Source: an optimization exercise on an open RTL-to-GDS flow (aim: small area and a short achievable clock period). Production flows keep margins and buffers that such runs may drop. The RTL was checked by simulation tests, not by an equivalence proof against the original design. Not every run is shown, and edits may drop behaviour that the tests do not exercise. Power and IR drop assume default switching activity.

<file path="design/flow/config.mk">
export PLATFORM = sky130hd
export DESIGN_NAME = alu_top
export DESIGN_NICKNAME = alu_top
export VERILOG_FILES = /design/flow/design.v
export SDC_FILE = /design/flow/constraint.sdc
export NUM_CORES = 4
export LEC_CHECK = 0
export CAP_MARGIN = 20
export CORE_MARGIN = 2
export CORE_UTILIZATION = 40
export SLEW_MARGIN = 20
</file>
<file path="design/flow/constraint.sdc">
create_clock -name core_clock -period 10.5 [get_ports {clk}]
set_input_delay 2.1000 -clock core_clock [delete_from_list [all_inputs] [get_ports {clk}]]
set_output_delay 2.1000 -clock core_clock [all_outputs]
set_load 0.01 [all_outputs]
</file>
<file path="design/flow/design.v">
`timescale 1ns / 1ps
module ALU(a,b,s,out);
input [7:0] a,b;
input [3:0] s;
output [7:0] out;
reg [7:0] out;
always@(*)
begin
	case(s)
	3'b000:
		out=a+b;
	3'b001:
		out=a-b;	
	3'b010:
		out=a*b;
	3'b011:
		out=(b==8'd0) ? 8'hff : a/b;
	3'b100:
		out=a&b;
	3'b101:
		out=a|b;
	3'b110:
		out=a^b;
	3'b111:
		out=~(a^b);
	default:
		out=8'd0;
	endcase 
end
endmodule
`timescale 1ns / 1ps
module alu_top(clk,a,b,s,out);
input clk;
input [7:0] a,b;
input [3:0] s;
output [7:0] out;
reg [7:0] a_q,b_q;
reg [3:0] s_q;
reg [7:0] out_q;
wire [7:0] alu_out;
ALU u_alu(.a(a_q),.b(b_q),.s(s_q),.out(alu_out));
always@(posedge clk)begin
	a_q<=a;
	b_q<=b;
	s_q<=s;
	out_q<=alu_out;
end
assign out=out_q;
endmodule
</file>
<file path="design/flow/run.sh">
#!/bin/bash
# synth_recipe.tcl (not shown) runs the flow's synth.tcl, then flattens the netlist and writes it again
# the make line also repeats each setting of config.mk as NAME=value (left out here)
make -C /OpenROAD-flow-scripts/flow DESIGN_CONFIG=/design/flow/config.mk WORK_HOME=/design/flow/orfs CLKGATE_MAP_FILE= SYNTH_SCRIPT=/design/flow/synth_recipe.tcl finish
</file>
run_1/final_routing.png
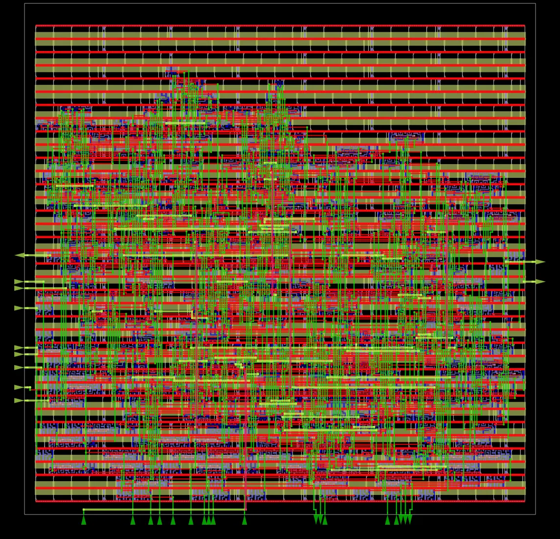
routed wl met3: 528 µm
GRT Overall Usage: 21.24%
drt wl/cell: 17.60 µm
Top Metal Used: met4

run_1/clock_map.png
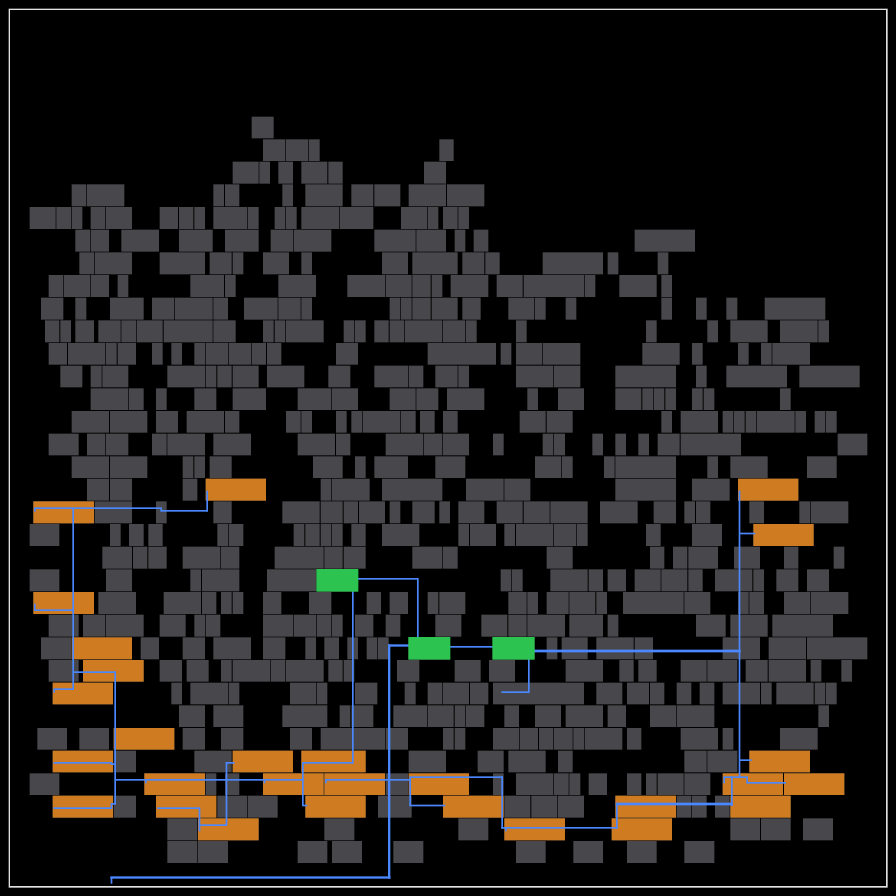
Orange stands for flip-flops, count 28. Green stands for cells driving clock nets, count 3. Blue stands for clock wires, length 409 µm.
There are 4 routed clock nets.
clock power share: 17.4%
clock skew: 0.003978 ns
Skew-Pair Late Insertion Delay: 0.28 ns

run_1/pins.png
Pins as bars across the die edge, other pins in grey.
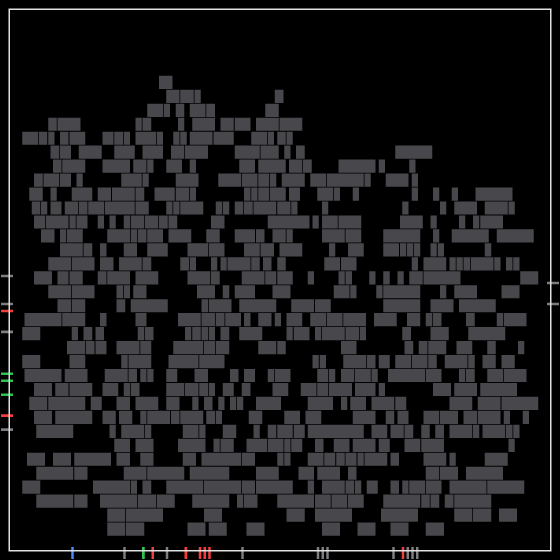
Blue stands for clk, pins 1, direction input, edge south. Green stands for s, pins 4, direction input, edge 3 west, 1 south. Red stands for b, pins 8, direction input, edge 6 south, 2 west.
Die Ht: 105.2 µm
die width: 105.2 µm
Port Buffer Count: 28

==> notes.md, run 1 <==
status=finished clean; RSZ-0062 raised after global routing=false; Cells after Synth=505; die area=around 11,000 µm²; sequential-to-total area share from yosys stat=13.68%; largest net degree at the start of global routing=27; leakage dissipation=between 2 and 2.5 nW; top cells by count, synth=79 x ha_1, 57 x nor2_1, 44 x inv_1, 36 x nand2_1, 35 x o21ai_0; Avg Cell Area, Syn=8.117 µm²; Buf/Inv on CP=1; hold_sp=s_q[3]; first-pass GRT wire length=around 19,000 µm; Crit Path Class=reg -> reg; HP Class=reg -> reg; crit path DAT=10.09 ns; TritonCTS clock tree=yes; Min Clock Period, post-route=9.913 ns; Design Power=roughly 0.51 mW; Distinct cells, synth=54; cell mode on critical path=ha_1; Routed Antenna Nets=0; Setup crit start=b_q[6]; gpl congestion=0.8818; Starting DRT DRC Count=between 200 and 250; cell family with the largest share of critical-path delay=compound AO/OA/AOI/OAI gates; cts hold-fix bufs=0; Post-DP HPWL=~9100 µm; initial antenna violation count=0; clock root cell=clkbuf_8; area grow syn2layout=17.19%; crit path launch type=flop; ANT cells=0; power density over cell area=approximately 110 nW/µm²; Max clock buf depth=2; vias in the first global route=3,679; Via density=roughly 5.5; required time of the critical path=roughly 11 ns; mapped cell area=between 4000 and 5000 µm²; maximum vdd ir drop=66.15 µV; clock-pin slew on the worst setup and hold paths=between 0.1 and 0.15 ns; hold_ws=0.6784 ns; Synth top area share=24.11%; biggest cell delay along the critical path=0.39 ns; I/O Pins=29
## run 1: cell type report
class | count | area [µm²] | area share [%]
Clock buffer | 3 | 41.29 | 0.8596
Timing Repair Buffer | 56 | 490.5 | 10.21
Sequential cell | 28 | 561.8 | 11.70
Multi-Input combinational cell | 413 | 3344 | 69.63
Inverter | 45 | 168.9 | 3.517
Clock inverter | 1 | 30.03 | 0.6252
Tap cell | 133 | 166.4 | 3.464
## run 1: worst register-to-register path: cells and delay by family (launching register included)
family / cells / cell delay [ns]
compound gates: 26 / 4.76
mux: 4 / 1.40
simple gates: 7 / 1.03
fa+ha+maj: 7 / 2.23
buf+inv: 1 / 0.06
flops: 1 / 0.35
## run 1: placed cells by master, fill, tap and decap left out, drive strengths merged, types with 5 or more instances in the layout
cell type / n
a21oi: 26
buf: 28
clkdlybuf4s50: 28
dfxtp: 28
fa: 13
ha: 79
inv: 44
mux2: 10
mux2i: 12
nand2: 36
nor2: 57
nor2b: 6
nor3: 13
o211ai: 8
o21a: 12
o21ai: 36
o221ai: 5
xnor2: 33
xor2: 12
## run 1: report_power, final
part           switching (mW)  internal, mW  leakage [nW]
Clock                  0.0374        0.0511        0.0357
Combinational           0.160         0.139          1.90
Sequential            0.00812         0.115         0.235
Total                   0.205         0.305          2.17
## run 1: metrics by stage
step,cells,instance area [µm²],worst slack [ns],TNS [ns]
5_1_grt,679,4803,0.01066,0
2_1_floorplan,505,4099,0.2165,0
6_report,679,4803,0.5874,0
3_3_place_gp,669,4621,0.1851,0
4_1_cts,673,4710,0.04886,0
3_5_place_dp,669,4627,-0.2469,-0.2469
## run 1: sequential cells by signal, summed over array words and instances, names as in the netlist
register  cells
a_q           8
b_q           8
out_q         8
s_q           4
## run 1: cells by family after synthesis
logic type / after synthesis / share of synthesized area [%]
xor+xnor: 45 / 9.615
flops: 28 / 13.68
compound gates: 116 / 18.32
fa+ha+maj: 92 / 30.46
simple gates: 138 / 15.63
buf+inv: 64 / 6.319
mux: 22 / 5.983
## run 1: worst paths after layout
path / endpoint / slack [ns] / depth (start not counted)
setup reg to reg: out_q[0] / 0.59 / 45
hold reg to reg: out_q[7] / 0.68 / 1
setup / recovery: out_q[0] / 0.59 / 45
hold / removal: out_q[7] / 0.68 / 1
## run 1: repair_timing
action	CTS	global route
buffers inserted	0	6
gates resized for setup	2	18
setup endpoints to repair	1	2
pin swaps	1	6
endpoints found under the hold margin	0	0
## run 1: layer usage
layer  global-route usage [%]  wire length (µm)
met5                        0                 0
met1                    29.15              5648
met2                    35.67              5625
met4                    4.762               151
met3                    2.474               528
run_1/wire_density.png
Scale bar: 20 µm. 21 x 21 tiles, from dark blue (low) to red (high), scaled to the fullest tile. Values are wire area over tile area, all layers added.
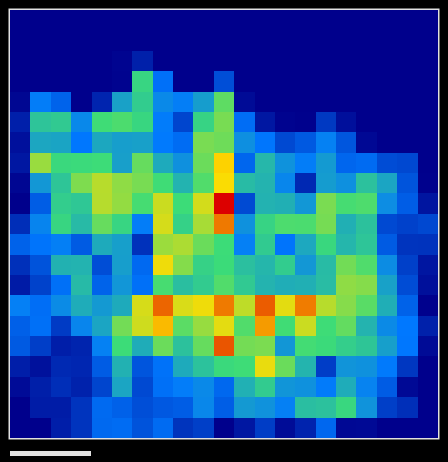

==> run 2: a larger rewrite; changed files in full <==
removed: design/flow/run.sh
==> design/flow/design.v <==
`timescale 1ns / 1ps
module ALU_DIVSTEP #(parameter J = 0) (r, b, q, ro);
input  [7:0] r, b;
output       q;
output [7:0] ro;
localparam W = 8 - J;
wire [W-1:0] x = r[7:J];
wire [W-1:0] y = b[W-1:0];
wire bz;
generate
	if (J == 0) begin : nz
		assign bz = 1'b1;
	end else begin : hz
		assign bz = ~|b[7:W];
	end
endgenerate
wire [W-1:0] G [0:3];
wire [W-1:0] L [0:3];
assign G[0] = x & ~y;
assign L[0] = ~x & y;
genvar k, i;
generate
	for (k = 0; k < 3; k = k + 1) begin : lvl
		for (i = 0; i < W; i = i + 1) begin : bt
			if (((i >> k) & 1) == 1) begin : cmb
				localparam integer P = ((i >> k) << k) - 1;
				assign G[k+1][i] = G[k][i] | (~L[k][i] & G[k][P]);
				assign L[k+1][i] = L[k][i] | (~G[k][i] & L[k][P]);
			end else begin : pas
				assign G[k+1][i] = G[k][i];
				assign L[k+1][i] = L[k][i];
			end
		end
	end
endgenerate
assign q = bz & ~L[3][W-1];
generate
	if (W == 1) begin : w1
		assign ro[7:J] = x ^ (q & y);
	end else begin : wn
		assign ro[7:J] = x ^ ({W{q}} & (y ^ {L[3][W-2:0], 1'b0}));
	end
	if (J > 0) begin : lo
		assign ro[J-1:0] = r[J-1:0];
	end
endgenerate
endmodule
module ALU(a,b,s,out);
input [7:0] a,b;
input [3:0] s;
output [7:0] out;
reg [7:0] out;
always@(*)
begin
	case(s)
	4'd0: out=a+b;
	4'd1: out=a-b;
	4'd2: out=a*b;
	4'd4: out=a&b;
	4'd5: out=a|b;
	4'd6: out=a^b;
	4'd7: out=~(a^b);
	default: out=8'd0;
	endcase
end
endmodule
`timescale 1ns / 1ps
module alu_top(clk,a,b,s,out);
input clk;
input [7:0] a,b;
input [3:0] s;
output [7:0] out;
wire [7:0] r7;
wire q7;
ALU_DIVSTEP #(7) d7(.r(a), .b(b), .q(q7), .ro(r7));
wire [7:0] r6;
wire q6;
ALU_DIVSTEP #(6) d6(.r(r7), .b(b), .q(q6), .ro(r6));
wire [7:0] r5;
wire q5;
ALU_DIVSTEP #(5) d5(.r(r6), .b(b), .q(q5), .ro(r5));
reg [7:0] a_q, b_q;
reg [3:0] s_q;
reg [7:5] rh_q;
reg [2:0] qh_q;
always@(posedge clk)begin
	a_q<=a;
	b_q<=b;
	s_q<=s;
	rh_q<=r5[7:5];
	qh_q<={q7,q6,q5};
end
wire [7:0] r1_in = {rh_q, a_q[4:0]};
wire [7:0] r4;
wire q4;
ALU_DIVSTEP #(4) d4(.r(r1_in), .b(b_q), .q(q4), .ro(r4));
wire [7:0] r3;
wire q3;
ALU_DIVSTEP #(3) d3(.r(r4), .b(b_q), .q(q3), .ro(r3));
wire [7:0] r2;
wire q2;
ALU_DIVSTEP #(2) d2(.r(r3), .b(b_q), .q(q2), .ro(r2));
wire [7:0] r1;
wire q1;
ALU_DIVSTEP #(1) d1(.r(r2), .b(b_q), .q(q1), .ro(r1));
wire [7:0] other;
ALU u_alu(.a(a_q),.b(b_q),.s(s_q),.out(other));
wire isdiv = (s_q == 4'd3);
wire [7:0] qsofar = {qh_q,q4,q3,q2,q1,1'b0};
reg [7:0] res_q;
reg [7:0] rem_q, bl_q;
reg dv_q;
always@(posedge clk)begin
	res_q<=isdiv ? qsofar : other;
	rem_q<=r1;
	bl_q<=b_q;
	dv_q<=isdiv;
end
wire [7:0] x0;
wire lq0;
ALU_DIVSTEP #(0) e0(.r(rem_q), .b(bl_q), .q(lq0), .ro(x0));
assign out = {res_q[7:1], res_q[0:0] | ({1{dv_q}} & {lq0})};
endmodule
==> design/flow/flow/run.sh <==
#!/bin/bash
# The standard layout (standard.sh), with one change to synthesis: ABC maps
# with a delay-driven script (flow/abc_speed.script) in place of ORFS's, and
# full adders are not extracted before ABC, so ABC can restructure them.
# The scripts folder is a copy of ORFS's with only abc_speed.script replaced.
set -euo pipefail
W=$(pwd)
S=$W/scripts_own
rm -rf "$S"
cp -r "$FLOW_HOME/scripts" "$S"
cp "$W/flow/abc_speed.script" "$S/abc_speed.script"
bash "$W/standard.sh" "SCRIPTS_DIR=$S" "ADDER_MAP_FILE=" finish > "$W/flow_make.log" 2>&1
==> design/flow/flow/abc_speed.script <==
strash
dch
map -D 2500
topo
buffer -p
upsize -D 2500
dnsize -D 2500
==> design/flow/standard.sh <==
#!/bin/bash
# synth_recipe.tcl (not shown) runs the flow's synth.tcl, then flattens the netlist and writes it again
# the make line also repeats each setting of config.mk as NAME=value (left out here)
make -C /OpenROAD-flow-scripts/flow DESIGN_CONFIG=/design/flow/config.mk WORK_HOME=/design/flow/orfs CLKGATE_MAP_FILE= SYNTH_SCRIPT=/design/flow/synth_recipe.tcl "${@:-finish}"
==> design/flow/config.mk <==
export PLATFORM = sky130hd
export DESIGN_NAME = alu_top
export DESIGN_NICKNAME = alu_top
export VERILOG_FILES = /design/flow/design.v
export SDC_FILE = /design/flow/constraint.sdc
export NUM_CORES = 4
export LEC_CHECK = 0
export CAP_MARGIN = 80
export CORE_MARGIN = 2
export CORE_UTILIZATION = 40
export SETUP_SLACK_MARGIN = 5
export SLEW_MARGIN = 80
run_2/wire_density.png
Scale bar: 20 µm. 21 x 21 tiles, from dark blue (low) to red (high), scaled to the fullest tile. Values are wire area over tile area, all layers added.
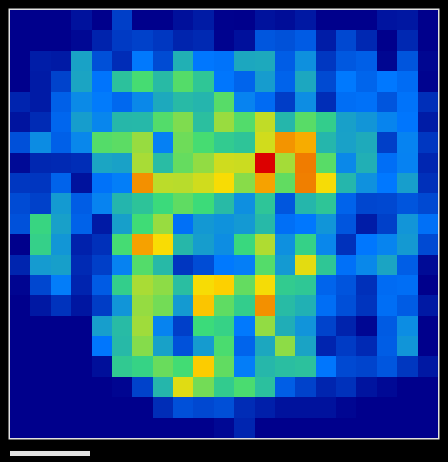
The densest ninth of the die: centre. 16% of the tiles are over half the peak. The mean over all tiles is 0.19. 19% of the tiles are nearly empty. The fullest tile reaches 0.73.
GRT Overall Usage: 23.30%
drt wl/cell: 15.22 µm
Post-Route WL: 13,030 µm
via count: 4,659

run_2/clock_map.png
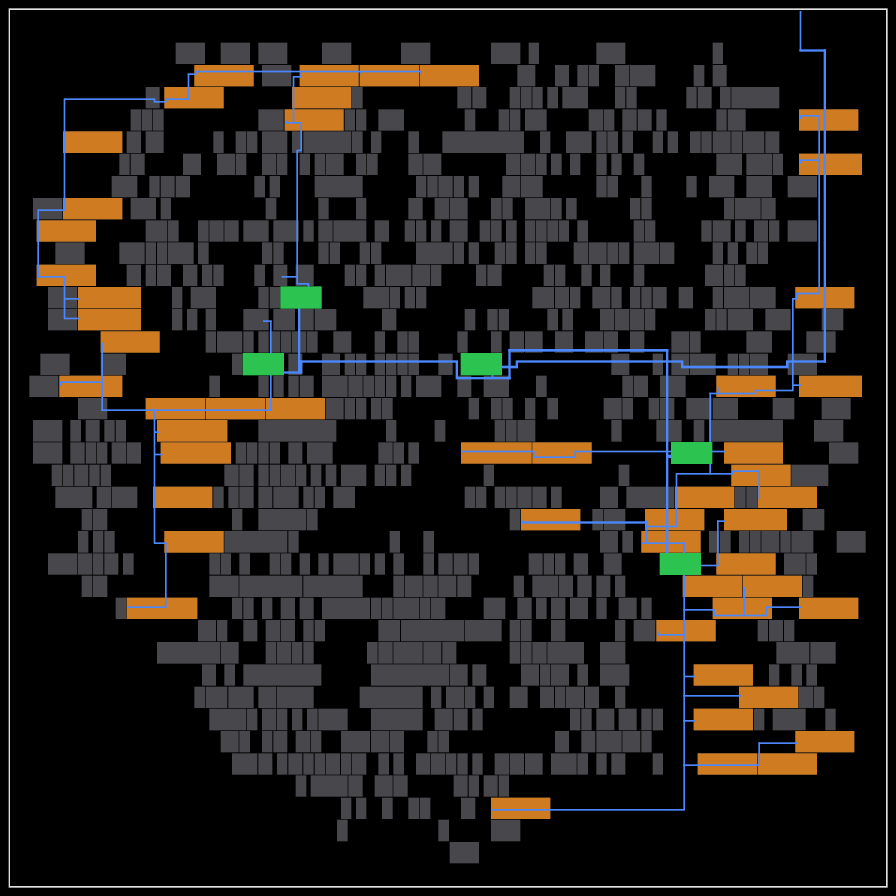
Orange stands for flip-flops, count 51. Blue stands for clock wires, length 654 µm. Green stands for cells driving clock nets, count 5.
Position of the flops: widely spread. There are 6 routed clock nets.
clock power share: 22.6%
clock skew: 0.01130 ns

==> run 2 against run 1 <==
  * Die area increased by 4.0%
  * Final cell count increased by 26%
  * Highest routed layer unchanged
  * Final area increased by 3.9%
  * Clock power increased by 44%
  * Still clean on timing, DRC and antenna
  * First-iteration DRC count increased by 94%
  * Fmax increased by 100%
==> notes.md, run 2 <==
top cells by count, synth=178 x nand2_1, 97 x nor2_1, 77 x inv_1, 65 x nand3_1, 51 x dfxtp_1; crit path launch type=flop; total stage count of the critical path=29 (-36%); Logic pwr share=37.9% (-21 points); Via density=5.443 (-0.68%); Int Pwr=0.3512 mW (+15%); HP Class=reg -> reg; vias in the first global route=4,271 (+16%); switching share of power=37.99% (-2.2 points); cell family with the largest share of critical-path delay=simple AND/OR/NAND/NOR gates; Buf/Inv on CP=7 (+6); largest net degree at the start of global routing=20 (-26%); Hold Path Depth=0 (-1); clock-pin slew on the worst setup and hold paths=0.10 ns (about the same); Crit Path Class=reg -> reg; cts hold-fix bufs=0 (unchanged); Distinct cells, synth=55 (+1.9%); register area=1044 µm² (+86%); first-pass GRT wire length=21,200 µm (+14%); crit path DAT=5.11 ns (-4.98 ns); ANT cells=0 (unchanged); required time of the critical path=10.76 ns (+0.08 ns); Post-DP HPWL=10,100 µm (+10%); post-CTS sizing=0 (-2); Max clock buf depth=2 (unchanged); status=finished clean; die width=107.3 µm (+2.0%); setup TNS=0 ns (unchanged); leakage dissipation=2.231 nW (+2.8%); area grow syn2layout=16.85%; I/O Pins=29 (unchanged); cell mode on critical path=nand2_1; gpl congestion=0.9163 (+3.9%); Final Worst Setup Slack=5.652 ns (+5.065 ns); Skew-Pair Late Insertion Delay=0.31 ns (+0.03 ns); Cells after Synth=692 (+37%); Seq pwr share=39.5% (+15 points); clock root cell=clkbuf_8; Sw Pwr=0.2152 mW (+4.9%); Design Power=0.5664 mW (+11%); footprint of the multi-input gates=2994 µm² (-10%); Port Buffer Count=28 (unchanged); maximum vdd ir drop=62.65 µV (-5.3%)
run_2/final_routing.png
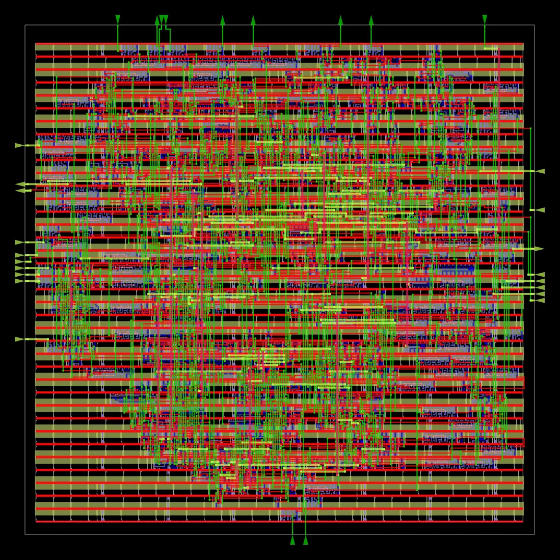
wire length on met1: 5989 µm
wire length on met2: 5759 µm
routed wl met3: 883 µm

## run 2: cell types whose count changed after synthesis, sizes merged, moves of 14 or more
cell / previous run / this run
nand2: 36 / 179
ha: 79 / 0
nand3: 1 / 70
nor2: 57 / 98
inv: 44 / 83
xnor2: 33 / 9
dfxtp: 28 / 51
nand4: 4 / 23
xor2: 12 / 26
## run 2: area by class of cell
class	instances	area share, %
multi-input combinational	536	60.02
timing repair buffer	41	6.973
tap	136	3.411
clock inverter	2	0.2759
sequential	51	20.92
clock buffer	6	1.881
inverter	84	6.521
## run 2: layer usage
layer  vias up  part of all wire (%)  GRT usage [%]
li1       2353                     -              -
met1      2087                    46          32.71
met2       180                    44          36.89
met3        39                   6.8          3.329
met4         0                   3.0          7.050
met5         -                     0              0
## run 2: worst paths after layout
path	slack, ns	from	endpoint
hold reg to reg	0.45	b_q[7]	bl_q[7]
setup / recovery	5.65	b_q[4]	rem_q[2]
setup reg to reg	5.65	b_q[4]	rem_q[2]
hold / removal	0.45	b_q[7]	bl_q[7]
## run 2: worst reg2reg max path, delay by kind of cell, from the launching register on
kind                   cells  cell delay (ns)
AOI/OAI and AO/OA          8             1.57
buffers and inverters      7             1.18
DFF                        1             0.31
and+or+nand+nor           14             1.74
## run 2: logic make-up after synthesis
group,count (synthesis),share of synthesized area [%]
compound gates,117,20.19
xor+xnor,35,7.181
buf+inv,105,9.994
flops,51,23.92
simple gates,384,38.72
## run 2: power by group through the flow
stage               sequential (mW)  combinational, mW  clock [mW]
global placement              0.228              0.197           0
floorplan                     0.220              0.156           0
finish                        0.224              0.215       0.128
CTS                           0.223              0.204       0.133
detailed placement            0.228              0.203           0
global route                  0.225              0.240       0.141
## run 2: through the flow
step / instances / hold WS (ns) / instance area, µm²
floorplan: 692 / 0.3258 / 4269
global placement: 837 / 0.4391 / 4623
detailed placement: 845 / 0.4453 / 4757
CTS: 853 / 0.4577 / 4865
global route: 856 / 0.4702 / 4989
finish: 856 / 0.4545 / 4989
run_2/zoom.png
Window x 34 to 74, y 34 to 74 µm. Cells in grey, sequential cells in the stronger grey; small squares are vias.
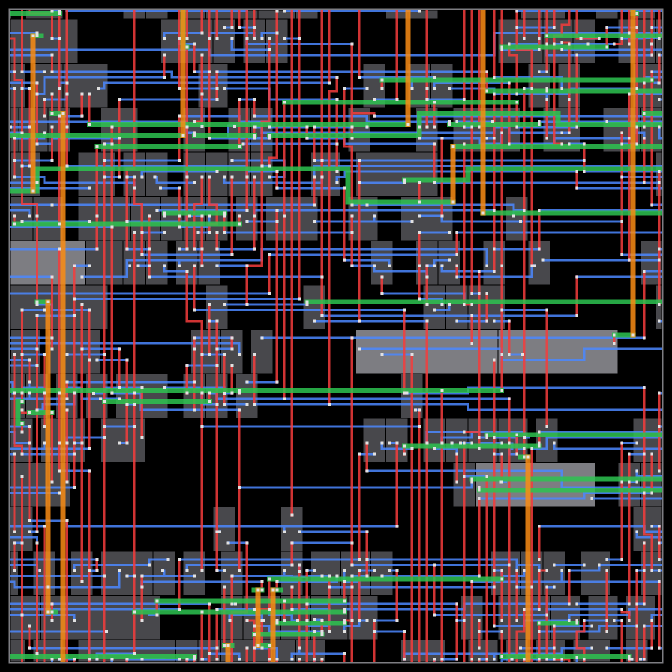

==> run 3: a larger rewrite; changed files in full <==
removed: design/flow/flow/abc_speed.script
==> design/flow/design.v <==
`timescale 1ns / 1ps
module ALU_DIVSTEP #(parameter J = 0) (r, b, q, ro);
input  [7:0] r, b;
output       q;
output [7:0] ro;
localparam W = 8 - J;
wire [W-1:0] x = r[7:J];
wire [W-1:0] y = b[W-1:0];
wire bz;
generate
	if (J == 0) begin : nz
		assign bz = 1'b1;
	end else begin : hz
		assign bz = ~|b[7:W];
	end
endgenerate
wire [W-1:0] G [0:3];
wire [W-1:0] L [0:3];
assign G[0] = x & ~y;
assign L[0] = ~x & y;
genvar k, i;
generate
	for (k = 0; k < 3; k = k + 1) begin : lvl
		for (i = 0; i < W; i = i + 1) begin : bt
			if (((i >> k) & 1) == 1) begin : cmb
				localparam integer P = ((i >> k) << k) - 1;
				assign G[k+1][i] = G[k][i] | (~L[k][i] & G[k][P]);
				assign L[k+1][i] = L[k][i] | (~G[k][i] & L[k][P]);
			end else begin : pas
				assign G[k+1][i] = G[k][i];
				assign L[k+1][i] = L[k][i];
			end
		end
	end
endgenerate
assign q = bz & ~L[3][W-1];
generate
	if (W == 1) begin : w1
		assign ro[7:J] = x ^ (q & y);
	end else begin : wn
		assign ro[7:J] = x ^ ({W{q}} & (y ^ {L[3][W-2:0], 1'b0}));
	end
	if (J > 0) begin : lo
		assign ro[J-1:0] = r[J-1:0];
	end
endgenerate
endmodule
module ALU_S0(a, b, rh, qh);
input [7:0] a, b;
output [7:4] rh;
output [3:0] qh;
wire [7:0] rs7;
wire qs7;
ALU_DIVSTEP #(7) ds7(.r(a), .b(b), .q(qs7), .ro(rs7));
wire [7:0] rs6;
wire qs6;
ALU_DIVSTEP #(6) ds6(.r(rs7), .b(b), .q(qs6), .ro(rs6));
wire [7:0] rs5;
wire qs5;
ALU_DIVSTEP #(5) ds5(.r(rs6), .b(b), .q(qs5), .ro(rs5));
wire [7:0] rs4;
wire qs4;
ALU_DIVSTEP #(4) ds4(.r(rs5), .b(b), .q(qs4), .ro(rs4));
assign rh = rs4[7:4];
assign qh = {qs7,qs6,qs5,qs4};
endmodule
module ALU_S1(a, b, s, rh, qh, other, res, rem, dv);
input [7:0] a, b, other;
input [3:0] s;
input [7:4] rh;
input [3:0] qh;
output [7:0] res;
output [7:0] rem;
output dv;
wire [7:0] r1_in = {rh, a[3:0]};
wire [7:0] rm3;
wire qm3;
ALU_DIVSTEP #(3) dm3(.r(r1_in), .b(b), .q(qm3), .ro(rm3));
wire [7:0] rm2;
wire qm2;
ALU_DIVSTEP #(2) dm2(.r(rm3), .b(b), .q(qm2), .ro(rm2));
wire [7:0] rm1;
wire qm1;
ALU_DIVSTEP #(1) dm1(.r(rm2), .b(b), .q(qm1), .ro(rm1));
wire isdiv = (s == 4'd3);
assign res = isdiv ? {qh,qm3,qm2,qm1,1'b0} : other;
assign rem = rm1;
assign dv = isdiv;
endmodule
module ALU(a,b,s,out);
input [7:0] a,b;
input [3:0] s;
output [7:0] out;
reg [7:0] out;
wire [7:0] bx = b ^ {8{s[0]}};
wire [7:0] sum = a + bx + {7'd0, s[0]};
wire [7:0] prod = a * b;
always@(*)
begin
	case(s)
	4'd0, 4'd1: out=sum;
	4'd2: out=prod;
	4'd4: out=a&b;
	4'd5: out=a|b;
	4'd6: out=a^b;
	4'd7: out=~(a^b);
	default: out=8'd0;
	endcase
end
endmodule
module ALU_S2(res, rem, b, dv, out);
input [7:0] res, rem, b;
input dv;
output [7:0] out;
wire [7:0] re0;
wire qe0;
ALU_DIVSTEP #(0) de0(.r(rem), .b(b), .q(qe0), .ro(re0));
assign out = {res[7:1], res[0:0] | ({1{dv}} & {qe0})};
endmodule
`timescale 1ns / 1ps
module alu_top(clk,a,b,s,out);
input clk;
input [7:0] a,b;
input [3:0] s;
output [7:0] out;
wire [7:4] rh;
wire [3:0] qh;
ALU_S0 u_s0(.a(a), .b(b), .rh(rh), .qh(qh));
reg [7:0] a_q, b_q;
reg [3:0] s_q;
reg [7:4] rh_q;
reg [3:0] qh_q;
always@(posedge clk)begin
	a_q<=a;
	b_q<=b;
	s_q<=s;
	rh_q<=rh;
	qh_q<=qh;
end
wire [7:0] other, res;
ALU u_alu(.a(a_q),.b(b_q),.s(s_q),.out(other));
wire [7:0] rem;
wire dv;
ALU_S1 u_s1(.a(a_q), .b(b_q), .s(s_q), .rh(rh_q), .qh(qh_q), .other(other), .res(res), .rem(rem), .dv(dv));
reg [7:0] res_q;
reg [7:0] rem_q, bl_q;
reg dv_q;
always@(posedge clk)begin
	res_q<=res;
	rem_q<=rem;
	bl_q<=b_q;
	dv_q<=dv;
end
ALU_S2 u_s2(.res(res_q), .rem(rem_q), .b(bl_q), .dv(dv_q), .out(out));
endmodule
==> design/flow/flow/run.sh <==
#!/bin/bash
# Own flow: the standard layout (standard.sh) with two changes.
# 1. Synthesis: the datapath modules ALU_S0, ALU_S1, ALU and ALU_S2 are kept
#    apart until after technology mapping (SYNTH_KEEP_MODULES), and ABC maps
#    each with its own script and delay target (flow/own_abc.tcl) in place of
#    ORFS's single ABC run; full adders are not extracted before ABC. The
#    design is then flattened as usual (synth_recipe.tcl), so the registers and
#    their names are those of the standard synthesis.
# 2. Placement: the port buffers that buffer_ports inserts are buf_4 cells.
# Everything else is the standard flow, run from a copy of ORFS's scripts
# that differs only in the ABC line of synth.tcl.
set -euo pipefail
W=$(pwd)
S=$W/scripts_own
rm -rf "$S"
cp -r "$FLOW_HOME/scripts" "$S"
python3 - "$S/synth.tcl" <<'PY'
import sys
p = sys.argv[1]
t = open(p).read()
old = "  log_cmd abc {*}$abc_args\n"
assert t.count(old) == 1
open(p, "w").write(t.replace(old, "  source $::env(OWN_ABC_TCL)\n"))
PY
export OWN_ABC_TCL=$W/flow/own_abc.tcl
bash "$W/standard.sh" "SCRIPTS_DIR=$S" "ADDER_MAP_FILE=" \
  "SYNTH_KEEP_MODULES=ALU_S0 ALU_S1 ALU ALU_S2" \
  "BUFFER_PORTS_ARGS=-buffer_cell sky130_fd_sc_hd__buf_4" \
  finish > "$W/flow_make.log" 2>&1
==> design/flow/flow/abc_map.tmpl <==
strash
dch
map {D}
topo
buffer -p
upsize {D}
dnsize {D}
==> design/flow/flow/abc_restructure.tmpl <==
&get -n
&st
&dch
&nf
&st
&syn2
&if -g -K 6
&synch2
&nf
&st
&syn2
&if -g -K 6
&synch2
&nf
&st
&syn2
&if -g -K 6
&synch2
&nf
&put
strash
dch
map {D}
topo
buffer -p
upsize {D}
dnsize {D}
==> design/flow/flow/own_abc.tcl <==
# Sourced by synth.tcl in place of its ABC call. Each datapath module is
# mapped on its own, with one of two ABC scripts and its own delay target (ps):
#   restructure: ORFS's delay-oriented restructuring, then delay-driven mapping
#   map:         delay-driven mapping of the structure as it is
# The stage-0 and stage-2 logic shares the clock period with the fixed input
# and output delays, so it gets tight targets.
set own_targets {
  ALU_S0  restructure 1500
  ALU_S1  map         3000
  ALU     map         2500
  ALU_S2  restructure 800
  alu_top map         3000
}
set own_dir [file dirname $::env(OWN_ABC_TCL)]
foreach {mod kind d} $own_targets {
  set fh [open $own_dir/abc_$kind.tmpl r]
  set body [string map [list "{D}" "-D $d"] [read $fh]]
  close $fh
  set f $::env(OBJECTS_DIR)/abc_own_$mod.script
  set fh [open $f w]
  puts -nonewline $fh $body
  close $fh
  log_cmd abc {*}[lreplace $abc_args 1 1 $f] $mod
}
==> design/flow/config.mk <==
export PLATFORM = sky130hd
export DESIGN_NAME = alu_top
export DESIGN_NICKNAME = alu_top
export VERILOG_FILES = /design/flow/design.v
export SDC_FILE = /design/flow/constraint.sdc
export NUM_CORES = 4
export LEC_CHECK = 0
export CAP_MARGIN = 20
export CORE_MARGIN = 2
export CORE_UTILIZATION = 40
export SLEW_MARGIN = 20
run_3/zoom.png
Window x 32 to 72, y 32 to 72 µm. Cells in grey, sequential cells in the stronger grey; small squares are vias.
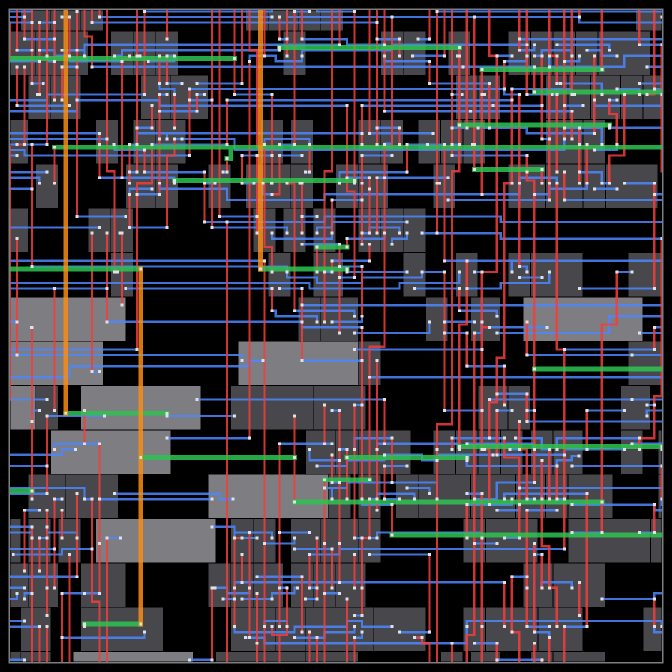
Green stands for met3. Orange stands for met4. Red stands for met2. Blue stands for met1.
138 logic cells have their middle in the window. Netlist names of flops here include b_q (3), a_q (2). Sequential cells in the window: 8. Most frequent: nor2_1 (29), nand2_1 (27), inv_1 (19).

run_3/final_routing.png
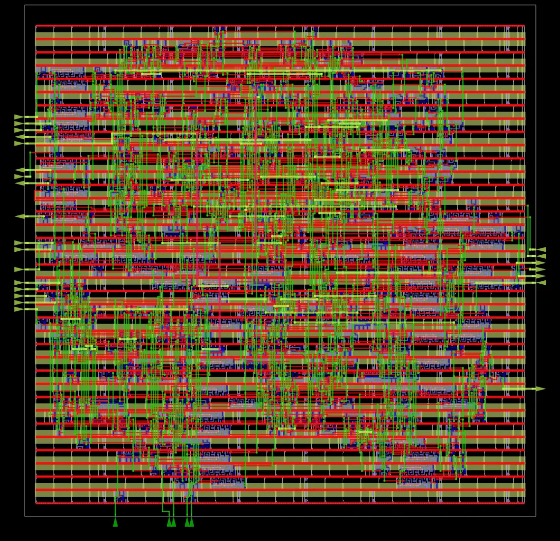
Post-Route WL: 10,560 µm
GRT Overall Usage: 19.74%

==> run 3 against run 2 <==
  * Clock skew decreased by 0.0049 ns
  * Clock power decreased by 13%
  * Synthesized cell count decreased by 9.4%
  * Total power fell by 4.9%
  * Largest power group unchanged
  * Wire length down 19%
  * Hold slack got worse by 0.015 ns
  * Utilization shrank 3.3 points
  * Area after synthesis shrank 4.6%
  * Via count is 14% lower
  * Still clean
  * Register-to-register slack better by 0.57 ns
  * Global-route usage decreased by 3.6 points
  * First-iteration DRC count shrank 49%
==> notes.md, run 3 <==
vias in the first global route=3,689 (-14%); Non-Filler Instances=778 (-9.1%); r2r setup slk=6.22 ns (+0.57 ns); Cells after Synth=627 (-9.4%); maximum vdd ir drop=51.34 µV (-18%); Distinct cells, synth=61 (+11%); Final Cell Area=4418 µm² (-11%); ANT cells=0 (unchanged); gpl congestion=0.8858 (-3.3%); Critical R2R Capture=rem_q[2]; Buf/Inv on CP=3 (-4); hold endpoint=res_q[6]; largest net degree at the start of global routing=18 (-10%); clock-pin slew on the worst setup and hold paths=0.09 ns (about the same); worst r2r src=b_q[3]; total stage count of the critical path=22 (-24%); cell family with the largest share of critical-path delay=compound AO/OA/AOI/OAI gates; top cells by count, synth=128 x nand2_1, 113 x nor2_1, 64 x inv_1, 53 x dfxtp_1; Final Worst Setup Slack=6.219 ns (+0.5662 ns); status=finished clean; setup TNS=0 ns (unchanged); Via density=5.127 (-5.8%); cts hold-fix bufs=0 (unchanged); hold_ws=0.4393 ns (-0.01524 ns); Design Power=0.5388 mW (-4.9%); Hold Path Depth=2 (+2); clock skew=0.006397 ns (-0.004898 ns); Port Buffer Count=28 (unchanged); Placed Cells=770 (-8.9%); crit path DAT=4.47 ns (-0.64 ns)
run_3/wire_density.png
Scale bar: 20 µm. 21 x 21 tiles, from dark blue (low) to red (high), scaled to the fullest tile. Values are wire area over tile area, all layers added.
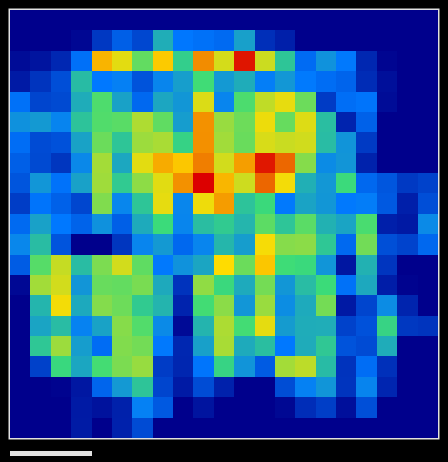
23% of the tiles are over half the peak. The mean over all tiles is 0.15. The densest ninth of the die: centre. The fullest tile reaches 0.52. 23% of the tiles are nearly empty.
via count: 3,989
drt wl/cell: 13.57 µm

==> run 3: cell count changes in the layout (fill, tap and decap cells not counted), sizes merged, moves of 11 or more <==
cell           before  now
buf                13   28
nand2             179  130
nand4              23    8
clkdlybuf4s50      28    0
nand3              70   20
nor3                5   16
nor2               98  115
==> run 3: power breakdown <==
group / internal (mW) / switching, mW / total, mW / leakage [nW]
combinational: 0.0767 / 0.118 / 0.195 / 1.49
sequential: 0.217 / 0.0157 / 0.233 / 0.444
clock: 0.0468 / 0.0638 / 0.111 / 0.0364
==> run 3: per-module statistics from Yosys (local to each module, per instance) <==
module	cells	flip-flops and latches	area (µm²)
ALU	293	0	1435
alu_top	53	53	1061
ALU_S1	146	0	802.0
ALU_S0	98	0	571.8
ALU_S2	37	0	202.7
==> run 3: layer usage <==
metal / part of all wire [%] / GRT usage, % / vias to the layer above
met5: 0 / 0 / -
met4: 0.78 / 4.095 / 0
met3: 5.4 / 3.244 / 7
met2: 46 / 32.98 / 97
met1: 47 / 26.82 / 1815
li1: - / - / 2070
==> run 3: kinds of logic after synthesis <==
group	count (synthesis)	synth area share [%]
compound gates	117	19.48
xor+xnor	53	11.40
fa+ha+maj	1	0.2458
buf+inv	92	9.831
flops	53	26.05
simple gates	311	33.00
==> run 3: area by class of cell <==
type                    instances  area [µm²]  area share, %
clock buffers                   5       68.82          1.558
inverters                      74       277.8          6.287
clock inverters                 3       22.52         0.5098
repair buffers                 28       210.2          4.758
multi-input cells             482        2611          59.10
flip-flops and latches         53        1061          24.02
well taps                     133       166.4          3.767
==> run 3: how the worst max path moves through the flow <==
| stage | slack, ns | to | start |
|---|---|---|---|
| 5_1_grt | 5.67 | rem_q[2] | b_q[3] |
| 3_5_place_dp | 6.11 | rh_q[5] | b[5] |
| 4_1_cts | 6.19 | rem_q[2] | b_q[0] |
| 6_report | 6.22 | rem_q[2] | b_q[3] |
| 3_3_place_gp | 6.12 | rh_q[5] | b[5] |
| 2_1_floorplan | 6.58 | rh_q[5] | b[7] |
==> run 3: tightest hold or removal path: cells and delay by family, from the launching register on <==
family        cells  cell delay (ns)
simple gates      2             0.10
flops             1             0.32
run_3/clock_map.png
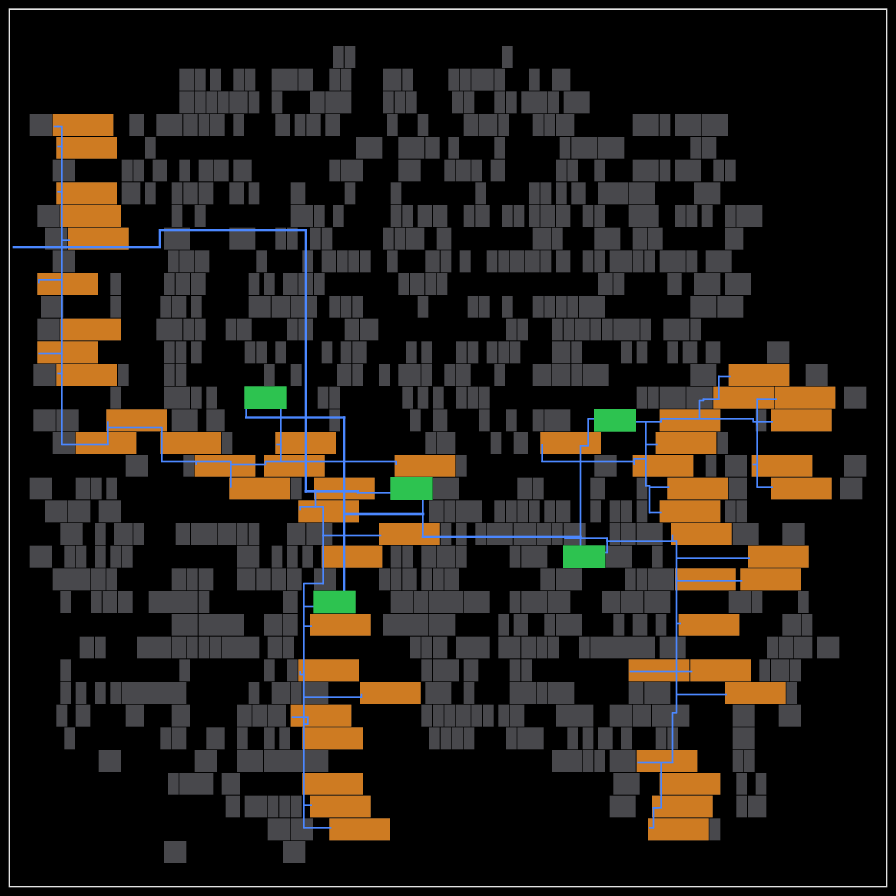

==> inputs of run 4 (changes only) <==
--- a/design/flow/design.v
+++ b/design/flow/design.v
@@ -47,6 +47,8 @@
 endmodule
-module ALU_S0(a, b, rh, qh);
+module ALU_S0(a, b, s, ah, sf, dv);
 input [7:0] a, b;
-output [7:4] rh;
-output [3:0] qh;
+input [3:0] s;
+output [7:4] ah;
+output [3:0] sf;
+output dv;
 wire [7:0] rs7;
@@ -63,17 +65,16 @@
 ALU_DIVSTEP #(4) ds4(.r(rs5), .b(b), .q(qs4), .ro(rs4));
-assign rh = rs4[7:4];
-assign qh = {qs7,qs6,qs5,qs4};
+assign dv = (s == 4'd3);
+assign ah = dv ? rs4[7:4] : a[7:4];
+assign sf = dv ? {qs7,qs6,qs5,qs4} : s;
 endmodule
-module ALU_S1(a, b, s, rh, qh, other, res, rem, dv);
+module ALU_S1(a, b, sf, dv, other, sa, res, rem);
 input [7:0] a, b, other;
-input [3:0] s;
-input [7:4] rh;
-input [3:0] qh;
-output [7:0] res;
-output [7:0] rem;
-output dv;
-wire [7:0] r1_in = {rh, a[3:0]};
+input [3:0] sf;
+input dv;
+output [3:0] sa;
+output [7:0] res, rem;
+assign sa = {sf[3] | dv, sf[2:0]};
 wire [7:0] rm3;
 wire qm3;
-ALU_DIVSTEP #(3) dm3(.r(r1_in), .b(b), .q(qm3), .ro(rm3));
+ALU_DIVSTEP #(3) dm3(.r(a), .b(b), .q(qm3), .ro(rm3));
 wire [7:0] rm2;
@@ -84,6 +85,4 @@
 ALU_DIVSTEP #(1) dm1(.r(rm2), .b(b), .q(qm1), .ro(rm1));
-wire isdiv = (s == 4'd3);
-assign res = isdiv ? {qh,qm3,qm2,qm1,1'b0} : other;
+assign res = other | ({8{dv}} & {sf[3:0], qm3, qm2, qm1, 1'b0});
 assign rem = rm1;
-assign dv = isdiv;
 endmodule
@@ -117,3 +116,3 @@
 ALU_DIVSTEP #(0) de0(.r(rem), .b(b), .q(qe0), .ro(re0));
-assign out = {res[7:1], res[0:0] | ({1{dv}} & {qe0})};
+assign out = {res[7:1], res[0] | (dv & qe0)};
 endmodule
@@ -125,23 +124,20 @@
 output [7:0] out;
-wire [7:4] rh;
-wire [3:0] qh;
-ALU_S0 u_s0(.a(a), .b(b), .rh(rh), .qh(qh));
+wire [7:4] ah;
+wire [3:0] sf;
+wire dv0;
+ALU_S0 u_s0(.a(a), .b(b), .s(s), .ah(ah), .sf(sf), .dv(dv0));
 reg [7:0] a_q, b_q;
 reg [3:0] s_q;
-reg [7:4] rh_q;
-reg [3:0] qh_q;
+reg d_q;
 always@(posedge clk)begin
-	a_q<=a;
+	a_q<={ah, a[3:0]};
 	b_q<=b;
-	s_q<=s;
-	rh_q<=rh;
-	qh_q<=qh;
+	s_q<=sf;
+	d_q<=dv0;
 end
-wire [7:0] other, res;
-ALU u_alu(.a(a_q),.b(b_q),.s(s_q),.out(other));
-wire [7:0] rem;
-wire dv;
-ALU_S1 u_s1(.a(a_q), .b(b_q), .s(s_q), .rh(rh_q), .qh(qh_q), .other(other), .res(res), .rem(rem), .dv(dv));
-reg [7:0] res_q;
-reg [7:0] rem_q, bl_q;
+wire [7:0] other, res, rem;
+wire [3:0] sa;
+ALU_S1 u_s1(.a(a_q), .b(b_q), .sf(s_q), .dv(d_q), .other(other), .sa(sa), .res(res), .rem(rem));
+ALU u_alu(.a(a_q),.b(b_q),.s(sa),.out(other));
+reg [7:0] res_q, rem_q, bl_q;
 reg dv_q;
@@ -151,3 +147,3 @@
 	bl_q<=b_q;
-	dv_q<=dv;
+	dv_q<=d_q;
 end
--- a/design/flow/flow/run.sh
+++ b/design/flow/flow/run.sh
@@ -8,3 +8,5 @@
 #    their names are those of the standard synthesis.
-# 2. Placement: the port buffers that buffer_ports inserts are buf_4 cells.
+# 2. The registers that feed most of the stage-1 logic are mapped to stronger
+#    flip-flops of the same type (drive 4 or 2), in flow/own_abc.tcl.
+# 3. Placement: the port buffers that buffer_ports inserts are buf_1 cells.
 # Everything else is the standard flow, run from a copy of ORFS's scripts
@@ -27,3 +29,3 @@
   "SYNTH_KEEP_MODULES=ALU_S0 ALU_S1 ALU ALU_S2" \
-  "BUFFER_PORTS_ARGS=-buffer_cell sky130_fd_sc_hd__buf_4" \
+  "BUFFER_PORTS_ARGS=-buffer_cell sky130_fd_sc_hd__buf_1" \
   finish > "$W/flow_make.log" 2>&1
==> design/flow/flow/abc_collapse.tmpl (new file) <==
strash
collapse
strash
&get -n
&st
&syn2
&if -g -K 6
&synch2
&nf
&st
&syn2
&if -g -K 6
&synch2
&nf
&put
strash
dch
map {D}
topo
buffer -p
upsize {D}
dnsize {D}
--- a/design/flow/flow/own_abc.tcl
+++ b/design/flow/flow/own_abc.tcl
@@ -1,5 +1,6 @@
 # Sourced by synth.tcl in place of its ABC call. Each datapath module is
-# mapped on its own, with one of two ABC scripts and its own delay target (ps):
+# mapped on its own, with one of three ABC scripts and its own delay target (ps):
 #   restructure: ORFS's delay-oriented restructuring, then delay-driven mapping
 #   map:         delay-driven mapping of the structure as it is
+#   collapse:    the logic collapsed to two levels first, then restructure
 # The stage-0 and stage-2 logic shares the clock period with the fixed input
@@ -7,4 +8,4 @@
 set own_targets {
-  ALU_S0  restructure 1500
-  ALU_S1  map         3000
+  ALU_S0  collapse    800
+  ALU_S1  map         2600
   ALU     map         2500
@@ -24 +25,5 @@
 }
+# The registers that feed most of the stage-1 logic get a stronger drive
+# (the same flip-flop, drive strength 4 or 2).
+chtype -map sky130_fd_sc_hd__dfxtp_1 sky130_fd_sc_hd__dfxtp_4 alu_top/c:a_q* alu_top/c:b_q*
+chtype -map sky130_fd_sc_hd__dfxtp_1 sky130_fd_sc_hd__dfxtp_2 alu_top/c:s_q* alu_top/c:rem_q* alu_top/c:bl_q*
run_4/clock_map.png
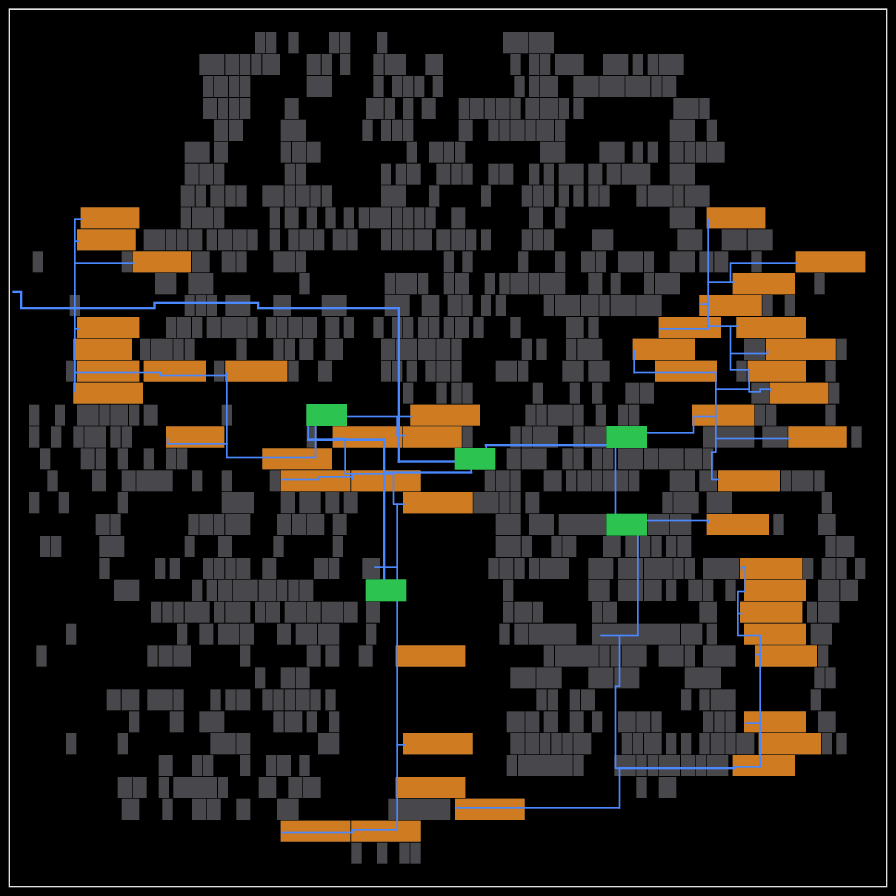
Green stands for cells driving clock nets, count 5. Blue stands for clock wires, length 570 µm. Orange stands for flip-flops, count 46.
There are 6 routed clock nets.
Clk. pwr: 0.129 mW
clock skew: 0.008494 ns
Skew-Pair Late Insertion Delay: 0.30 ns
clock power share: 23.2%

run_4/wire_density.png
Scale bar: 20 µm. 22 x 22 tiles, from dark blue (low) to red (high), scaled to the fullest tile. Values are wire area over tile area, all layers added.
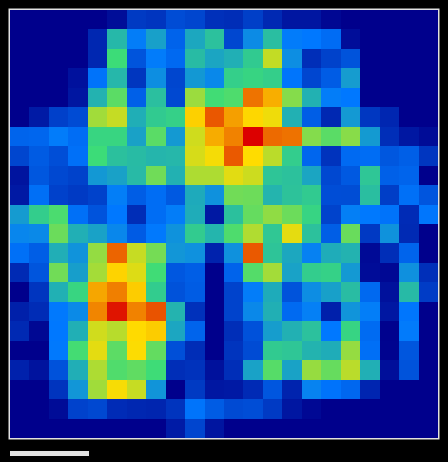
The densest ninth of the die: north. 18% of the tiles are over half the peak. The emptiest ninth of the die: north-east.
GRT Overall Usage: 21.36%
drt wl/cell: 14.50 µm

==> run 4 against run 3 <==
  * Combinational power grew 14%
  * Critical path depth fell by 16
  * Clock-buffer cell count grew 1
  * Largest power group is now combinational cells
  * Highest routed layer unchanged
==> notes.md, run 4 <==
Final Cell Area=4636 µm² (+4.9%); vias in the first global route=4,133 (+12%); Int Pwr=0.3416 mW (+0.23%); Distinct cells, synth=64 (+4.9%); ANT cells=0 (unchanged); Final Cycle Share=35.76%; First-pass DRT Iterations=5; Via density=5.387 (+5.1%); nets@finish=722; status=finished clean; sequential-to-total area share from yosys stat=22.91%; Final Max Slew Viols=0; mapped cell area=about 4400 µm²; Area contributors post-synth=nand2_1 10%, nor2_1 10%, dfxtp_2 9.7%, dfxtp_4 8.7%, inv_1 7.2%; async set or reset register ratio after synthesis=0%; Final Hold Fails=0; leakage dissipation=between 1.5 and 2 nW; area grow syn2layout=5.556%; Logic pwr share=39.7% (+3.5 points); Routed Antenna Nets=0; clock root cell=clkbuf_8; HP Class=reg -> reg; power density over cell area=120.5 nW/µm²; clock-pin slew on the worst setup and hold paths=0.08 ns (about the same); Design Power=0.5588 mW (+3.7%); Sw Pwr=0.2172 mW (+9.7%); maximum vdd ir drop=58.75 µV (+14%); Min Clock Period, post-route=3.755 ns; largest net degree at the start of global routing=15 (-3); crit path launch type=primary input; Layout fillers=roughly 1,100; cell taking the most area after synthesis=nand2_1; post-CTS setup buffer count=0; via count=4,536 (+14%); top cells by count, synth=121 x nand2_1, 120 x nor2_1, 84 x inv_1, 49 x o21ai_0, 30 x xor2_1; DRC=0; first-pass GRT wire length=~20,000 µm; setup TNS=0 ns (unchanged); Ys Warns=10; Post-Route WL=12,210 µm (+16%); cell row count=38; required time of the critical path=10.67 ns; crit-path max FO=13; cts hold-fix bufs=0 (unchanged); post-CTS sizing=0; Cells after Synth=688 (+9.7%); Synth Register Bits=46; worst slew pin tran=0.9702 ns; Max clock buf depth=2; gpl congestion=0.9150 (+3.3%); crit path DAT=3.93 ns (-0.54 ns); Port Buffer Count=28 (unchanged); Die Ht=about 110 µm; Seq pwr share=37.2% (-6.1 points); Synth top area share=10.34%; die area=around 12,000 µm²; Non-Filler Instances=842 (+8.2%); Placed Cells=834 (+8.3%); switching share of power=38.88% (+2.1 points); I/O Pins=29
run_4/zoom.png
Window x 34 to 74, y 34 to 74 µm. Cells in grey, sequential cells in the stronger grey; small squares are vias.
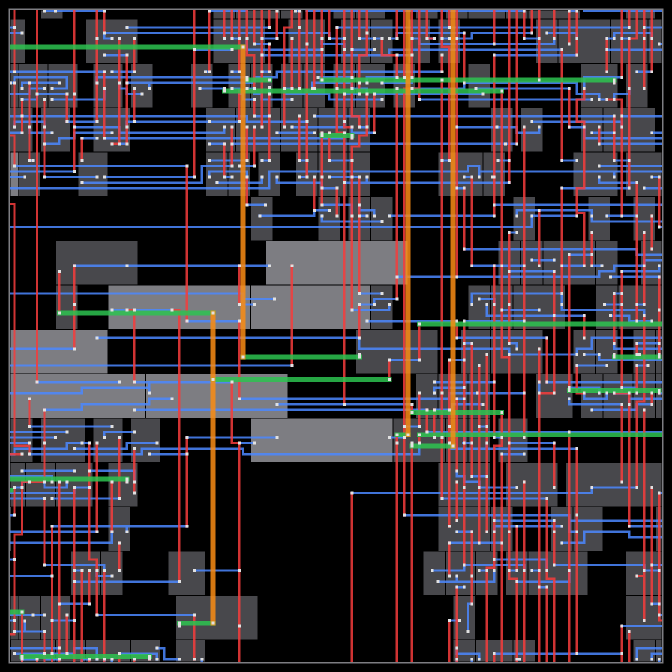
Red stands for met2. Orange stands for met4. Green stands for met3. Blue stands for met1.
Netlist names of flops here include b_q (4), a_q (2). 133 logic cells have their middle in the window. Most frequent: nor2_1 (24), nand2_1 (21), inv_1 (15). Sequential cells in the window: 7.

run 4: changes by cell type after synthesis, sizes merged, moves of 6 or more:
cell / before / now
dfxtp: 53 / 46
nand3: 20 / 30
nor2: 115 / 124
o21ai: 42 / 59
inv: 72 / 87
nand2: 130 / 124
run 4: final cells by class:
type | count | area [µm²] | share of cell area (%)
inverters | 89 | 335.3 | 7.233
repair buffers | 28 | 105.1 | 2.267
well taps | 140 | 175.2 | 3.779
clock inverters | 2 | 36.28 | 0.7827
clock buffers | 6 | 72.57 | 1.565
multi-input cells | 531 | 2905 | 62.67
flip-flops and latches | 46 | 1006 | 21.70
run 4: final timing paths:
kind                            slack, ns  depth (start not counted)  startpoint        to
worst min register to register       0.42                          0      a_q[0]  rem_q[0]
worst max-delay path                 6.75                          6        b[3]    a_q[5]
worst max register to register       6.75                         23      b_q[0]  rem_q[6]
worst min-delay path                 0.42                          0      a_q[0]  rem_q[0]
run 4: critical path, cell delays in order:
cell      delay [ns]
buf_1           0.50
clkinv_1        0.46
nand2_1         0.27
o221ai_1        0.17
a221oi_2        0.31
o211ai_1        0.11
run 4: per-layer routing:
metal,routed length (µm),GRT usage [%],up-vias
met5,0,0,-
met4,199,6.044,0
met3,707,2.869,17
met2,5495,34.87,138
met1,5803,29.43,2074
li1,-,-,2307
run 4: stage by stage:
step                hold WS (ns)  utilization, %  worst slack, ns
finish                    0.4161           42.95            6.745
global route              0.4233           42.95            6.456
CTS                       0.4171           42.95            6.770
detailed placement        0.4043           41.94            6.500
global placement          0.4040           41.94            6.532
floorplan                 0.3768               -            7.297
run 4: per-module statistics from Yosys, one instance, submodules excluded:
module   area, µm²  times used
ALU_S0       763.2           1
ALU_S1       984.7           1
alu_top       1006           1
ALU_S2       202.7           1
ALU           1435           1
run 4: power groups by stage:
stage          Sequential, mW  Combinational, mW  Clock (mW)
5_1_grt                 0.210              0.248       0.142
3_3_place_gp            0.211              0.215           0
6_report                0.208              0.222       0.129
4_1_cts                 0.208              0.219       0.134
3_5_place_dp            0.212              0.217           0
2_1_floorplan           0.203              0.180           0
run 4: cells by family (layout without fill, tap and decap cells):
group,after synthesis,count (layout),synth area share [%]
compound gates,156,156,23.11
xor+xnor,47,47,9.715
fa+ha+maj,1,1,0.2279
buf+inv,111,125,10.94
flops,46,46,22.91
simple gates,327,327,33.11
run_4/final_routing.png
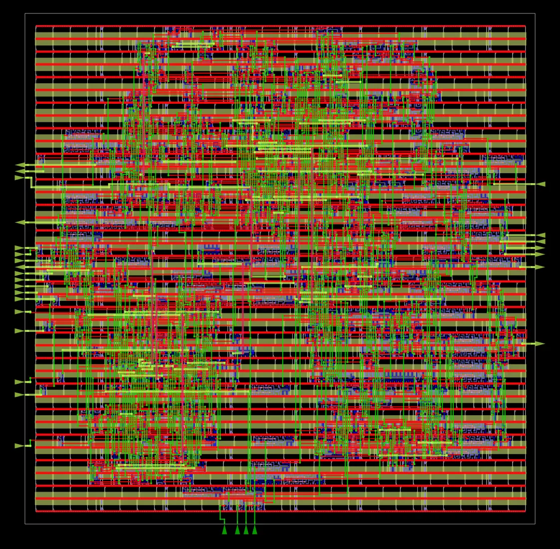

==> inputs of run 5 (changes only) <==
--- a/design/flow/flow/run.sh
+++ b/design/flow/flow/run.sh
@@ -10,3 +10,3 @@
 #    flip-flops of the same type (drive 4 or 2), in flow/own_abc.tcl.
-# 3. Placement: the port buffers that buffer_ports inserts are buf_1 cells.
+# 3. Placement: the port buffers that buffer_ports inserts are buf_2 cells.
 # Everything else is the standard flow, run from a copy of ORFS's scripts
@@ -29,3 +29,3 @@
   "SYNTH_KEEP_MODULES=ALU_S0 ALU_S1 ALU ALU_S2" \
-  "BUFFER_PORTS_ARGS=-buffer_cell sky130_fd_sc_hd__buf_1" \
+  "BUFFER_PORTS_ARGS=-buffer_cell sky130_fd_sc_hd__buf_2" \
   finish > "$W/flow_make.log" 2>&1
==> design/flow/flow/abc_syn4.tmpl (new file) <==
strash
&get -n
&st
&syn4
&put
dch -f
map {D}
topo
buffer -p
upsize {D}
dnsize {D}
--- a/design/flow/flow/own_abc.tcl
+++ b/design/flow/flow/own_abc.tcl
@@ -1,3 +1,4 @@
 # Sourced by synth.tcl in place of its ABC call. Each datapath module is
-# mapped on its own, with one of three ABC scripts and its own delay target (ps):
+# mapped on its own, with its own ABC script (flow/abc_KIND.tmpl) and delay
+# target (ps):
 #   restructure: ORFS's delay-oriented restructuring, then delay-driven mapping
@@ -5,2 +6,3 @@
 #   collapse:    the logic collapsed to two levels first, then restructure
+#   syn4:        AIG rewriting (&syn4), then delay-driven mapping
 # The stage-0 and stage-2 logic shares the clock period with the fixed input
@@ -9,5 +11,5 @@
   ALU_S0  collapse    800
-  ALU_S1  map         2600
+  ALU_S1  syn4        2000
   ALU     map         2500
-  ALU_S2  restructure 800
+  ALU_S2  restructure 500
   alu_top map         3000
run_5/final_routing.png
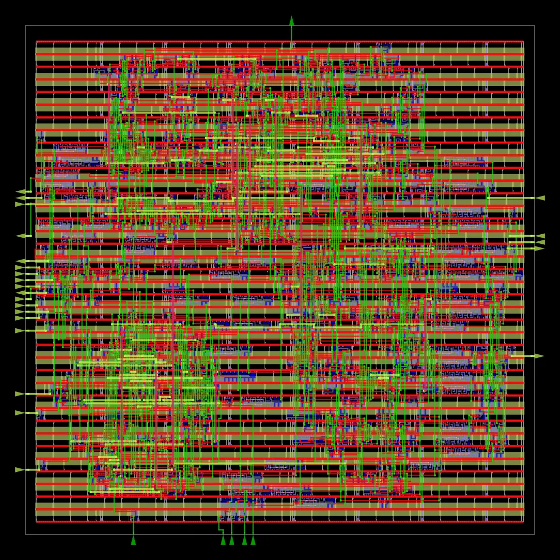
GRT Overall Usage: 21.85%
via count: 4,706

run_5/clock_map.png
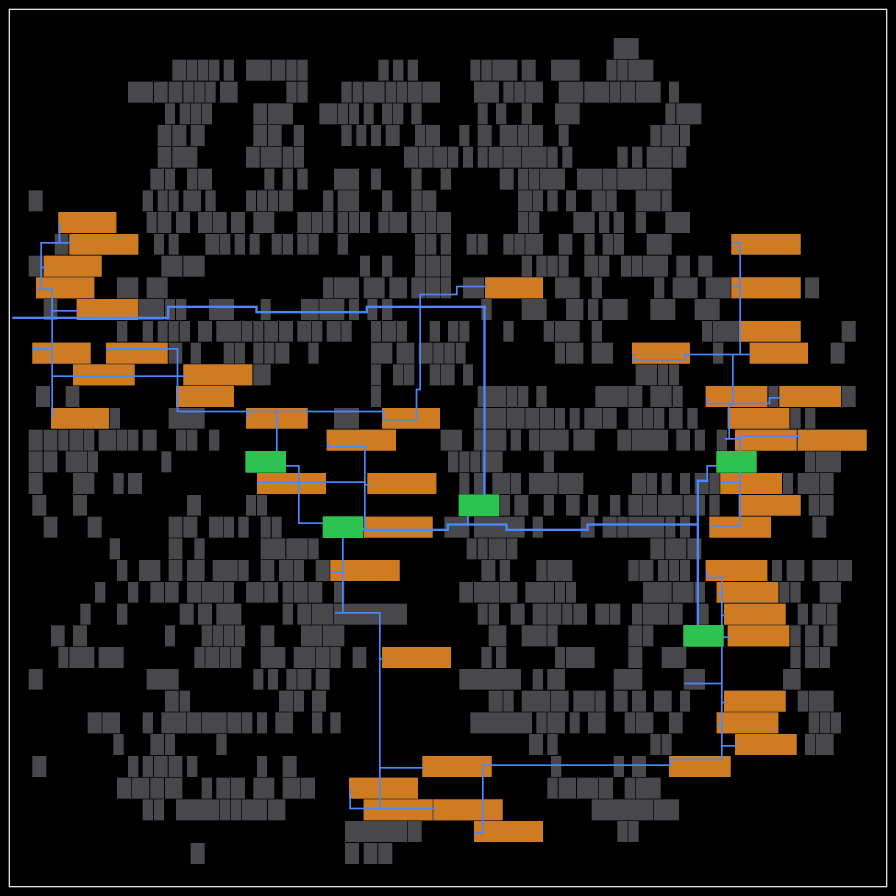
Green stands for cells driving clock nets, count 5. Blue stands for clock wires, length 569 µm. Orange stands for flip-flops, count 46.
There are 6 routed clock nets.
Clk. pwr: 0.120 mW
clock skew: 0.01223 ns

==> run 5 against run 4 <==
  * Combinational power grew 2%
  * Clock-buffer cell count grew 1
  * Synthesized cell count grew 2.0%
  * Hold slack gained 0.0039 ns
==> notes.md, run 5 <==
status=finished clean; Skew-Pair Late Insertion Delay=0.31 ns (about the same); Min Clock Period, post-route=3.442 ns (-0.3124 ns); crit path launch type=flop; power density over cell area=117.3 nW/µm² (-2.7%); cells on worst reg2reg path=17 (-26%); Non-Filler Instances=856 (+1.7%); Distinct cells, synth=62 (-3.1%); Final Cycle Share=32.79% (-3.0 points); worst-path cell chain=inv_1 > o22ai_1 > nand4_1 > nand2_1 > xor2_1 > xnor2_1 > or2_1 > nand2_1 > xor2_1 > xor2_1 > or2_2 > nand2_1 > o21ai_0 > a21oi_1 > xor2_1 > o221ai_1 > o21bai_1; Port Buffer Count=28 (unchanged); Synth Register Bits=46 (unchanged); I/O Pins=29 (unchanged); biggest cell delay along the critical path=0.47 ns (-0.03 ns); vias in the first global route=4,266 (+3.2%); maximum vdd ir drop=74.35 µV (+27%); async set or reset register ratio after synthesis=0% (unchanged); slowest CP cell=dfxtp_4; Ys Warns=10 (unchanged); footprint of the multi-input gates=2963 µm² (+2.0%); Post-Route WL=12,740 µm (+4.4%); cell row count=38 (unchanged); clock-pin slew on the worst setup and hold paths=0.09 ns (about the same); leakage dissipation=2.170 nW (+9.0%); crit-path max FO=12 (-1); Max clock buf depth=2 (unchanged); Critical R2R Capture=res_q[7]; register area=1006 µm² (unchanged)
run_5/pins.png
Pins as bars across the die edge, other pins in grey.
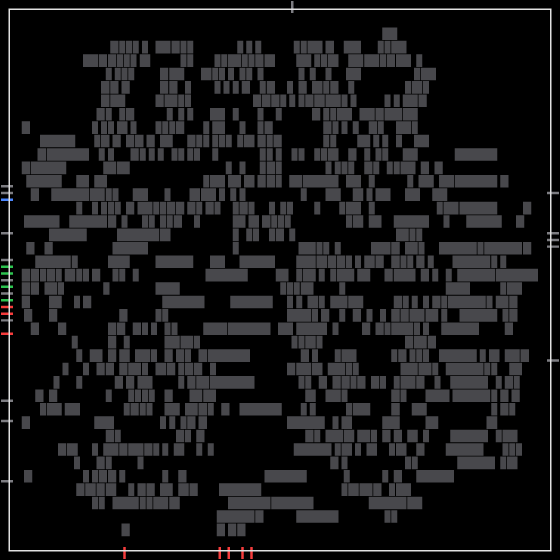
Red stands for b, pins 8, direction input, edge 5 south, 3 west. Green stands for s, pins 4, direction input, edge west. Blue stands for clk, pins 1, direction input, edge west.
die width: 109.5 µm
Die Ht: 109.5 µm

run 5: cell types whose count changed after synthesis, sizes merged, moves of 3 or more:
cell    change
nand3      +27
nor2       -16
xnor2       -3
inv         +3
xor2        -7
o21bai      +6
a31oi       +3
o21a        -6
nand2      +14
a21boi      -4
o21ai       -7
run 5: stage by stage:
stage	setup WS, ns	util (%)
after floorplan	7.362	-
final	7.058	43.64
after CTS	7.082	43.64
after detailed placement	6.842	42.67
after global placement	6.831	42.67
after global routing	6.778	43.64
run 5: modules after synthesis (local to each module, per instance):
module / times used / cells / flops+latches
ALU: 1 / 293 / 0
ALU_S0: 1 / 146 / 0
ALU_S1: 1 / 175 / 0
ALU_S2: 1 / 42 / 0
alu_top: 1 / 46 / 46
run 5: area by class of cell:
class                   instances  share of cell area [%]
clock buffers                   7                   2.063
clock inverters                 1                  0.1587
inverters                      91                   7.220
multi-input cells             543                   62.63
flip-flops and latches         46                   21.26
well taps                     140                   3.703
repair buffers                 28                   2.962
run 5: worst min-delay path by stage:
stage,to,cells past startpoint,startpoint
after floorplan,bl_q[6],0,b_q[6]
after global placement,rem_q[0],0,a_q[0]
after detailed placement,rem_q[0],0,a_q[0]
after CTS,rem_q[0],0,a_q[0]
after global routing,rem_q[0],0,a_q[0]
final,rem_q[0],0,a_q[0]
run 5: cell families after synthesis:
| group | Yosys count | synth area share [%] |
|---|---|---|
| AOI/OAI and AO/OA | 152 | 22.80 |
| xor gates and xnor gates | 37 | 7.273 |
| adders and majority gates | 1 | 0.2247 |
| buffers and inverters | 113 | 10.92 |
| DFF | 46 | 22.58 |
| and+or+nand+nor | 353 | 36.20 |
run 5: metal layers:
| metal | wire (µm) | track usage (%) | vias to the layer above |
|---|---|---|---|
| li1 | - | - | 2388 |
| met1 | 5875 | 29.36 | 2117 |
| met2 | 5680 | 35.58 | 174 |
| met3 | 876 | 3.616 | 27 |
| met4 | 308 | 7.052 | 0 |
| met5 | 0 | 0 | - |
run 5: power breakdown:
part / switching, mW / internal (mW) / leakage [nW] / total [mW]
Combinational: 0.144 / 0.0821 / 1.73 / 0.227
Clock: 0.0587 / 0.0614 / 0.0496 / 0.120
Sequential: 0.0175 / 0.191 / 0.392 / 0.208
Total: 0.221 / 0.334 / 2.17 / 0.555
run 5: worst max-delay path: cells and delay by family, from the launching register on:
family	cells	cell delay, ns
AO/OA/AOI/OAI	5	0.78
buffers and inverters	1	0.12
XOR/XNOR	5	0.93
AND/OR/NAND/NOR	6	1.02
flip-flops	1	0.47
run_5/wire_density.png
Scale bar: 20 µm. 22 x 22 tiles, from dark blue (low) to red (high), scaled to the fullest tile. Values are wire area over tile area, all layers added.
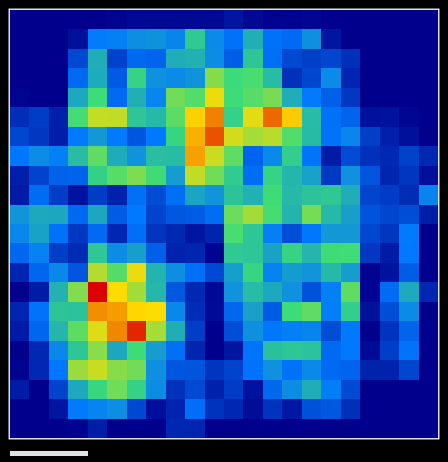

==> inputs of run 6 (changes only) <==
--- a/design/flow/design.v
+++ b/design/flow/design.v
@@ -69,3 +69,3 @@
 endmodule
-module ALU_S1(a, b, sf, dv, other, sa, res, rem);
+module ALU_S1(a, b, sf, dv, other, sa, res);
 input [7:0] a, b, other;
@@ -74,3 +74,3 @@
 output [3:0] sa;
-output [7:0] res, rem;
+output [7:0] res;
 assign sa = {sf[3] | dv, sf[2:0]};
@@ -82,7 +82,9 @@
 ALU_DIVSTEP #(2) dm2(.r(rm3), .b(b), .q(qm2), .ro(rm2));
-wire [7:0] rm1;
-wire qm1;
-ALU_DIVSTEP #(1) dm1(.r(rm2), .b(b), .q(qm1), .ro(rm1));
-assign res = other | ({8{dv}} & {sf[3:0], qm3, qm2, qm1, 1'b0});
-assign rem = rm1;
+wire [9:0] b3 = {2'b0, b} + {1'b0, b, 1'b0};
+wire c1 = rm2 >= b;
+wire c2 = {1'b0, rm2} >= {b, 1'b0};
+wire c3 = {2'b0, rm2} >= b3;
+wire q1 = c2;
+wire q0 = c2 ? c3 : c1;
+assign res = other | ({8{dv}} & {sf, qm3, qm2, q1, q0});
 endmodule
@@ -109,11 +111,2 @@
 endmodule
-module ALU_S2(res, rem, b, dv, out);
-input [7:0] res, rem, b;
-input dv;
-output [7:0] out;
-wire [7:0] re0;
-wire qe0;
-ALU_DIVSTEP #(0) de0(.r(rem), .b(b), .q(qe0), .ro(re0));
-assign out = {res[7:1], res[0] | (dv & qe0)};
-endmodule
 `timescale 1ns / 1ps
@@ -137,15 +130,11 @@
 end
-wire [7:0] other, res, rem;
+wire [7:0] other, res;
 wire [3:0] sa;
-ALU_S1 u_s1(.a(a_q), .b(b_q), .sf(s_q), .dv(d_q), .other(other), .sa(sa), .res(res), .rem(rem));
+ALU_S1 u_s1(.a(a_q), .b(b_q), .sf(s_q), .dv(d_q), .other(other), .sa(sa), .res(res));
 ALU u_alu(.a(a_q),.b(b_q),.s(sa),.out(other));
-reg [7:0] res_q, rem_q, bl_q;
-reg dv_q;
+reg [7:0] res_q;
 always@(posedge clk)begin
 	res_q<=res;
-	rem_q<=rem;
-	bl_q<=b_q;
-	dv_q<=d_q;
 end
-ALU_S2 u_s2(.res(res_q), .rem(rem_q), .b(bl_q), .dv(dv_q), .out(out));
+assign out=res_q;
 endmodule
--- a/design/flow/flow/run.sh
+++ b/design/flow/flow/run.sh
@@ -2,3 +2,3 @@
 # Own flow: the standard layout (standard.sh) with two changes.
-# 1. Synthesis: the datapath modules ALU_S0, ALU_S1, ALU and ALU_S2 are kept
+# 1. Synthesis: the datapath modules ALU_S0, ALU_S1 and ALU are kept
 #    apart until after technology mapping (SYNTH_KEEP_MODULES), and ABC maps
@@ -28,3 +28,3 @@
 bash "$W/standard.sh" "SCRIPTS_DIR=$S" "ADDER_MAP_FILE=" \
-  "SYNTH_KEEP_MODULES=ALU_S0 ALU_S1 ALU ALU_S2" \
+  "SYNTH_KEEP_MODULES=ALU_S0 ALU_S1 ALU" \
   "BUFFER_PORTS_ARGS=-buffer_cell sky130_fd_sc_hd__buf_2" \
--- a/design/flow/flow/own_abc.tcl
+++ b/design/flow/flow/own_abc.tcl
@@ -7,4 +7,4 @@
 #   syn4:        AIG rewriting (&syn4), then delay-driven mapping
-# The stage-0 and stage-2 logic shares the clock period with the fixed input
-# and output delays, so it gets tight targets.
+# The stage-0 logic shares the clock period with the fixed input delay, so
+# it gets a tight target.
 set own_targets {
@@ -13,3 +13,2 @@
   ALU     map         2500
-  ALU_S2  restructure 500
   alu_top map         3000
@@ -30,2 +29,2 @@
 chtype -map sky130_fd_sc_hd__dfxtp_1 sky130_fd_sc_hd__dfxtp_4 alu_top/c:a_q* alu_top/c:b_q*
-chtype -map sky130_fd_sc_hd__dfxtp_1 sky130_fd_sc_hd__dfxtp_2 alu_top/c:s_q* alu_top/c:rem_q* alu_top/c:bl_q*
+chtype -map sky130_fd_sc_hd__dfxtp_1 sky130_fd_sc_hd__dfxtp_2 alu_top/c:s_q*
run_6/wire_density.png
Scale bar: 20 µm. 21 x 21 tiles, from dark blue (low) to red (high), scaled to the fullest tile. Values are wire area over tile area, all layers added.
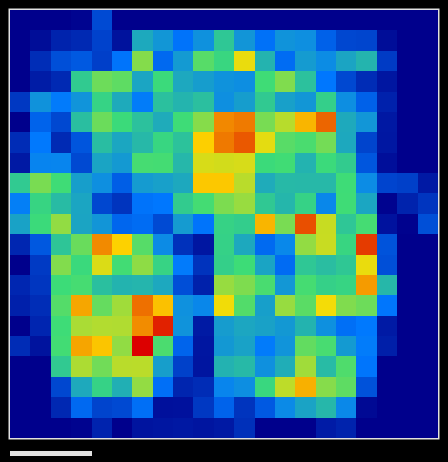
19% of the tiles are nearly empty. The emptiest ninth of the die: north-east. The mean over all tiles is 0.19. The fullest tile reaches 0.61. 23% of the tiles are over half the peak.
GRT Overall Usage: 23.71%
via count: 4,767
drt wl/cell: 15.27 µm
Post-Route WL: 12,950 µm

run_6/pins.png
Pins as bars across the die edge, other pins in grey.
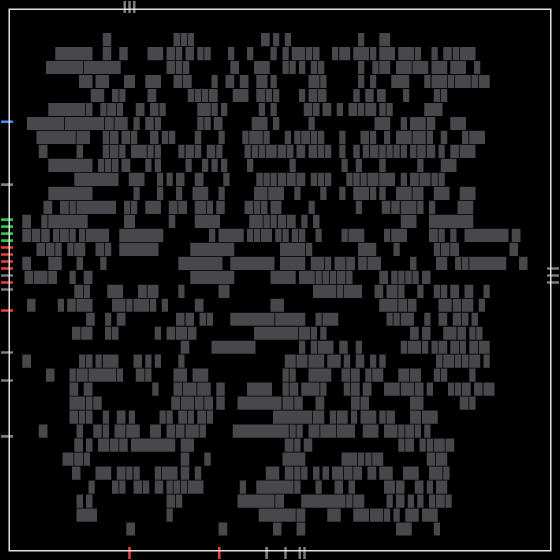
Red stands for b, pins 8, direction input, edge 6 west, 2 south. Blue stands for clk, pins 1, direction input, edge west. Green stands for s, pins 4, direction input, edge west.
All pins by edge: 17 west, 6 south, 3 east, 3 north.
die width: 105.0 µm
Die Ht: 105.0 µm

==> run 6 against run 5 <==
  * Combinational power about the same
  * Non-clock buffer count unchanged
  * Area after synthesis down 8.4%
  * Global-route usage up 1.9 points
  * First-iteration DRC count down 20%
  * Clock-buffer cell count down 1
  * Clock skew up 0.0013 ns
  * Wire length up 1.7%
  * Final cell count down 0.93%
  * Critical endpoint is now res_q[0]
  * Largest cell class unchanged
==> notes.md, run 6 <==
nets@finish=approximately 740; Area contributors post-synth=nor2_1 11%, nand2_1 11%, dfxtp_4 9.3%, inv_1 7.7%, o21ai_0 6.1%; power density over cell area=109.0 nW/µm² (-7.0%); Final Cycle Share=33.73% (+0.94 points); Min Clock Period, post-route=3.541 ns (+0.09900 ns); crit-path max FO=12 (unchanged); status=finished clean; Distinct cells, synth=58 (-6.5%); leakage dissipation=1.996 nW (-8.0%); clock-pin slew on the worst setup and hold paths=0.07 ns (-0.02 ns); maximum vdd ir drop=53.55 µV (-28%); top cells by count, synth=123 x nor2_1, 122 x nand2_1, 84 x inv_1, 50 x o21ai_0, 46 x nand3_1; Layout fillers=1,092; Non-Filler Instances=848 (-0.93%); initial antenna violation count=0; crit path launch type=flop; Post-DP HPWL=around 10,000 µm; Ys Warns=8 (-2); Max clock buf depth=2 (unchanged); DRC=0; HP Class=reg -> reg; vias in the first global route=4,428 (+3.8%); async set or reset register ratio after synthesis=0% (unchanged); Synth Register Bits=29 (-37%); I/O Pins=29 (unchanged)
run_6/clock_map.png
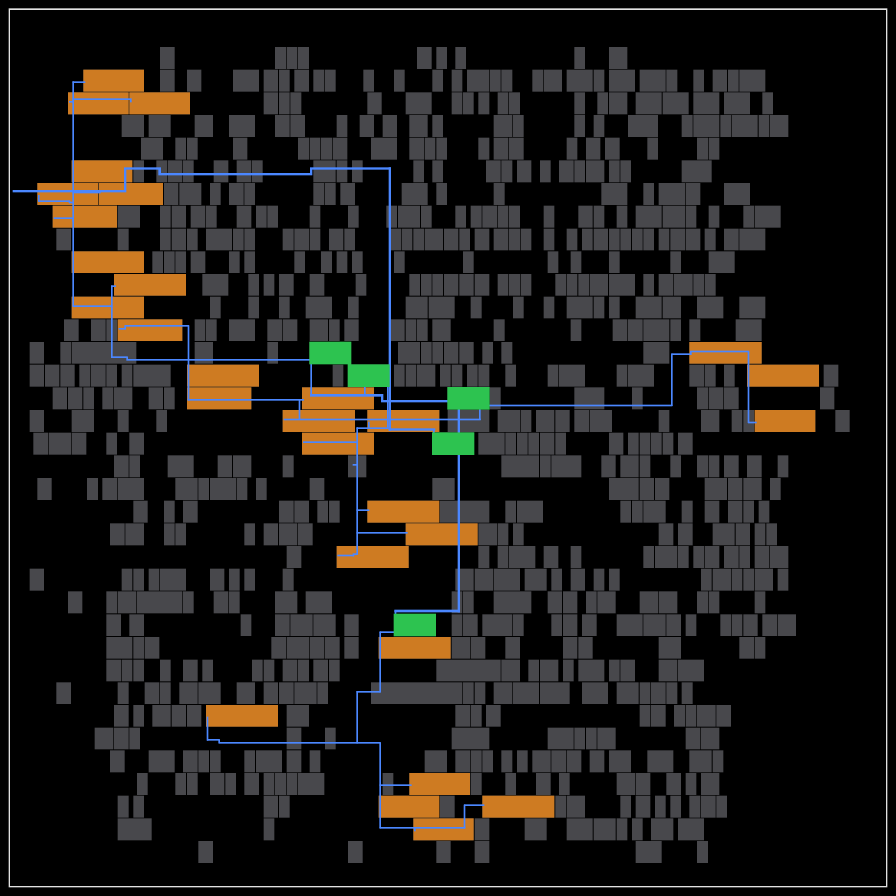
Blue stands for clock wires, length 468 µm. Orange stands for flip-flops, count 29. Green stands for cells driving clock nets, count 5.
There are 6 routed clock nets.
clock power share: 25.7%
clock skew: 0.01354 ns
Skew-Pair Late Insertion Delay: 0.28 ns
Clk. pwr: 0.124 mW

run 6: where the power goes:
group	internal (mW)	total, mW	switching, mW
combinational	0.0810	0.225	0.144
sequential	0.118	0.133	0.0152
clock	0.0773	0.124	0.0464
total	0.276	0.482	0.205
run 6: logic make-up after synthesis:
kind of cell             synth area share [%]
AND/OR/NAND/NOR                         40.09
buffers and inverters                   10.08
AO/OA/AOI/OAI                           25.19
flip-flops                              15.81
XOR/XNOR                                8.581
adder cells (fa/ha/maj)                0.2452
run 6: layer usage:
metal	wire length, µm	track usage (%)	vias to the layer above
met4	269	7.143	0
met2	5978	39.75	153
met3	742	2.682	26
met5	0	0	-
met1	5960	31.79	2195
li1	-	-	2393
run 6: per-stage QoR:
step	util (%)	power [mW]	instance area (µm²)	setup slack, ns
2_1_floorplan	-	0.3021	4083	7.362
4_1_cts	45.01	0.4816	4419	6.989
5_1_grt	45.01	0.5198	4419	6.562
6_report	45.01	0.4818	4419	6.959
3_5_place_dp	43.79	0.3575	4300	6.850
3_3_place_gp	43.79	0.3559	4300	6.857
run 6: final timing paths:
| path | slack [ns] | end | start | cells past startpoint |
|---|---|---|---|---|
| max reg2reg | 6.96 | res_q[0] | b_q[2] | 19 |
| min reg2reg | 0.48 | res_q[7] | s_q[3] | 2 |
| min | 0.48 | res_q[7] | s_q[3] | 2 |
| max | 6.96 | res_q[0] | b_q[2] | 19 |
run 6: Yosys stat by module, one instance, submodules excluded:
module,flops+latches,cells
ALU_S1,0,228
alu_top,29,29
ALU,0,293
ALU_S0,0,146
run 6: critical path, cell delays in order (launching register included):
cell	delay (ns)
dfxtp_4	0.39
inv_1	0.33
nand2_1	0.16
nand3_2	0.15
a41oi_2	0.16
o21ai_1	0.24
nand3_1	0.12
nand3_2	0.12
nand2_1	0.08
nand3_1	0.09
nand3_2	0.13
a31oi_4	0.34
nor2_2	0.06
xor2_1	0.40
o21ai_1	0.17
nor2_1	0.11
nand4_1	0.11
o22ai_1	0.19
o21ai_1	0.09
nand2_1	0.06
run 6: layout make-up:
cell class / count / area (µm²) / area share (%)
multi-input combinational: 564 / 3025 / 68.46
sequential: 29 / 645.6 / 14.61
inverter: 86 / 322.8 / 7.305
tap: 133 / 166.4 / 3.766
timing repair buffer: 28 / 140.1 / 3.171
clock buffer: 6 / 82.58 / 1.869
clock inverter: 2 / 36.28 / 0.8211
run_6/zoom.png
Window x 33 to 73, y 33 to 73 µm. Cells in grey, sequential cells in the stronger grey; small squares are vias.
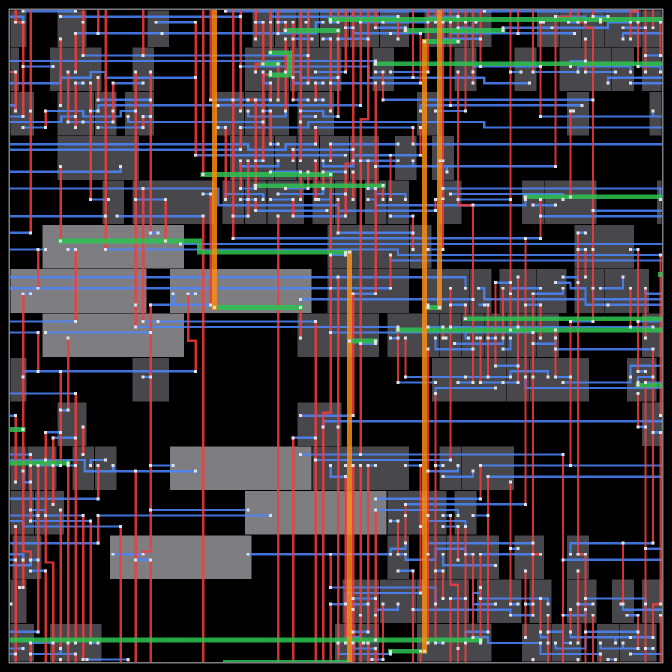

==> inputs of run 7 (changes only) <==
--- a/design/flow/design.v
+++ b/design/flow/design.v
@@ -69,3 +69,3 @@
 endmodule
-module ALU_S1(a, b, sf, dv, other, sa, res);
+module ALU_S1(a, b, sf, dv, other, sa, res, c1, c2, c3);
 input [7:0] a, b, other;
@@ -75,2 +75,3 @@
 output [7:0] res;
+output c1, c2, c3;
 assign sa = {sf[3] | dv, sf[2:0]};
@@ -83,8 +84,6 @@
 wire [9:0] b3 = {2'b0, b} + {1'b0, b, 1'b0};
-wire c1 = rm2 >= b;
-wire c2 = {1'b0, rm2} >= {b, 1'b0};
-wire c3 = {2'b0, rm2} >= b3;
-wire q1 = c2;
-wire q0 = c2 ? c3 : c1;
-assign res = other | ({8{dv}} & {sf, qm3, qm2, q1, q0});
+assign c1 = dv & (rm2 >= b);
+assign c2 = dv & ({1'b0, rm2} >= {b, 1'b0});
+assign c3 = {2'b0, rm2} >= b3;
+assign res = other | ({8{dv}} & {sf, qm3, qm2, 2'b0});
 endmodule
@@ -111,2 +110,8 @@
 endmodule
+module ALU_S2(res, c1, c2, c3, out);
+input [7:0] res;
+input c1, c2, c3;
+output [7:0] out;
+assign out = {res[7:2], res[1] | c2, res[0] | (c2 ? c3 : c1)};
+endmodule
 `timescale 1ns / 1ps
@@ -132,9 +137,14 @@
 wire [3:0] sa;
-ALU_S1 u_s1(.a(a_q), .b(b_q), .sf(s_q), .dv(d_q), .other(other), .sa(sa), .res(res));
+wire c1, c2, c3;
+ALU_S1 u_s1(.a(a_q), .b(b_q), .sf(s_q), .dv(d_q), .other(other), .sa(sa), .res(res), .c1(c1), .c2(c2), .c3(c3));
 ALU u_alu(.a(a_q),.b(b_q),.s(sa),.out(other));
 reg [7:0] res_q;
+reg c1_q, c2_q, c3_q;
 always@(posedge clk)begin
 	res_q<=res;
+	c1_q<=c1;
+	c2_q<=c2;
+	c3_q<=c3;
 end
-assign out=res_q;
+ALU_S2 u_s2(.res(res_q), .c1(c1_q), .c2(c2_q), .c3(c3_q), .out(out));
 endmodule
--- a/design/flow/flow/run.sh
+++ b/design/flow/flow/run.sh
@@ -2,3 +2,3 @@
 # Own flow: the standard layout (standard.sh) with two changes.
-# 1. Synthesis: the datapath modules ALU_S0, ALU_S1 and ALU are kept
+# 1. Synthesis: the datapath modules ALU_S0, ALU_S1, ALU and ALU_S2 are kept
 #    apart until after technology mapping (SYNTH_KEEP_MODULES), and ABC maps
@@ -28,3 +28,3 @@
 bash "$W/standard.sh" "SCRIPTS_DIR=$S" "ADDER_MAP_FILE=" \
-  "SYNTH_KEEP_MODULES=ALU_S0 ALU_S1 ALU" \
+  "SYNTH_KEEP_MODULES=ALU_S0 ALU_S1 ALU ALU_S2" \
   "BUFFER_PORTS_ARGS=-buffer_cell sky130_fd_sc_hd__buf_2" \
--- a/design/flow/flow/own_abc.tcl
+++ b/design/flow/flow/own_abc.tcl
@@ -7,4 +7,4 @@
 #   syn4:        AIG rewriting (&syn4), then delay-driven mapping
-# The stage-0 logic shares the clock period with the fixed input delay, so
-# it gets a tight target.
+# The stage-0 and stage-2 logic shares the clock period with the fixed input
+# and output delays, so it gets tight targets.
 set own_targets {
@@ -13,2 +13,3 @@
   ALU     map         2500
+  ALU_S2  restructure 500
   alu_top map         3000
run_7/zoom.png
Window x 33 to 73, y 33 to 73 µm. Cells in grey, sequential cells in the stronger grey; small squares are vias.
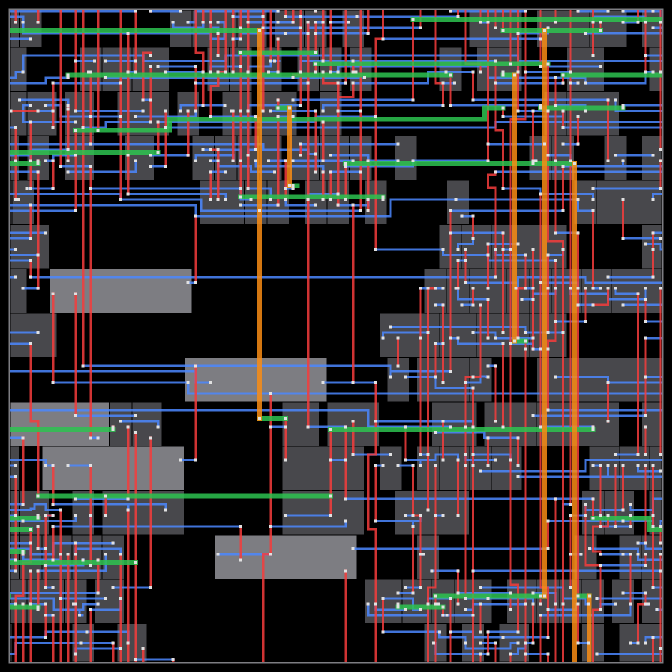
Green stands for met3. Red stands for met2. Blue stands for met1. Orange stands for met4.
137 logic cells have their middle in the window. Sequential cells in the window: 5. Most frequent: nand2_1 (27), inv_1 (22), nor2_1 (16). Netlist names of flops here include a_q (2), b_q (2).

run_7/clock_map.png
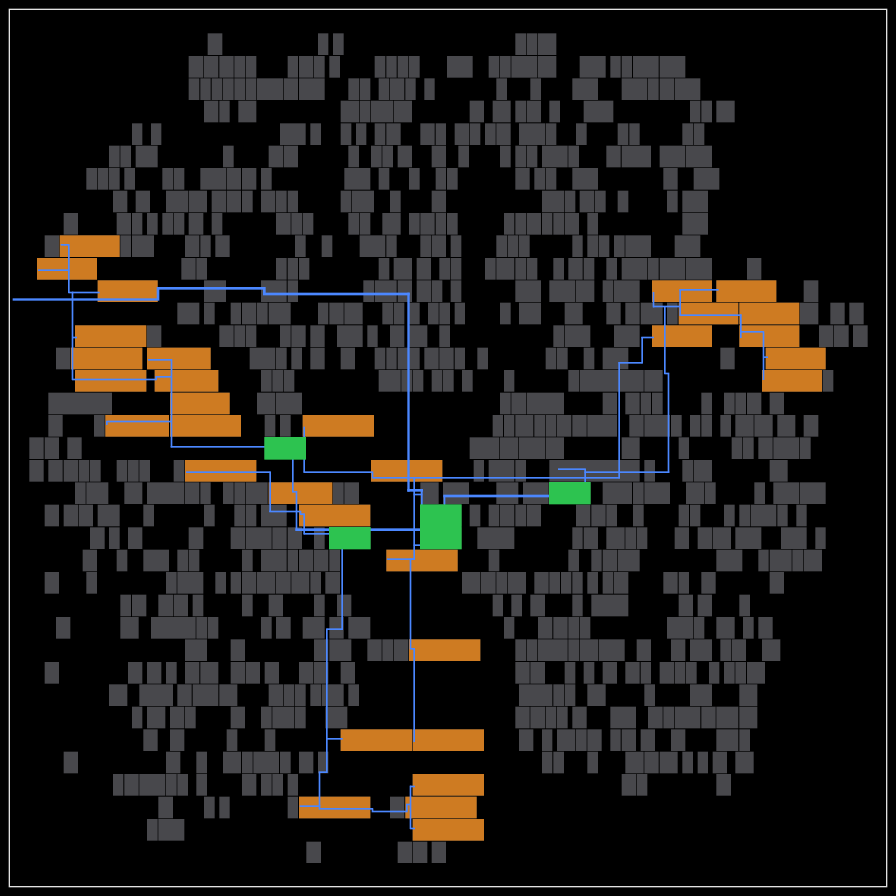
Orange stands for flip-flops, count 32. Green stands for cells driving clock nets, count 5. Blue stands for clock wires, length 476 µm.
There are 6 routed clock nets.
clock power share: 24.5%
Clk. pwr: 0.118 mW
clock skew: 0.007634 ns

run_7/wire_density.png
Scale bar: 20 µm. 21 x 21 tiles, from dark blue (low) to red (high), scaled to the fullest tile. Values are wire area over tile area, all layers added.
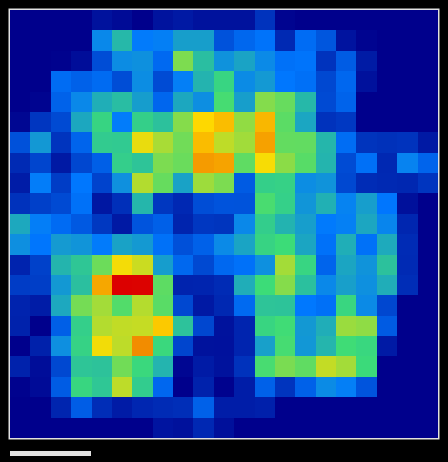
21% of the tiles are nearly empty. The fullest tile reaches 0.76. 15% of the tiles are over half the peak. The emptiest ninth of the die: north-east.
via count: 4,783
GRT Overall Usage: 22.92%
drt wl/cell: 14.91 µm

==> run 7 against run 6 <==
  * Still clean
  * Synthesized cell count grew 1.1%
  * Setup slack better by 0.042 ns
  * Die area is 2.1% higher
  * Final area up 0.48%
  * Sequential share of layout area up 1.3 points
  * Hold slack better by 0.021 ns
  * Clock power shrank 5%
  * Via count grew 0.34%
  * Utilization decreased by 1.6 points
  * Largest power group unchanged
  * Highest routed layer unchanged
==> notes.md, run 7 <==
Final Worst Setup Slack=7.001 ns (+0.04216 ns); vias in the first global route=4,398 (-0.68%); power density over cell area=109.0 nW/µm² (about the same); Synth Area in Compound Gates=24.94% (-0.25 points); cells on worst reg2reg path=17 (-2); XOR/XNOR Fraction of Synth Area=7.974% (-0.61 points); async set or reset register ratio after synthesis=0% (unchanged); Adder-Cell Fraction of Synth Area=0.2398% (-0.0054 points); worst-path cell chain=inv_1 > o22ai_1 > nand4_1 > nand2_1 > xor2_1 > xnor2_1 > or2_1 > nand2_1 > xor2_1 > xor2_1 > or2_2 > nand2_1 > o21ai_0 > a21oi_1 > xor2_1 > o221ai_1 > o21bai_1; clock-pin slew on the worst setup and hold paths=0.08 ns (about the same); status=finished clean; Critical R2R Capture=res_q[7]; hold_sp=s_q[2]; biggest cell delay along the critical path=0.46 ns (+0.06 ns); Max clock buf depth=2 (unchanged); initial antenna violation count=0 (unchanged); hold endpoint=res_q[6]; Final Cycle Share=33.33% (-0.40 points); leakage dissipation=2.033 nW (+1.9%); Final Cell Area=4441 µm² (+0.48%); worst r2r src=a_q[2]; I/O Pins=29 (unchanged); Synth Register Bits=32 (+10%); r2r setup slk=7.00 ns (+0.04 ns); maximum vdd ir drop=69.89 µV (+31%); Synth Area in Simple Gates=37.98% (-2.1 points); worst slack at placement=6.928 ns (+0.07793 ns); Min Clock Period, post-route=3.499 ns (-0.04216 ns); Post-Route WL=12,670 µm (-2.2%)
-- run 7: changes by cell type after synthesis, moves of 3 or more --
cell and delta:
a22oi_1 -4, nor2_1 -9, buf_4 +8, nand3_1 +4
o22ai_1 +4, o21ai_0 +4, dfxtp_1 +3, o21ai_1 -5
inv_1 +6, a31oi_1 +3
-- run 7: per-module statistics from Yosys (local to each module, per instance) --
module   area [µm²]  cells
ALU            1435    293
ALU_S1         1205    223
ALU_S0        763.2    146
alu_top       705.7     32
ALU_S2        65.06     10
-- run 7: worst max-delay path: cells and delay by family, from the launching register on --
kind / cells / cell delay, ns
flip-flops: 1 / 0.46
AO/OA/AOI/OAI: 5 / 0.85
AND/OR/NAND/NOR: 6 / 1.00
XOR/XNOR: 5 / 0.92
buffers and inverters: 1 / 0.14
-- run 7: through the flow --
stage / util, % / power (mW) / hold slack, ns
after floorplan: - / 0.3165 / 0.4195
final: 43.40 / 0.4839 / 0.4959
after CTS: 43.40 / 0.4841 / 0.5042
after global placement: 42.33 / 0.3626 / 0.4789
after global routing: 43.40 / 0.5247 / 0.5358
after detailed placement: 42.33 / 0.3642 / 0.4898
-- run 7: cell type report --
cell class / count / area [µm²] / share of cell area, %
clock inverter: 3 / 41.29 / 0.9298
tap: 136 / 170.2 / 3.832
timing repair buffer: 28 / 140.1 / 3.156
inverter: 92 / 345.3 / 7.777
sequential: 32 / 705.7 / 15.89
clock buffer: 5 / 68.82 / 1.550
multi-input combinational: 554 / 2969 / 66.86
-- run 7: logic make-up (layout without fill, tap and decap cells) --
logic type / after synthesis / after routing
AO/OA/AOI/OAI: 163 / 163
XOR/XNOR: 38 / 38
buffers and inverters: 118 / 128
flip-flops: 32 / 32
AND/OR/NAND/NOR: 352 / 352
adder cells (fa/ha/maj): 1 / 1
-- run 7: power by group --
part	total (mW)	internal, mW	switching (mW)
sequential	0.146	0.130	0.0155
clock	0.118	0.0704	0.0480
combinational	0.220	0.0801	0.140
total	0.484	0.281	0.203
-- run 7: how the worst max path moves through the flow --
stage,start,endpoint,slack [ns],cells past startpoint
final,a_q[2],res_q[7],7.00,17
after global routing,b_q[4],res_q[7],6.65,17
after CTS,a_q[2],res_q[7],7.02,17
after detailed placement,b[3],a_q[5],6.93,6
after global placement,b[3],a_q[5],6.91,6
after floorplan,b[4],a_q[5],7.36,5
-- run 7: per-layer routing --
layer	up-vias	global-route usage (%)	part of all wire, %
li1	2407	-	-
met1	2151	31.34	45
met2	195	37.59	44
met3	30	3.863	8.2
met4	0	5.357	2.5
met5	-	0	0

-- re-timing with driven ports --
The results above use ideal ports. As a check the final layouts listed here were re-extracted and re-timed, cells and wires unchanged.
Step 1 (the two cells are an assumption about what drives the block):
set clk [get_ports {clk}]
set_driving_cell -lib_cell sky130_fd_sc_hd__clkbuf_16 $clk
set_driving_cell -lib_cell sky130_fd_sc_hd__buf_2 [delete_from_list [all_inputs] $clk]
Step 2, shift: input delay + t, output delay - t, t = (earliest + latest rising clock arrival at the registers) / 2. This alone moves slack from input paths to output paths.
Slacks: ideal ports / drivers / drivers and shift; pairs: ideal ports / drivers.
| run | t, ns | setup slack, ns | worst hold slack (ns) |
|---|---|---|---|
| run 1 | 0.305 | 0.587 / 0.587 / 0.587 | 0.678 / 0.678 / 0.678 |
| run 2 | 0.342 | 5.652 / 5.652 / 5.369 | 0.455 / 0.455 / 0.455 |
| run 3 | 0.331 | 6.219 / 6.219 / 6.086 | 0.439 / 0.439 / 0.439 |
| run 4 | 0.323 | 6.745 / 6.751 / 6.429 | 0.416 / 0.416 / 0.416 |
| run 5 | 0.335 | 7.058 / 7.058 / 6.830 | 0.420 / 0.420 / 0.420 |
| run 6 | 0.312 | 6.959 / 6.959 / 6.832 | 0.475 / 0.475 / 0.475 |
| run 7 | 0.308 | 7.001 / 7.001 / 6.837 | 0.496 / 0.496 / 0.496 |
After both steps setup and hold are still met in every run listed. For run 4, which loses most, drivers alone change the setup slack by +0.006 ns; drivers and shift together by -0.316 ns.
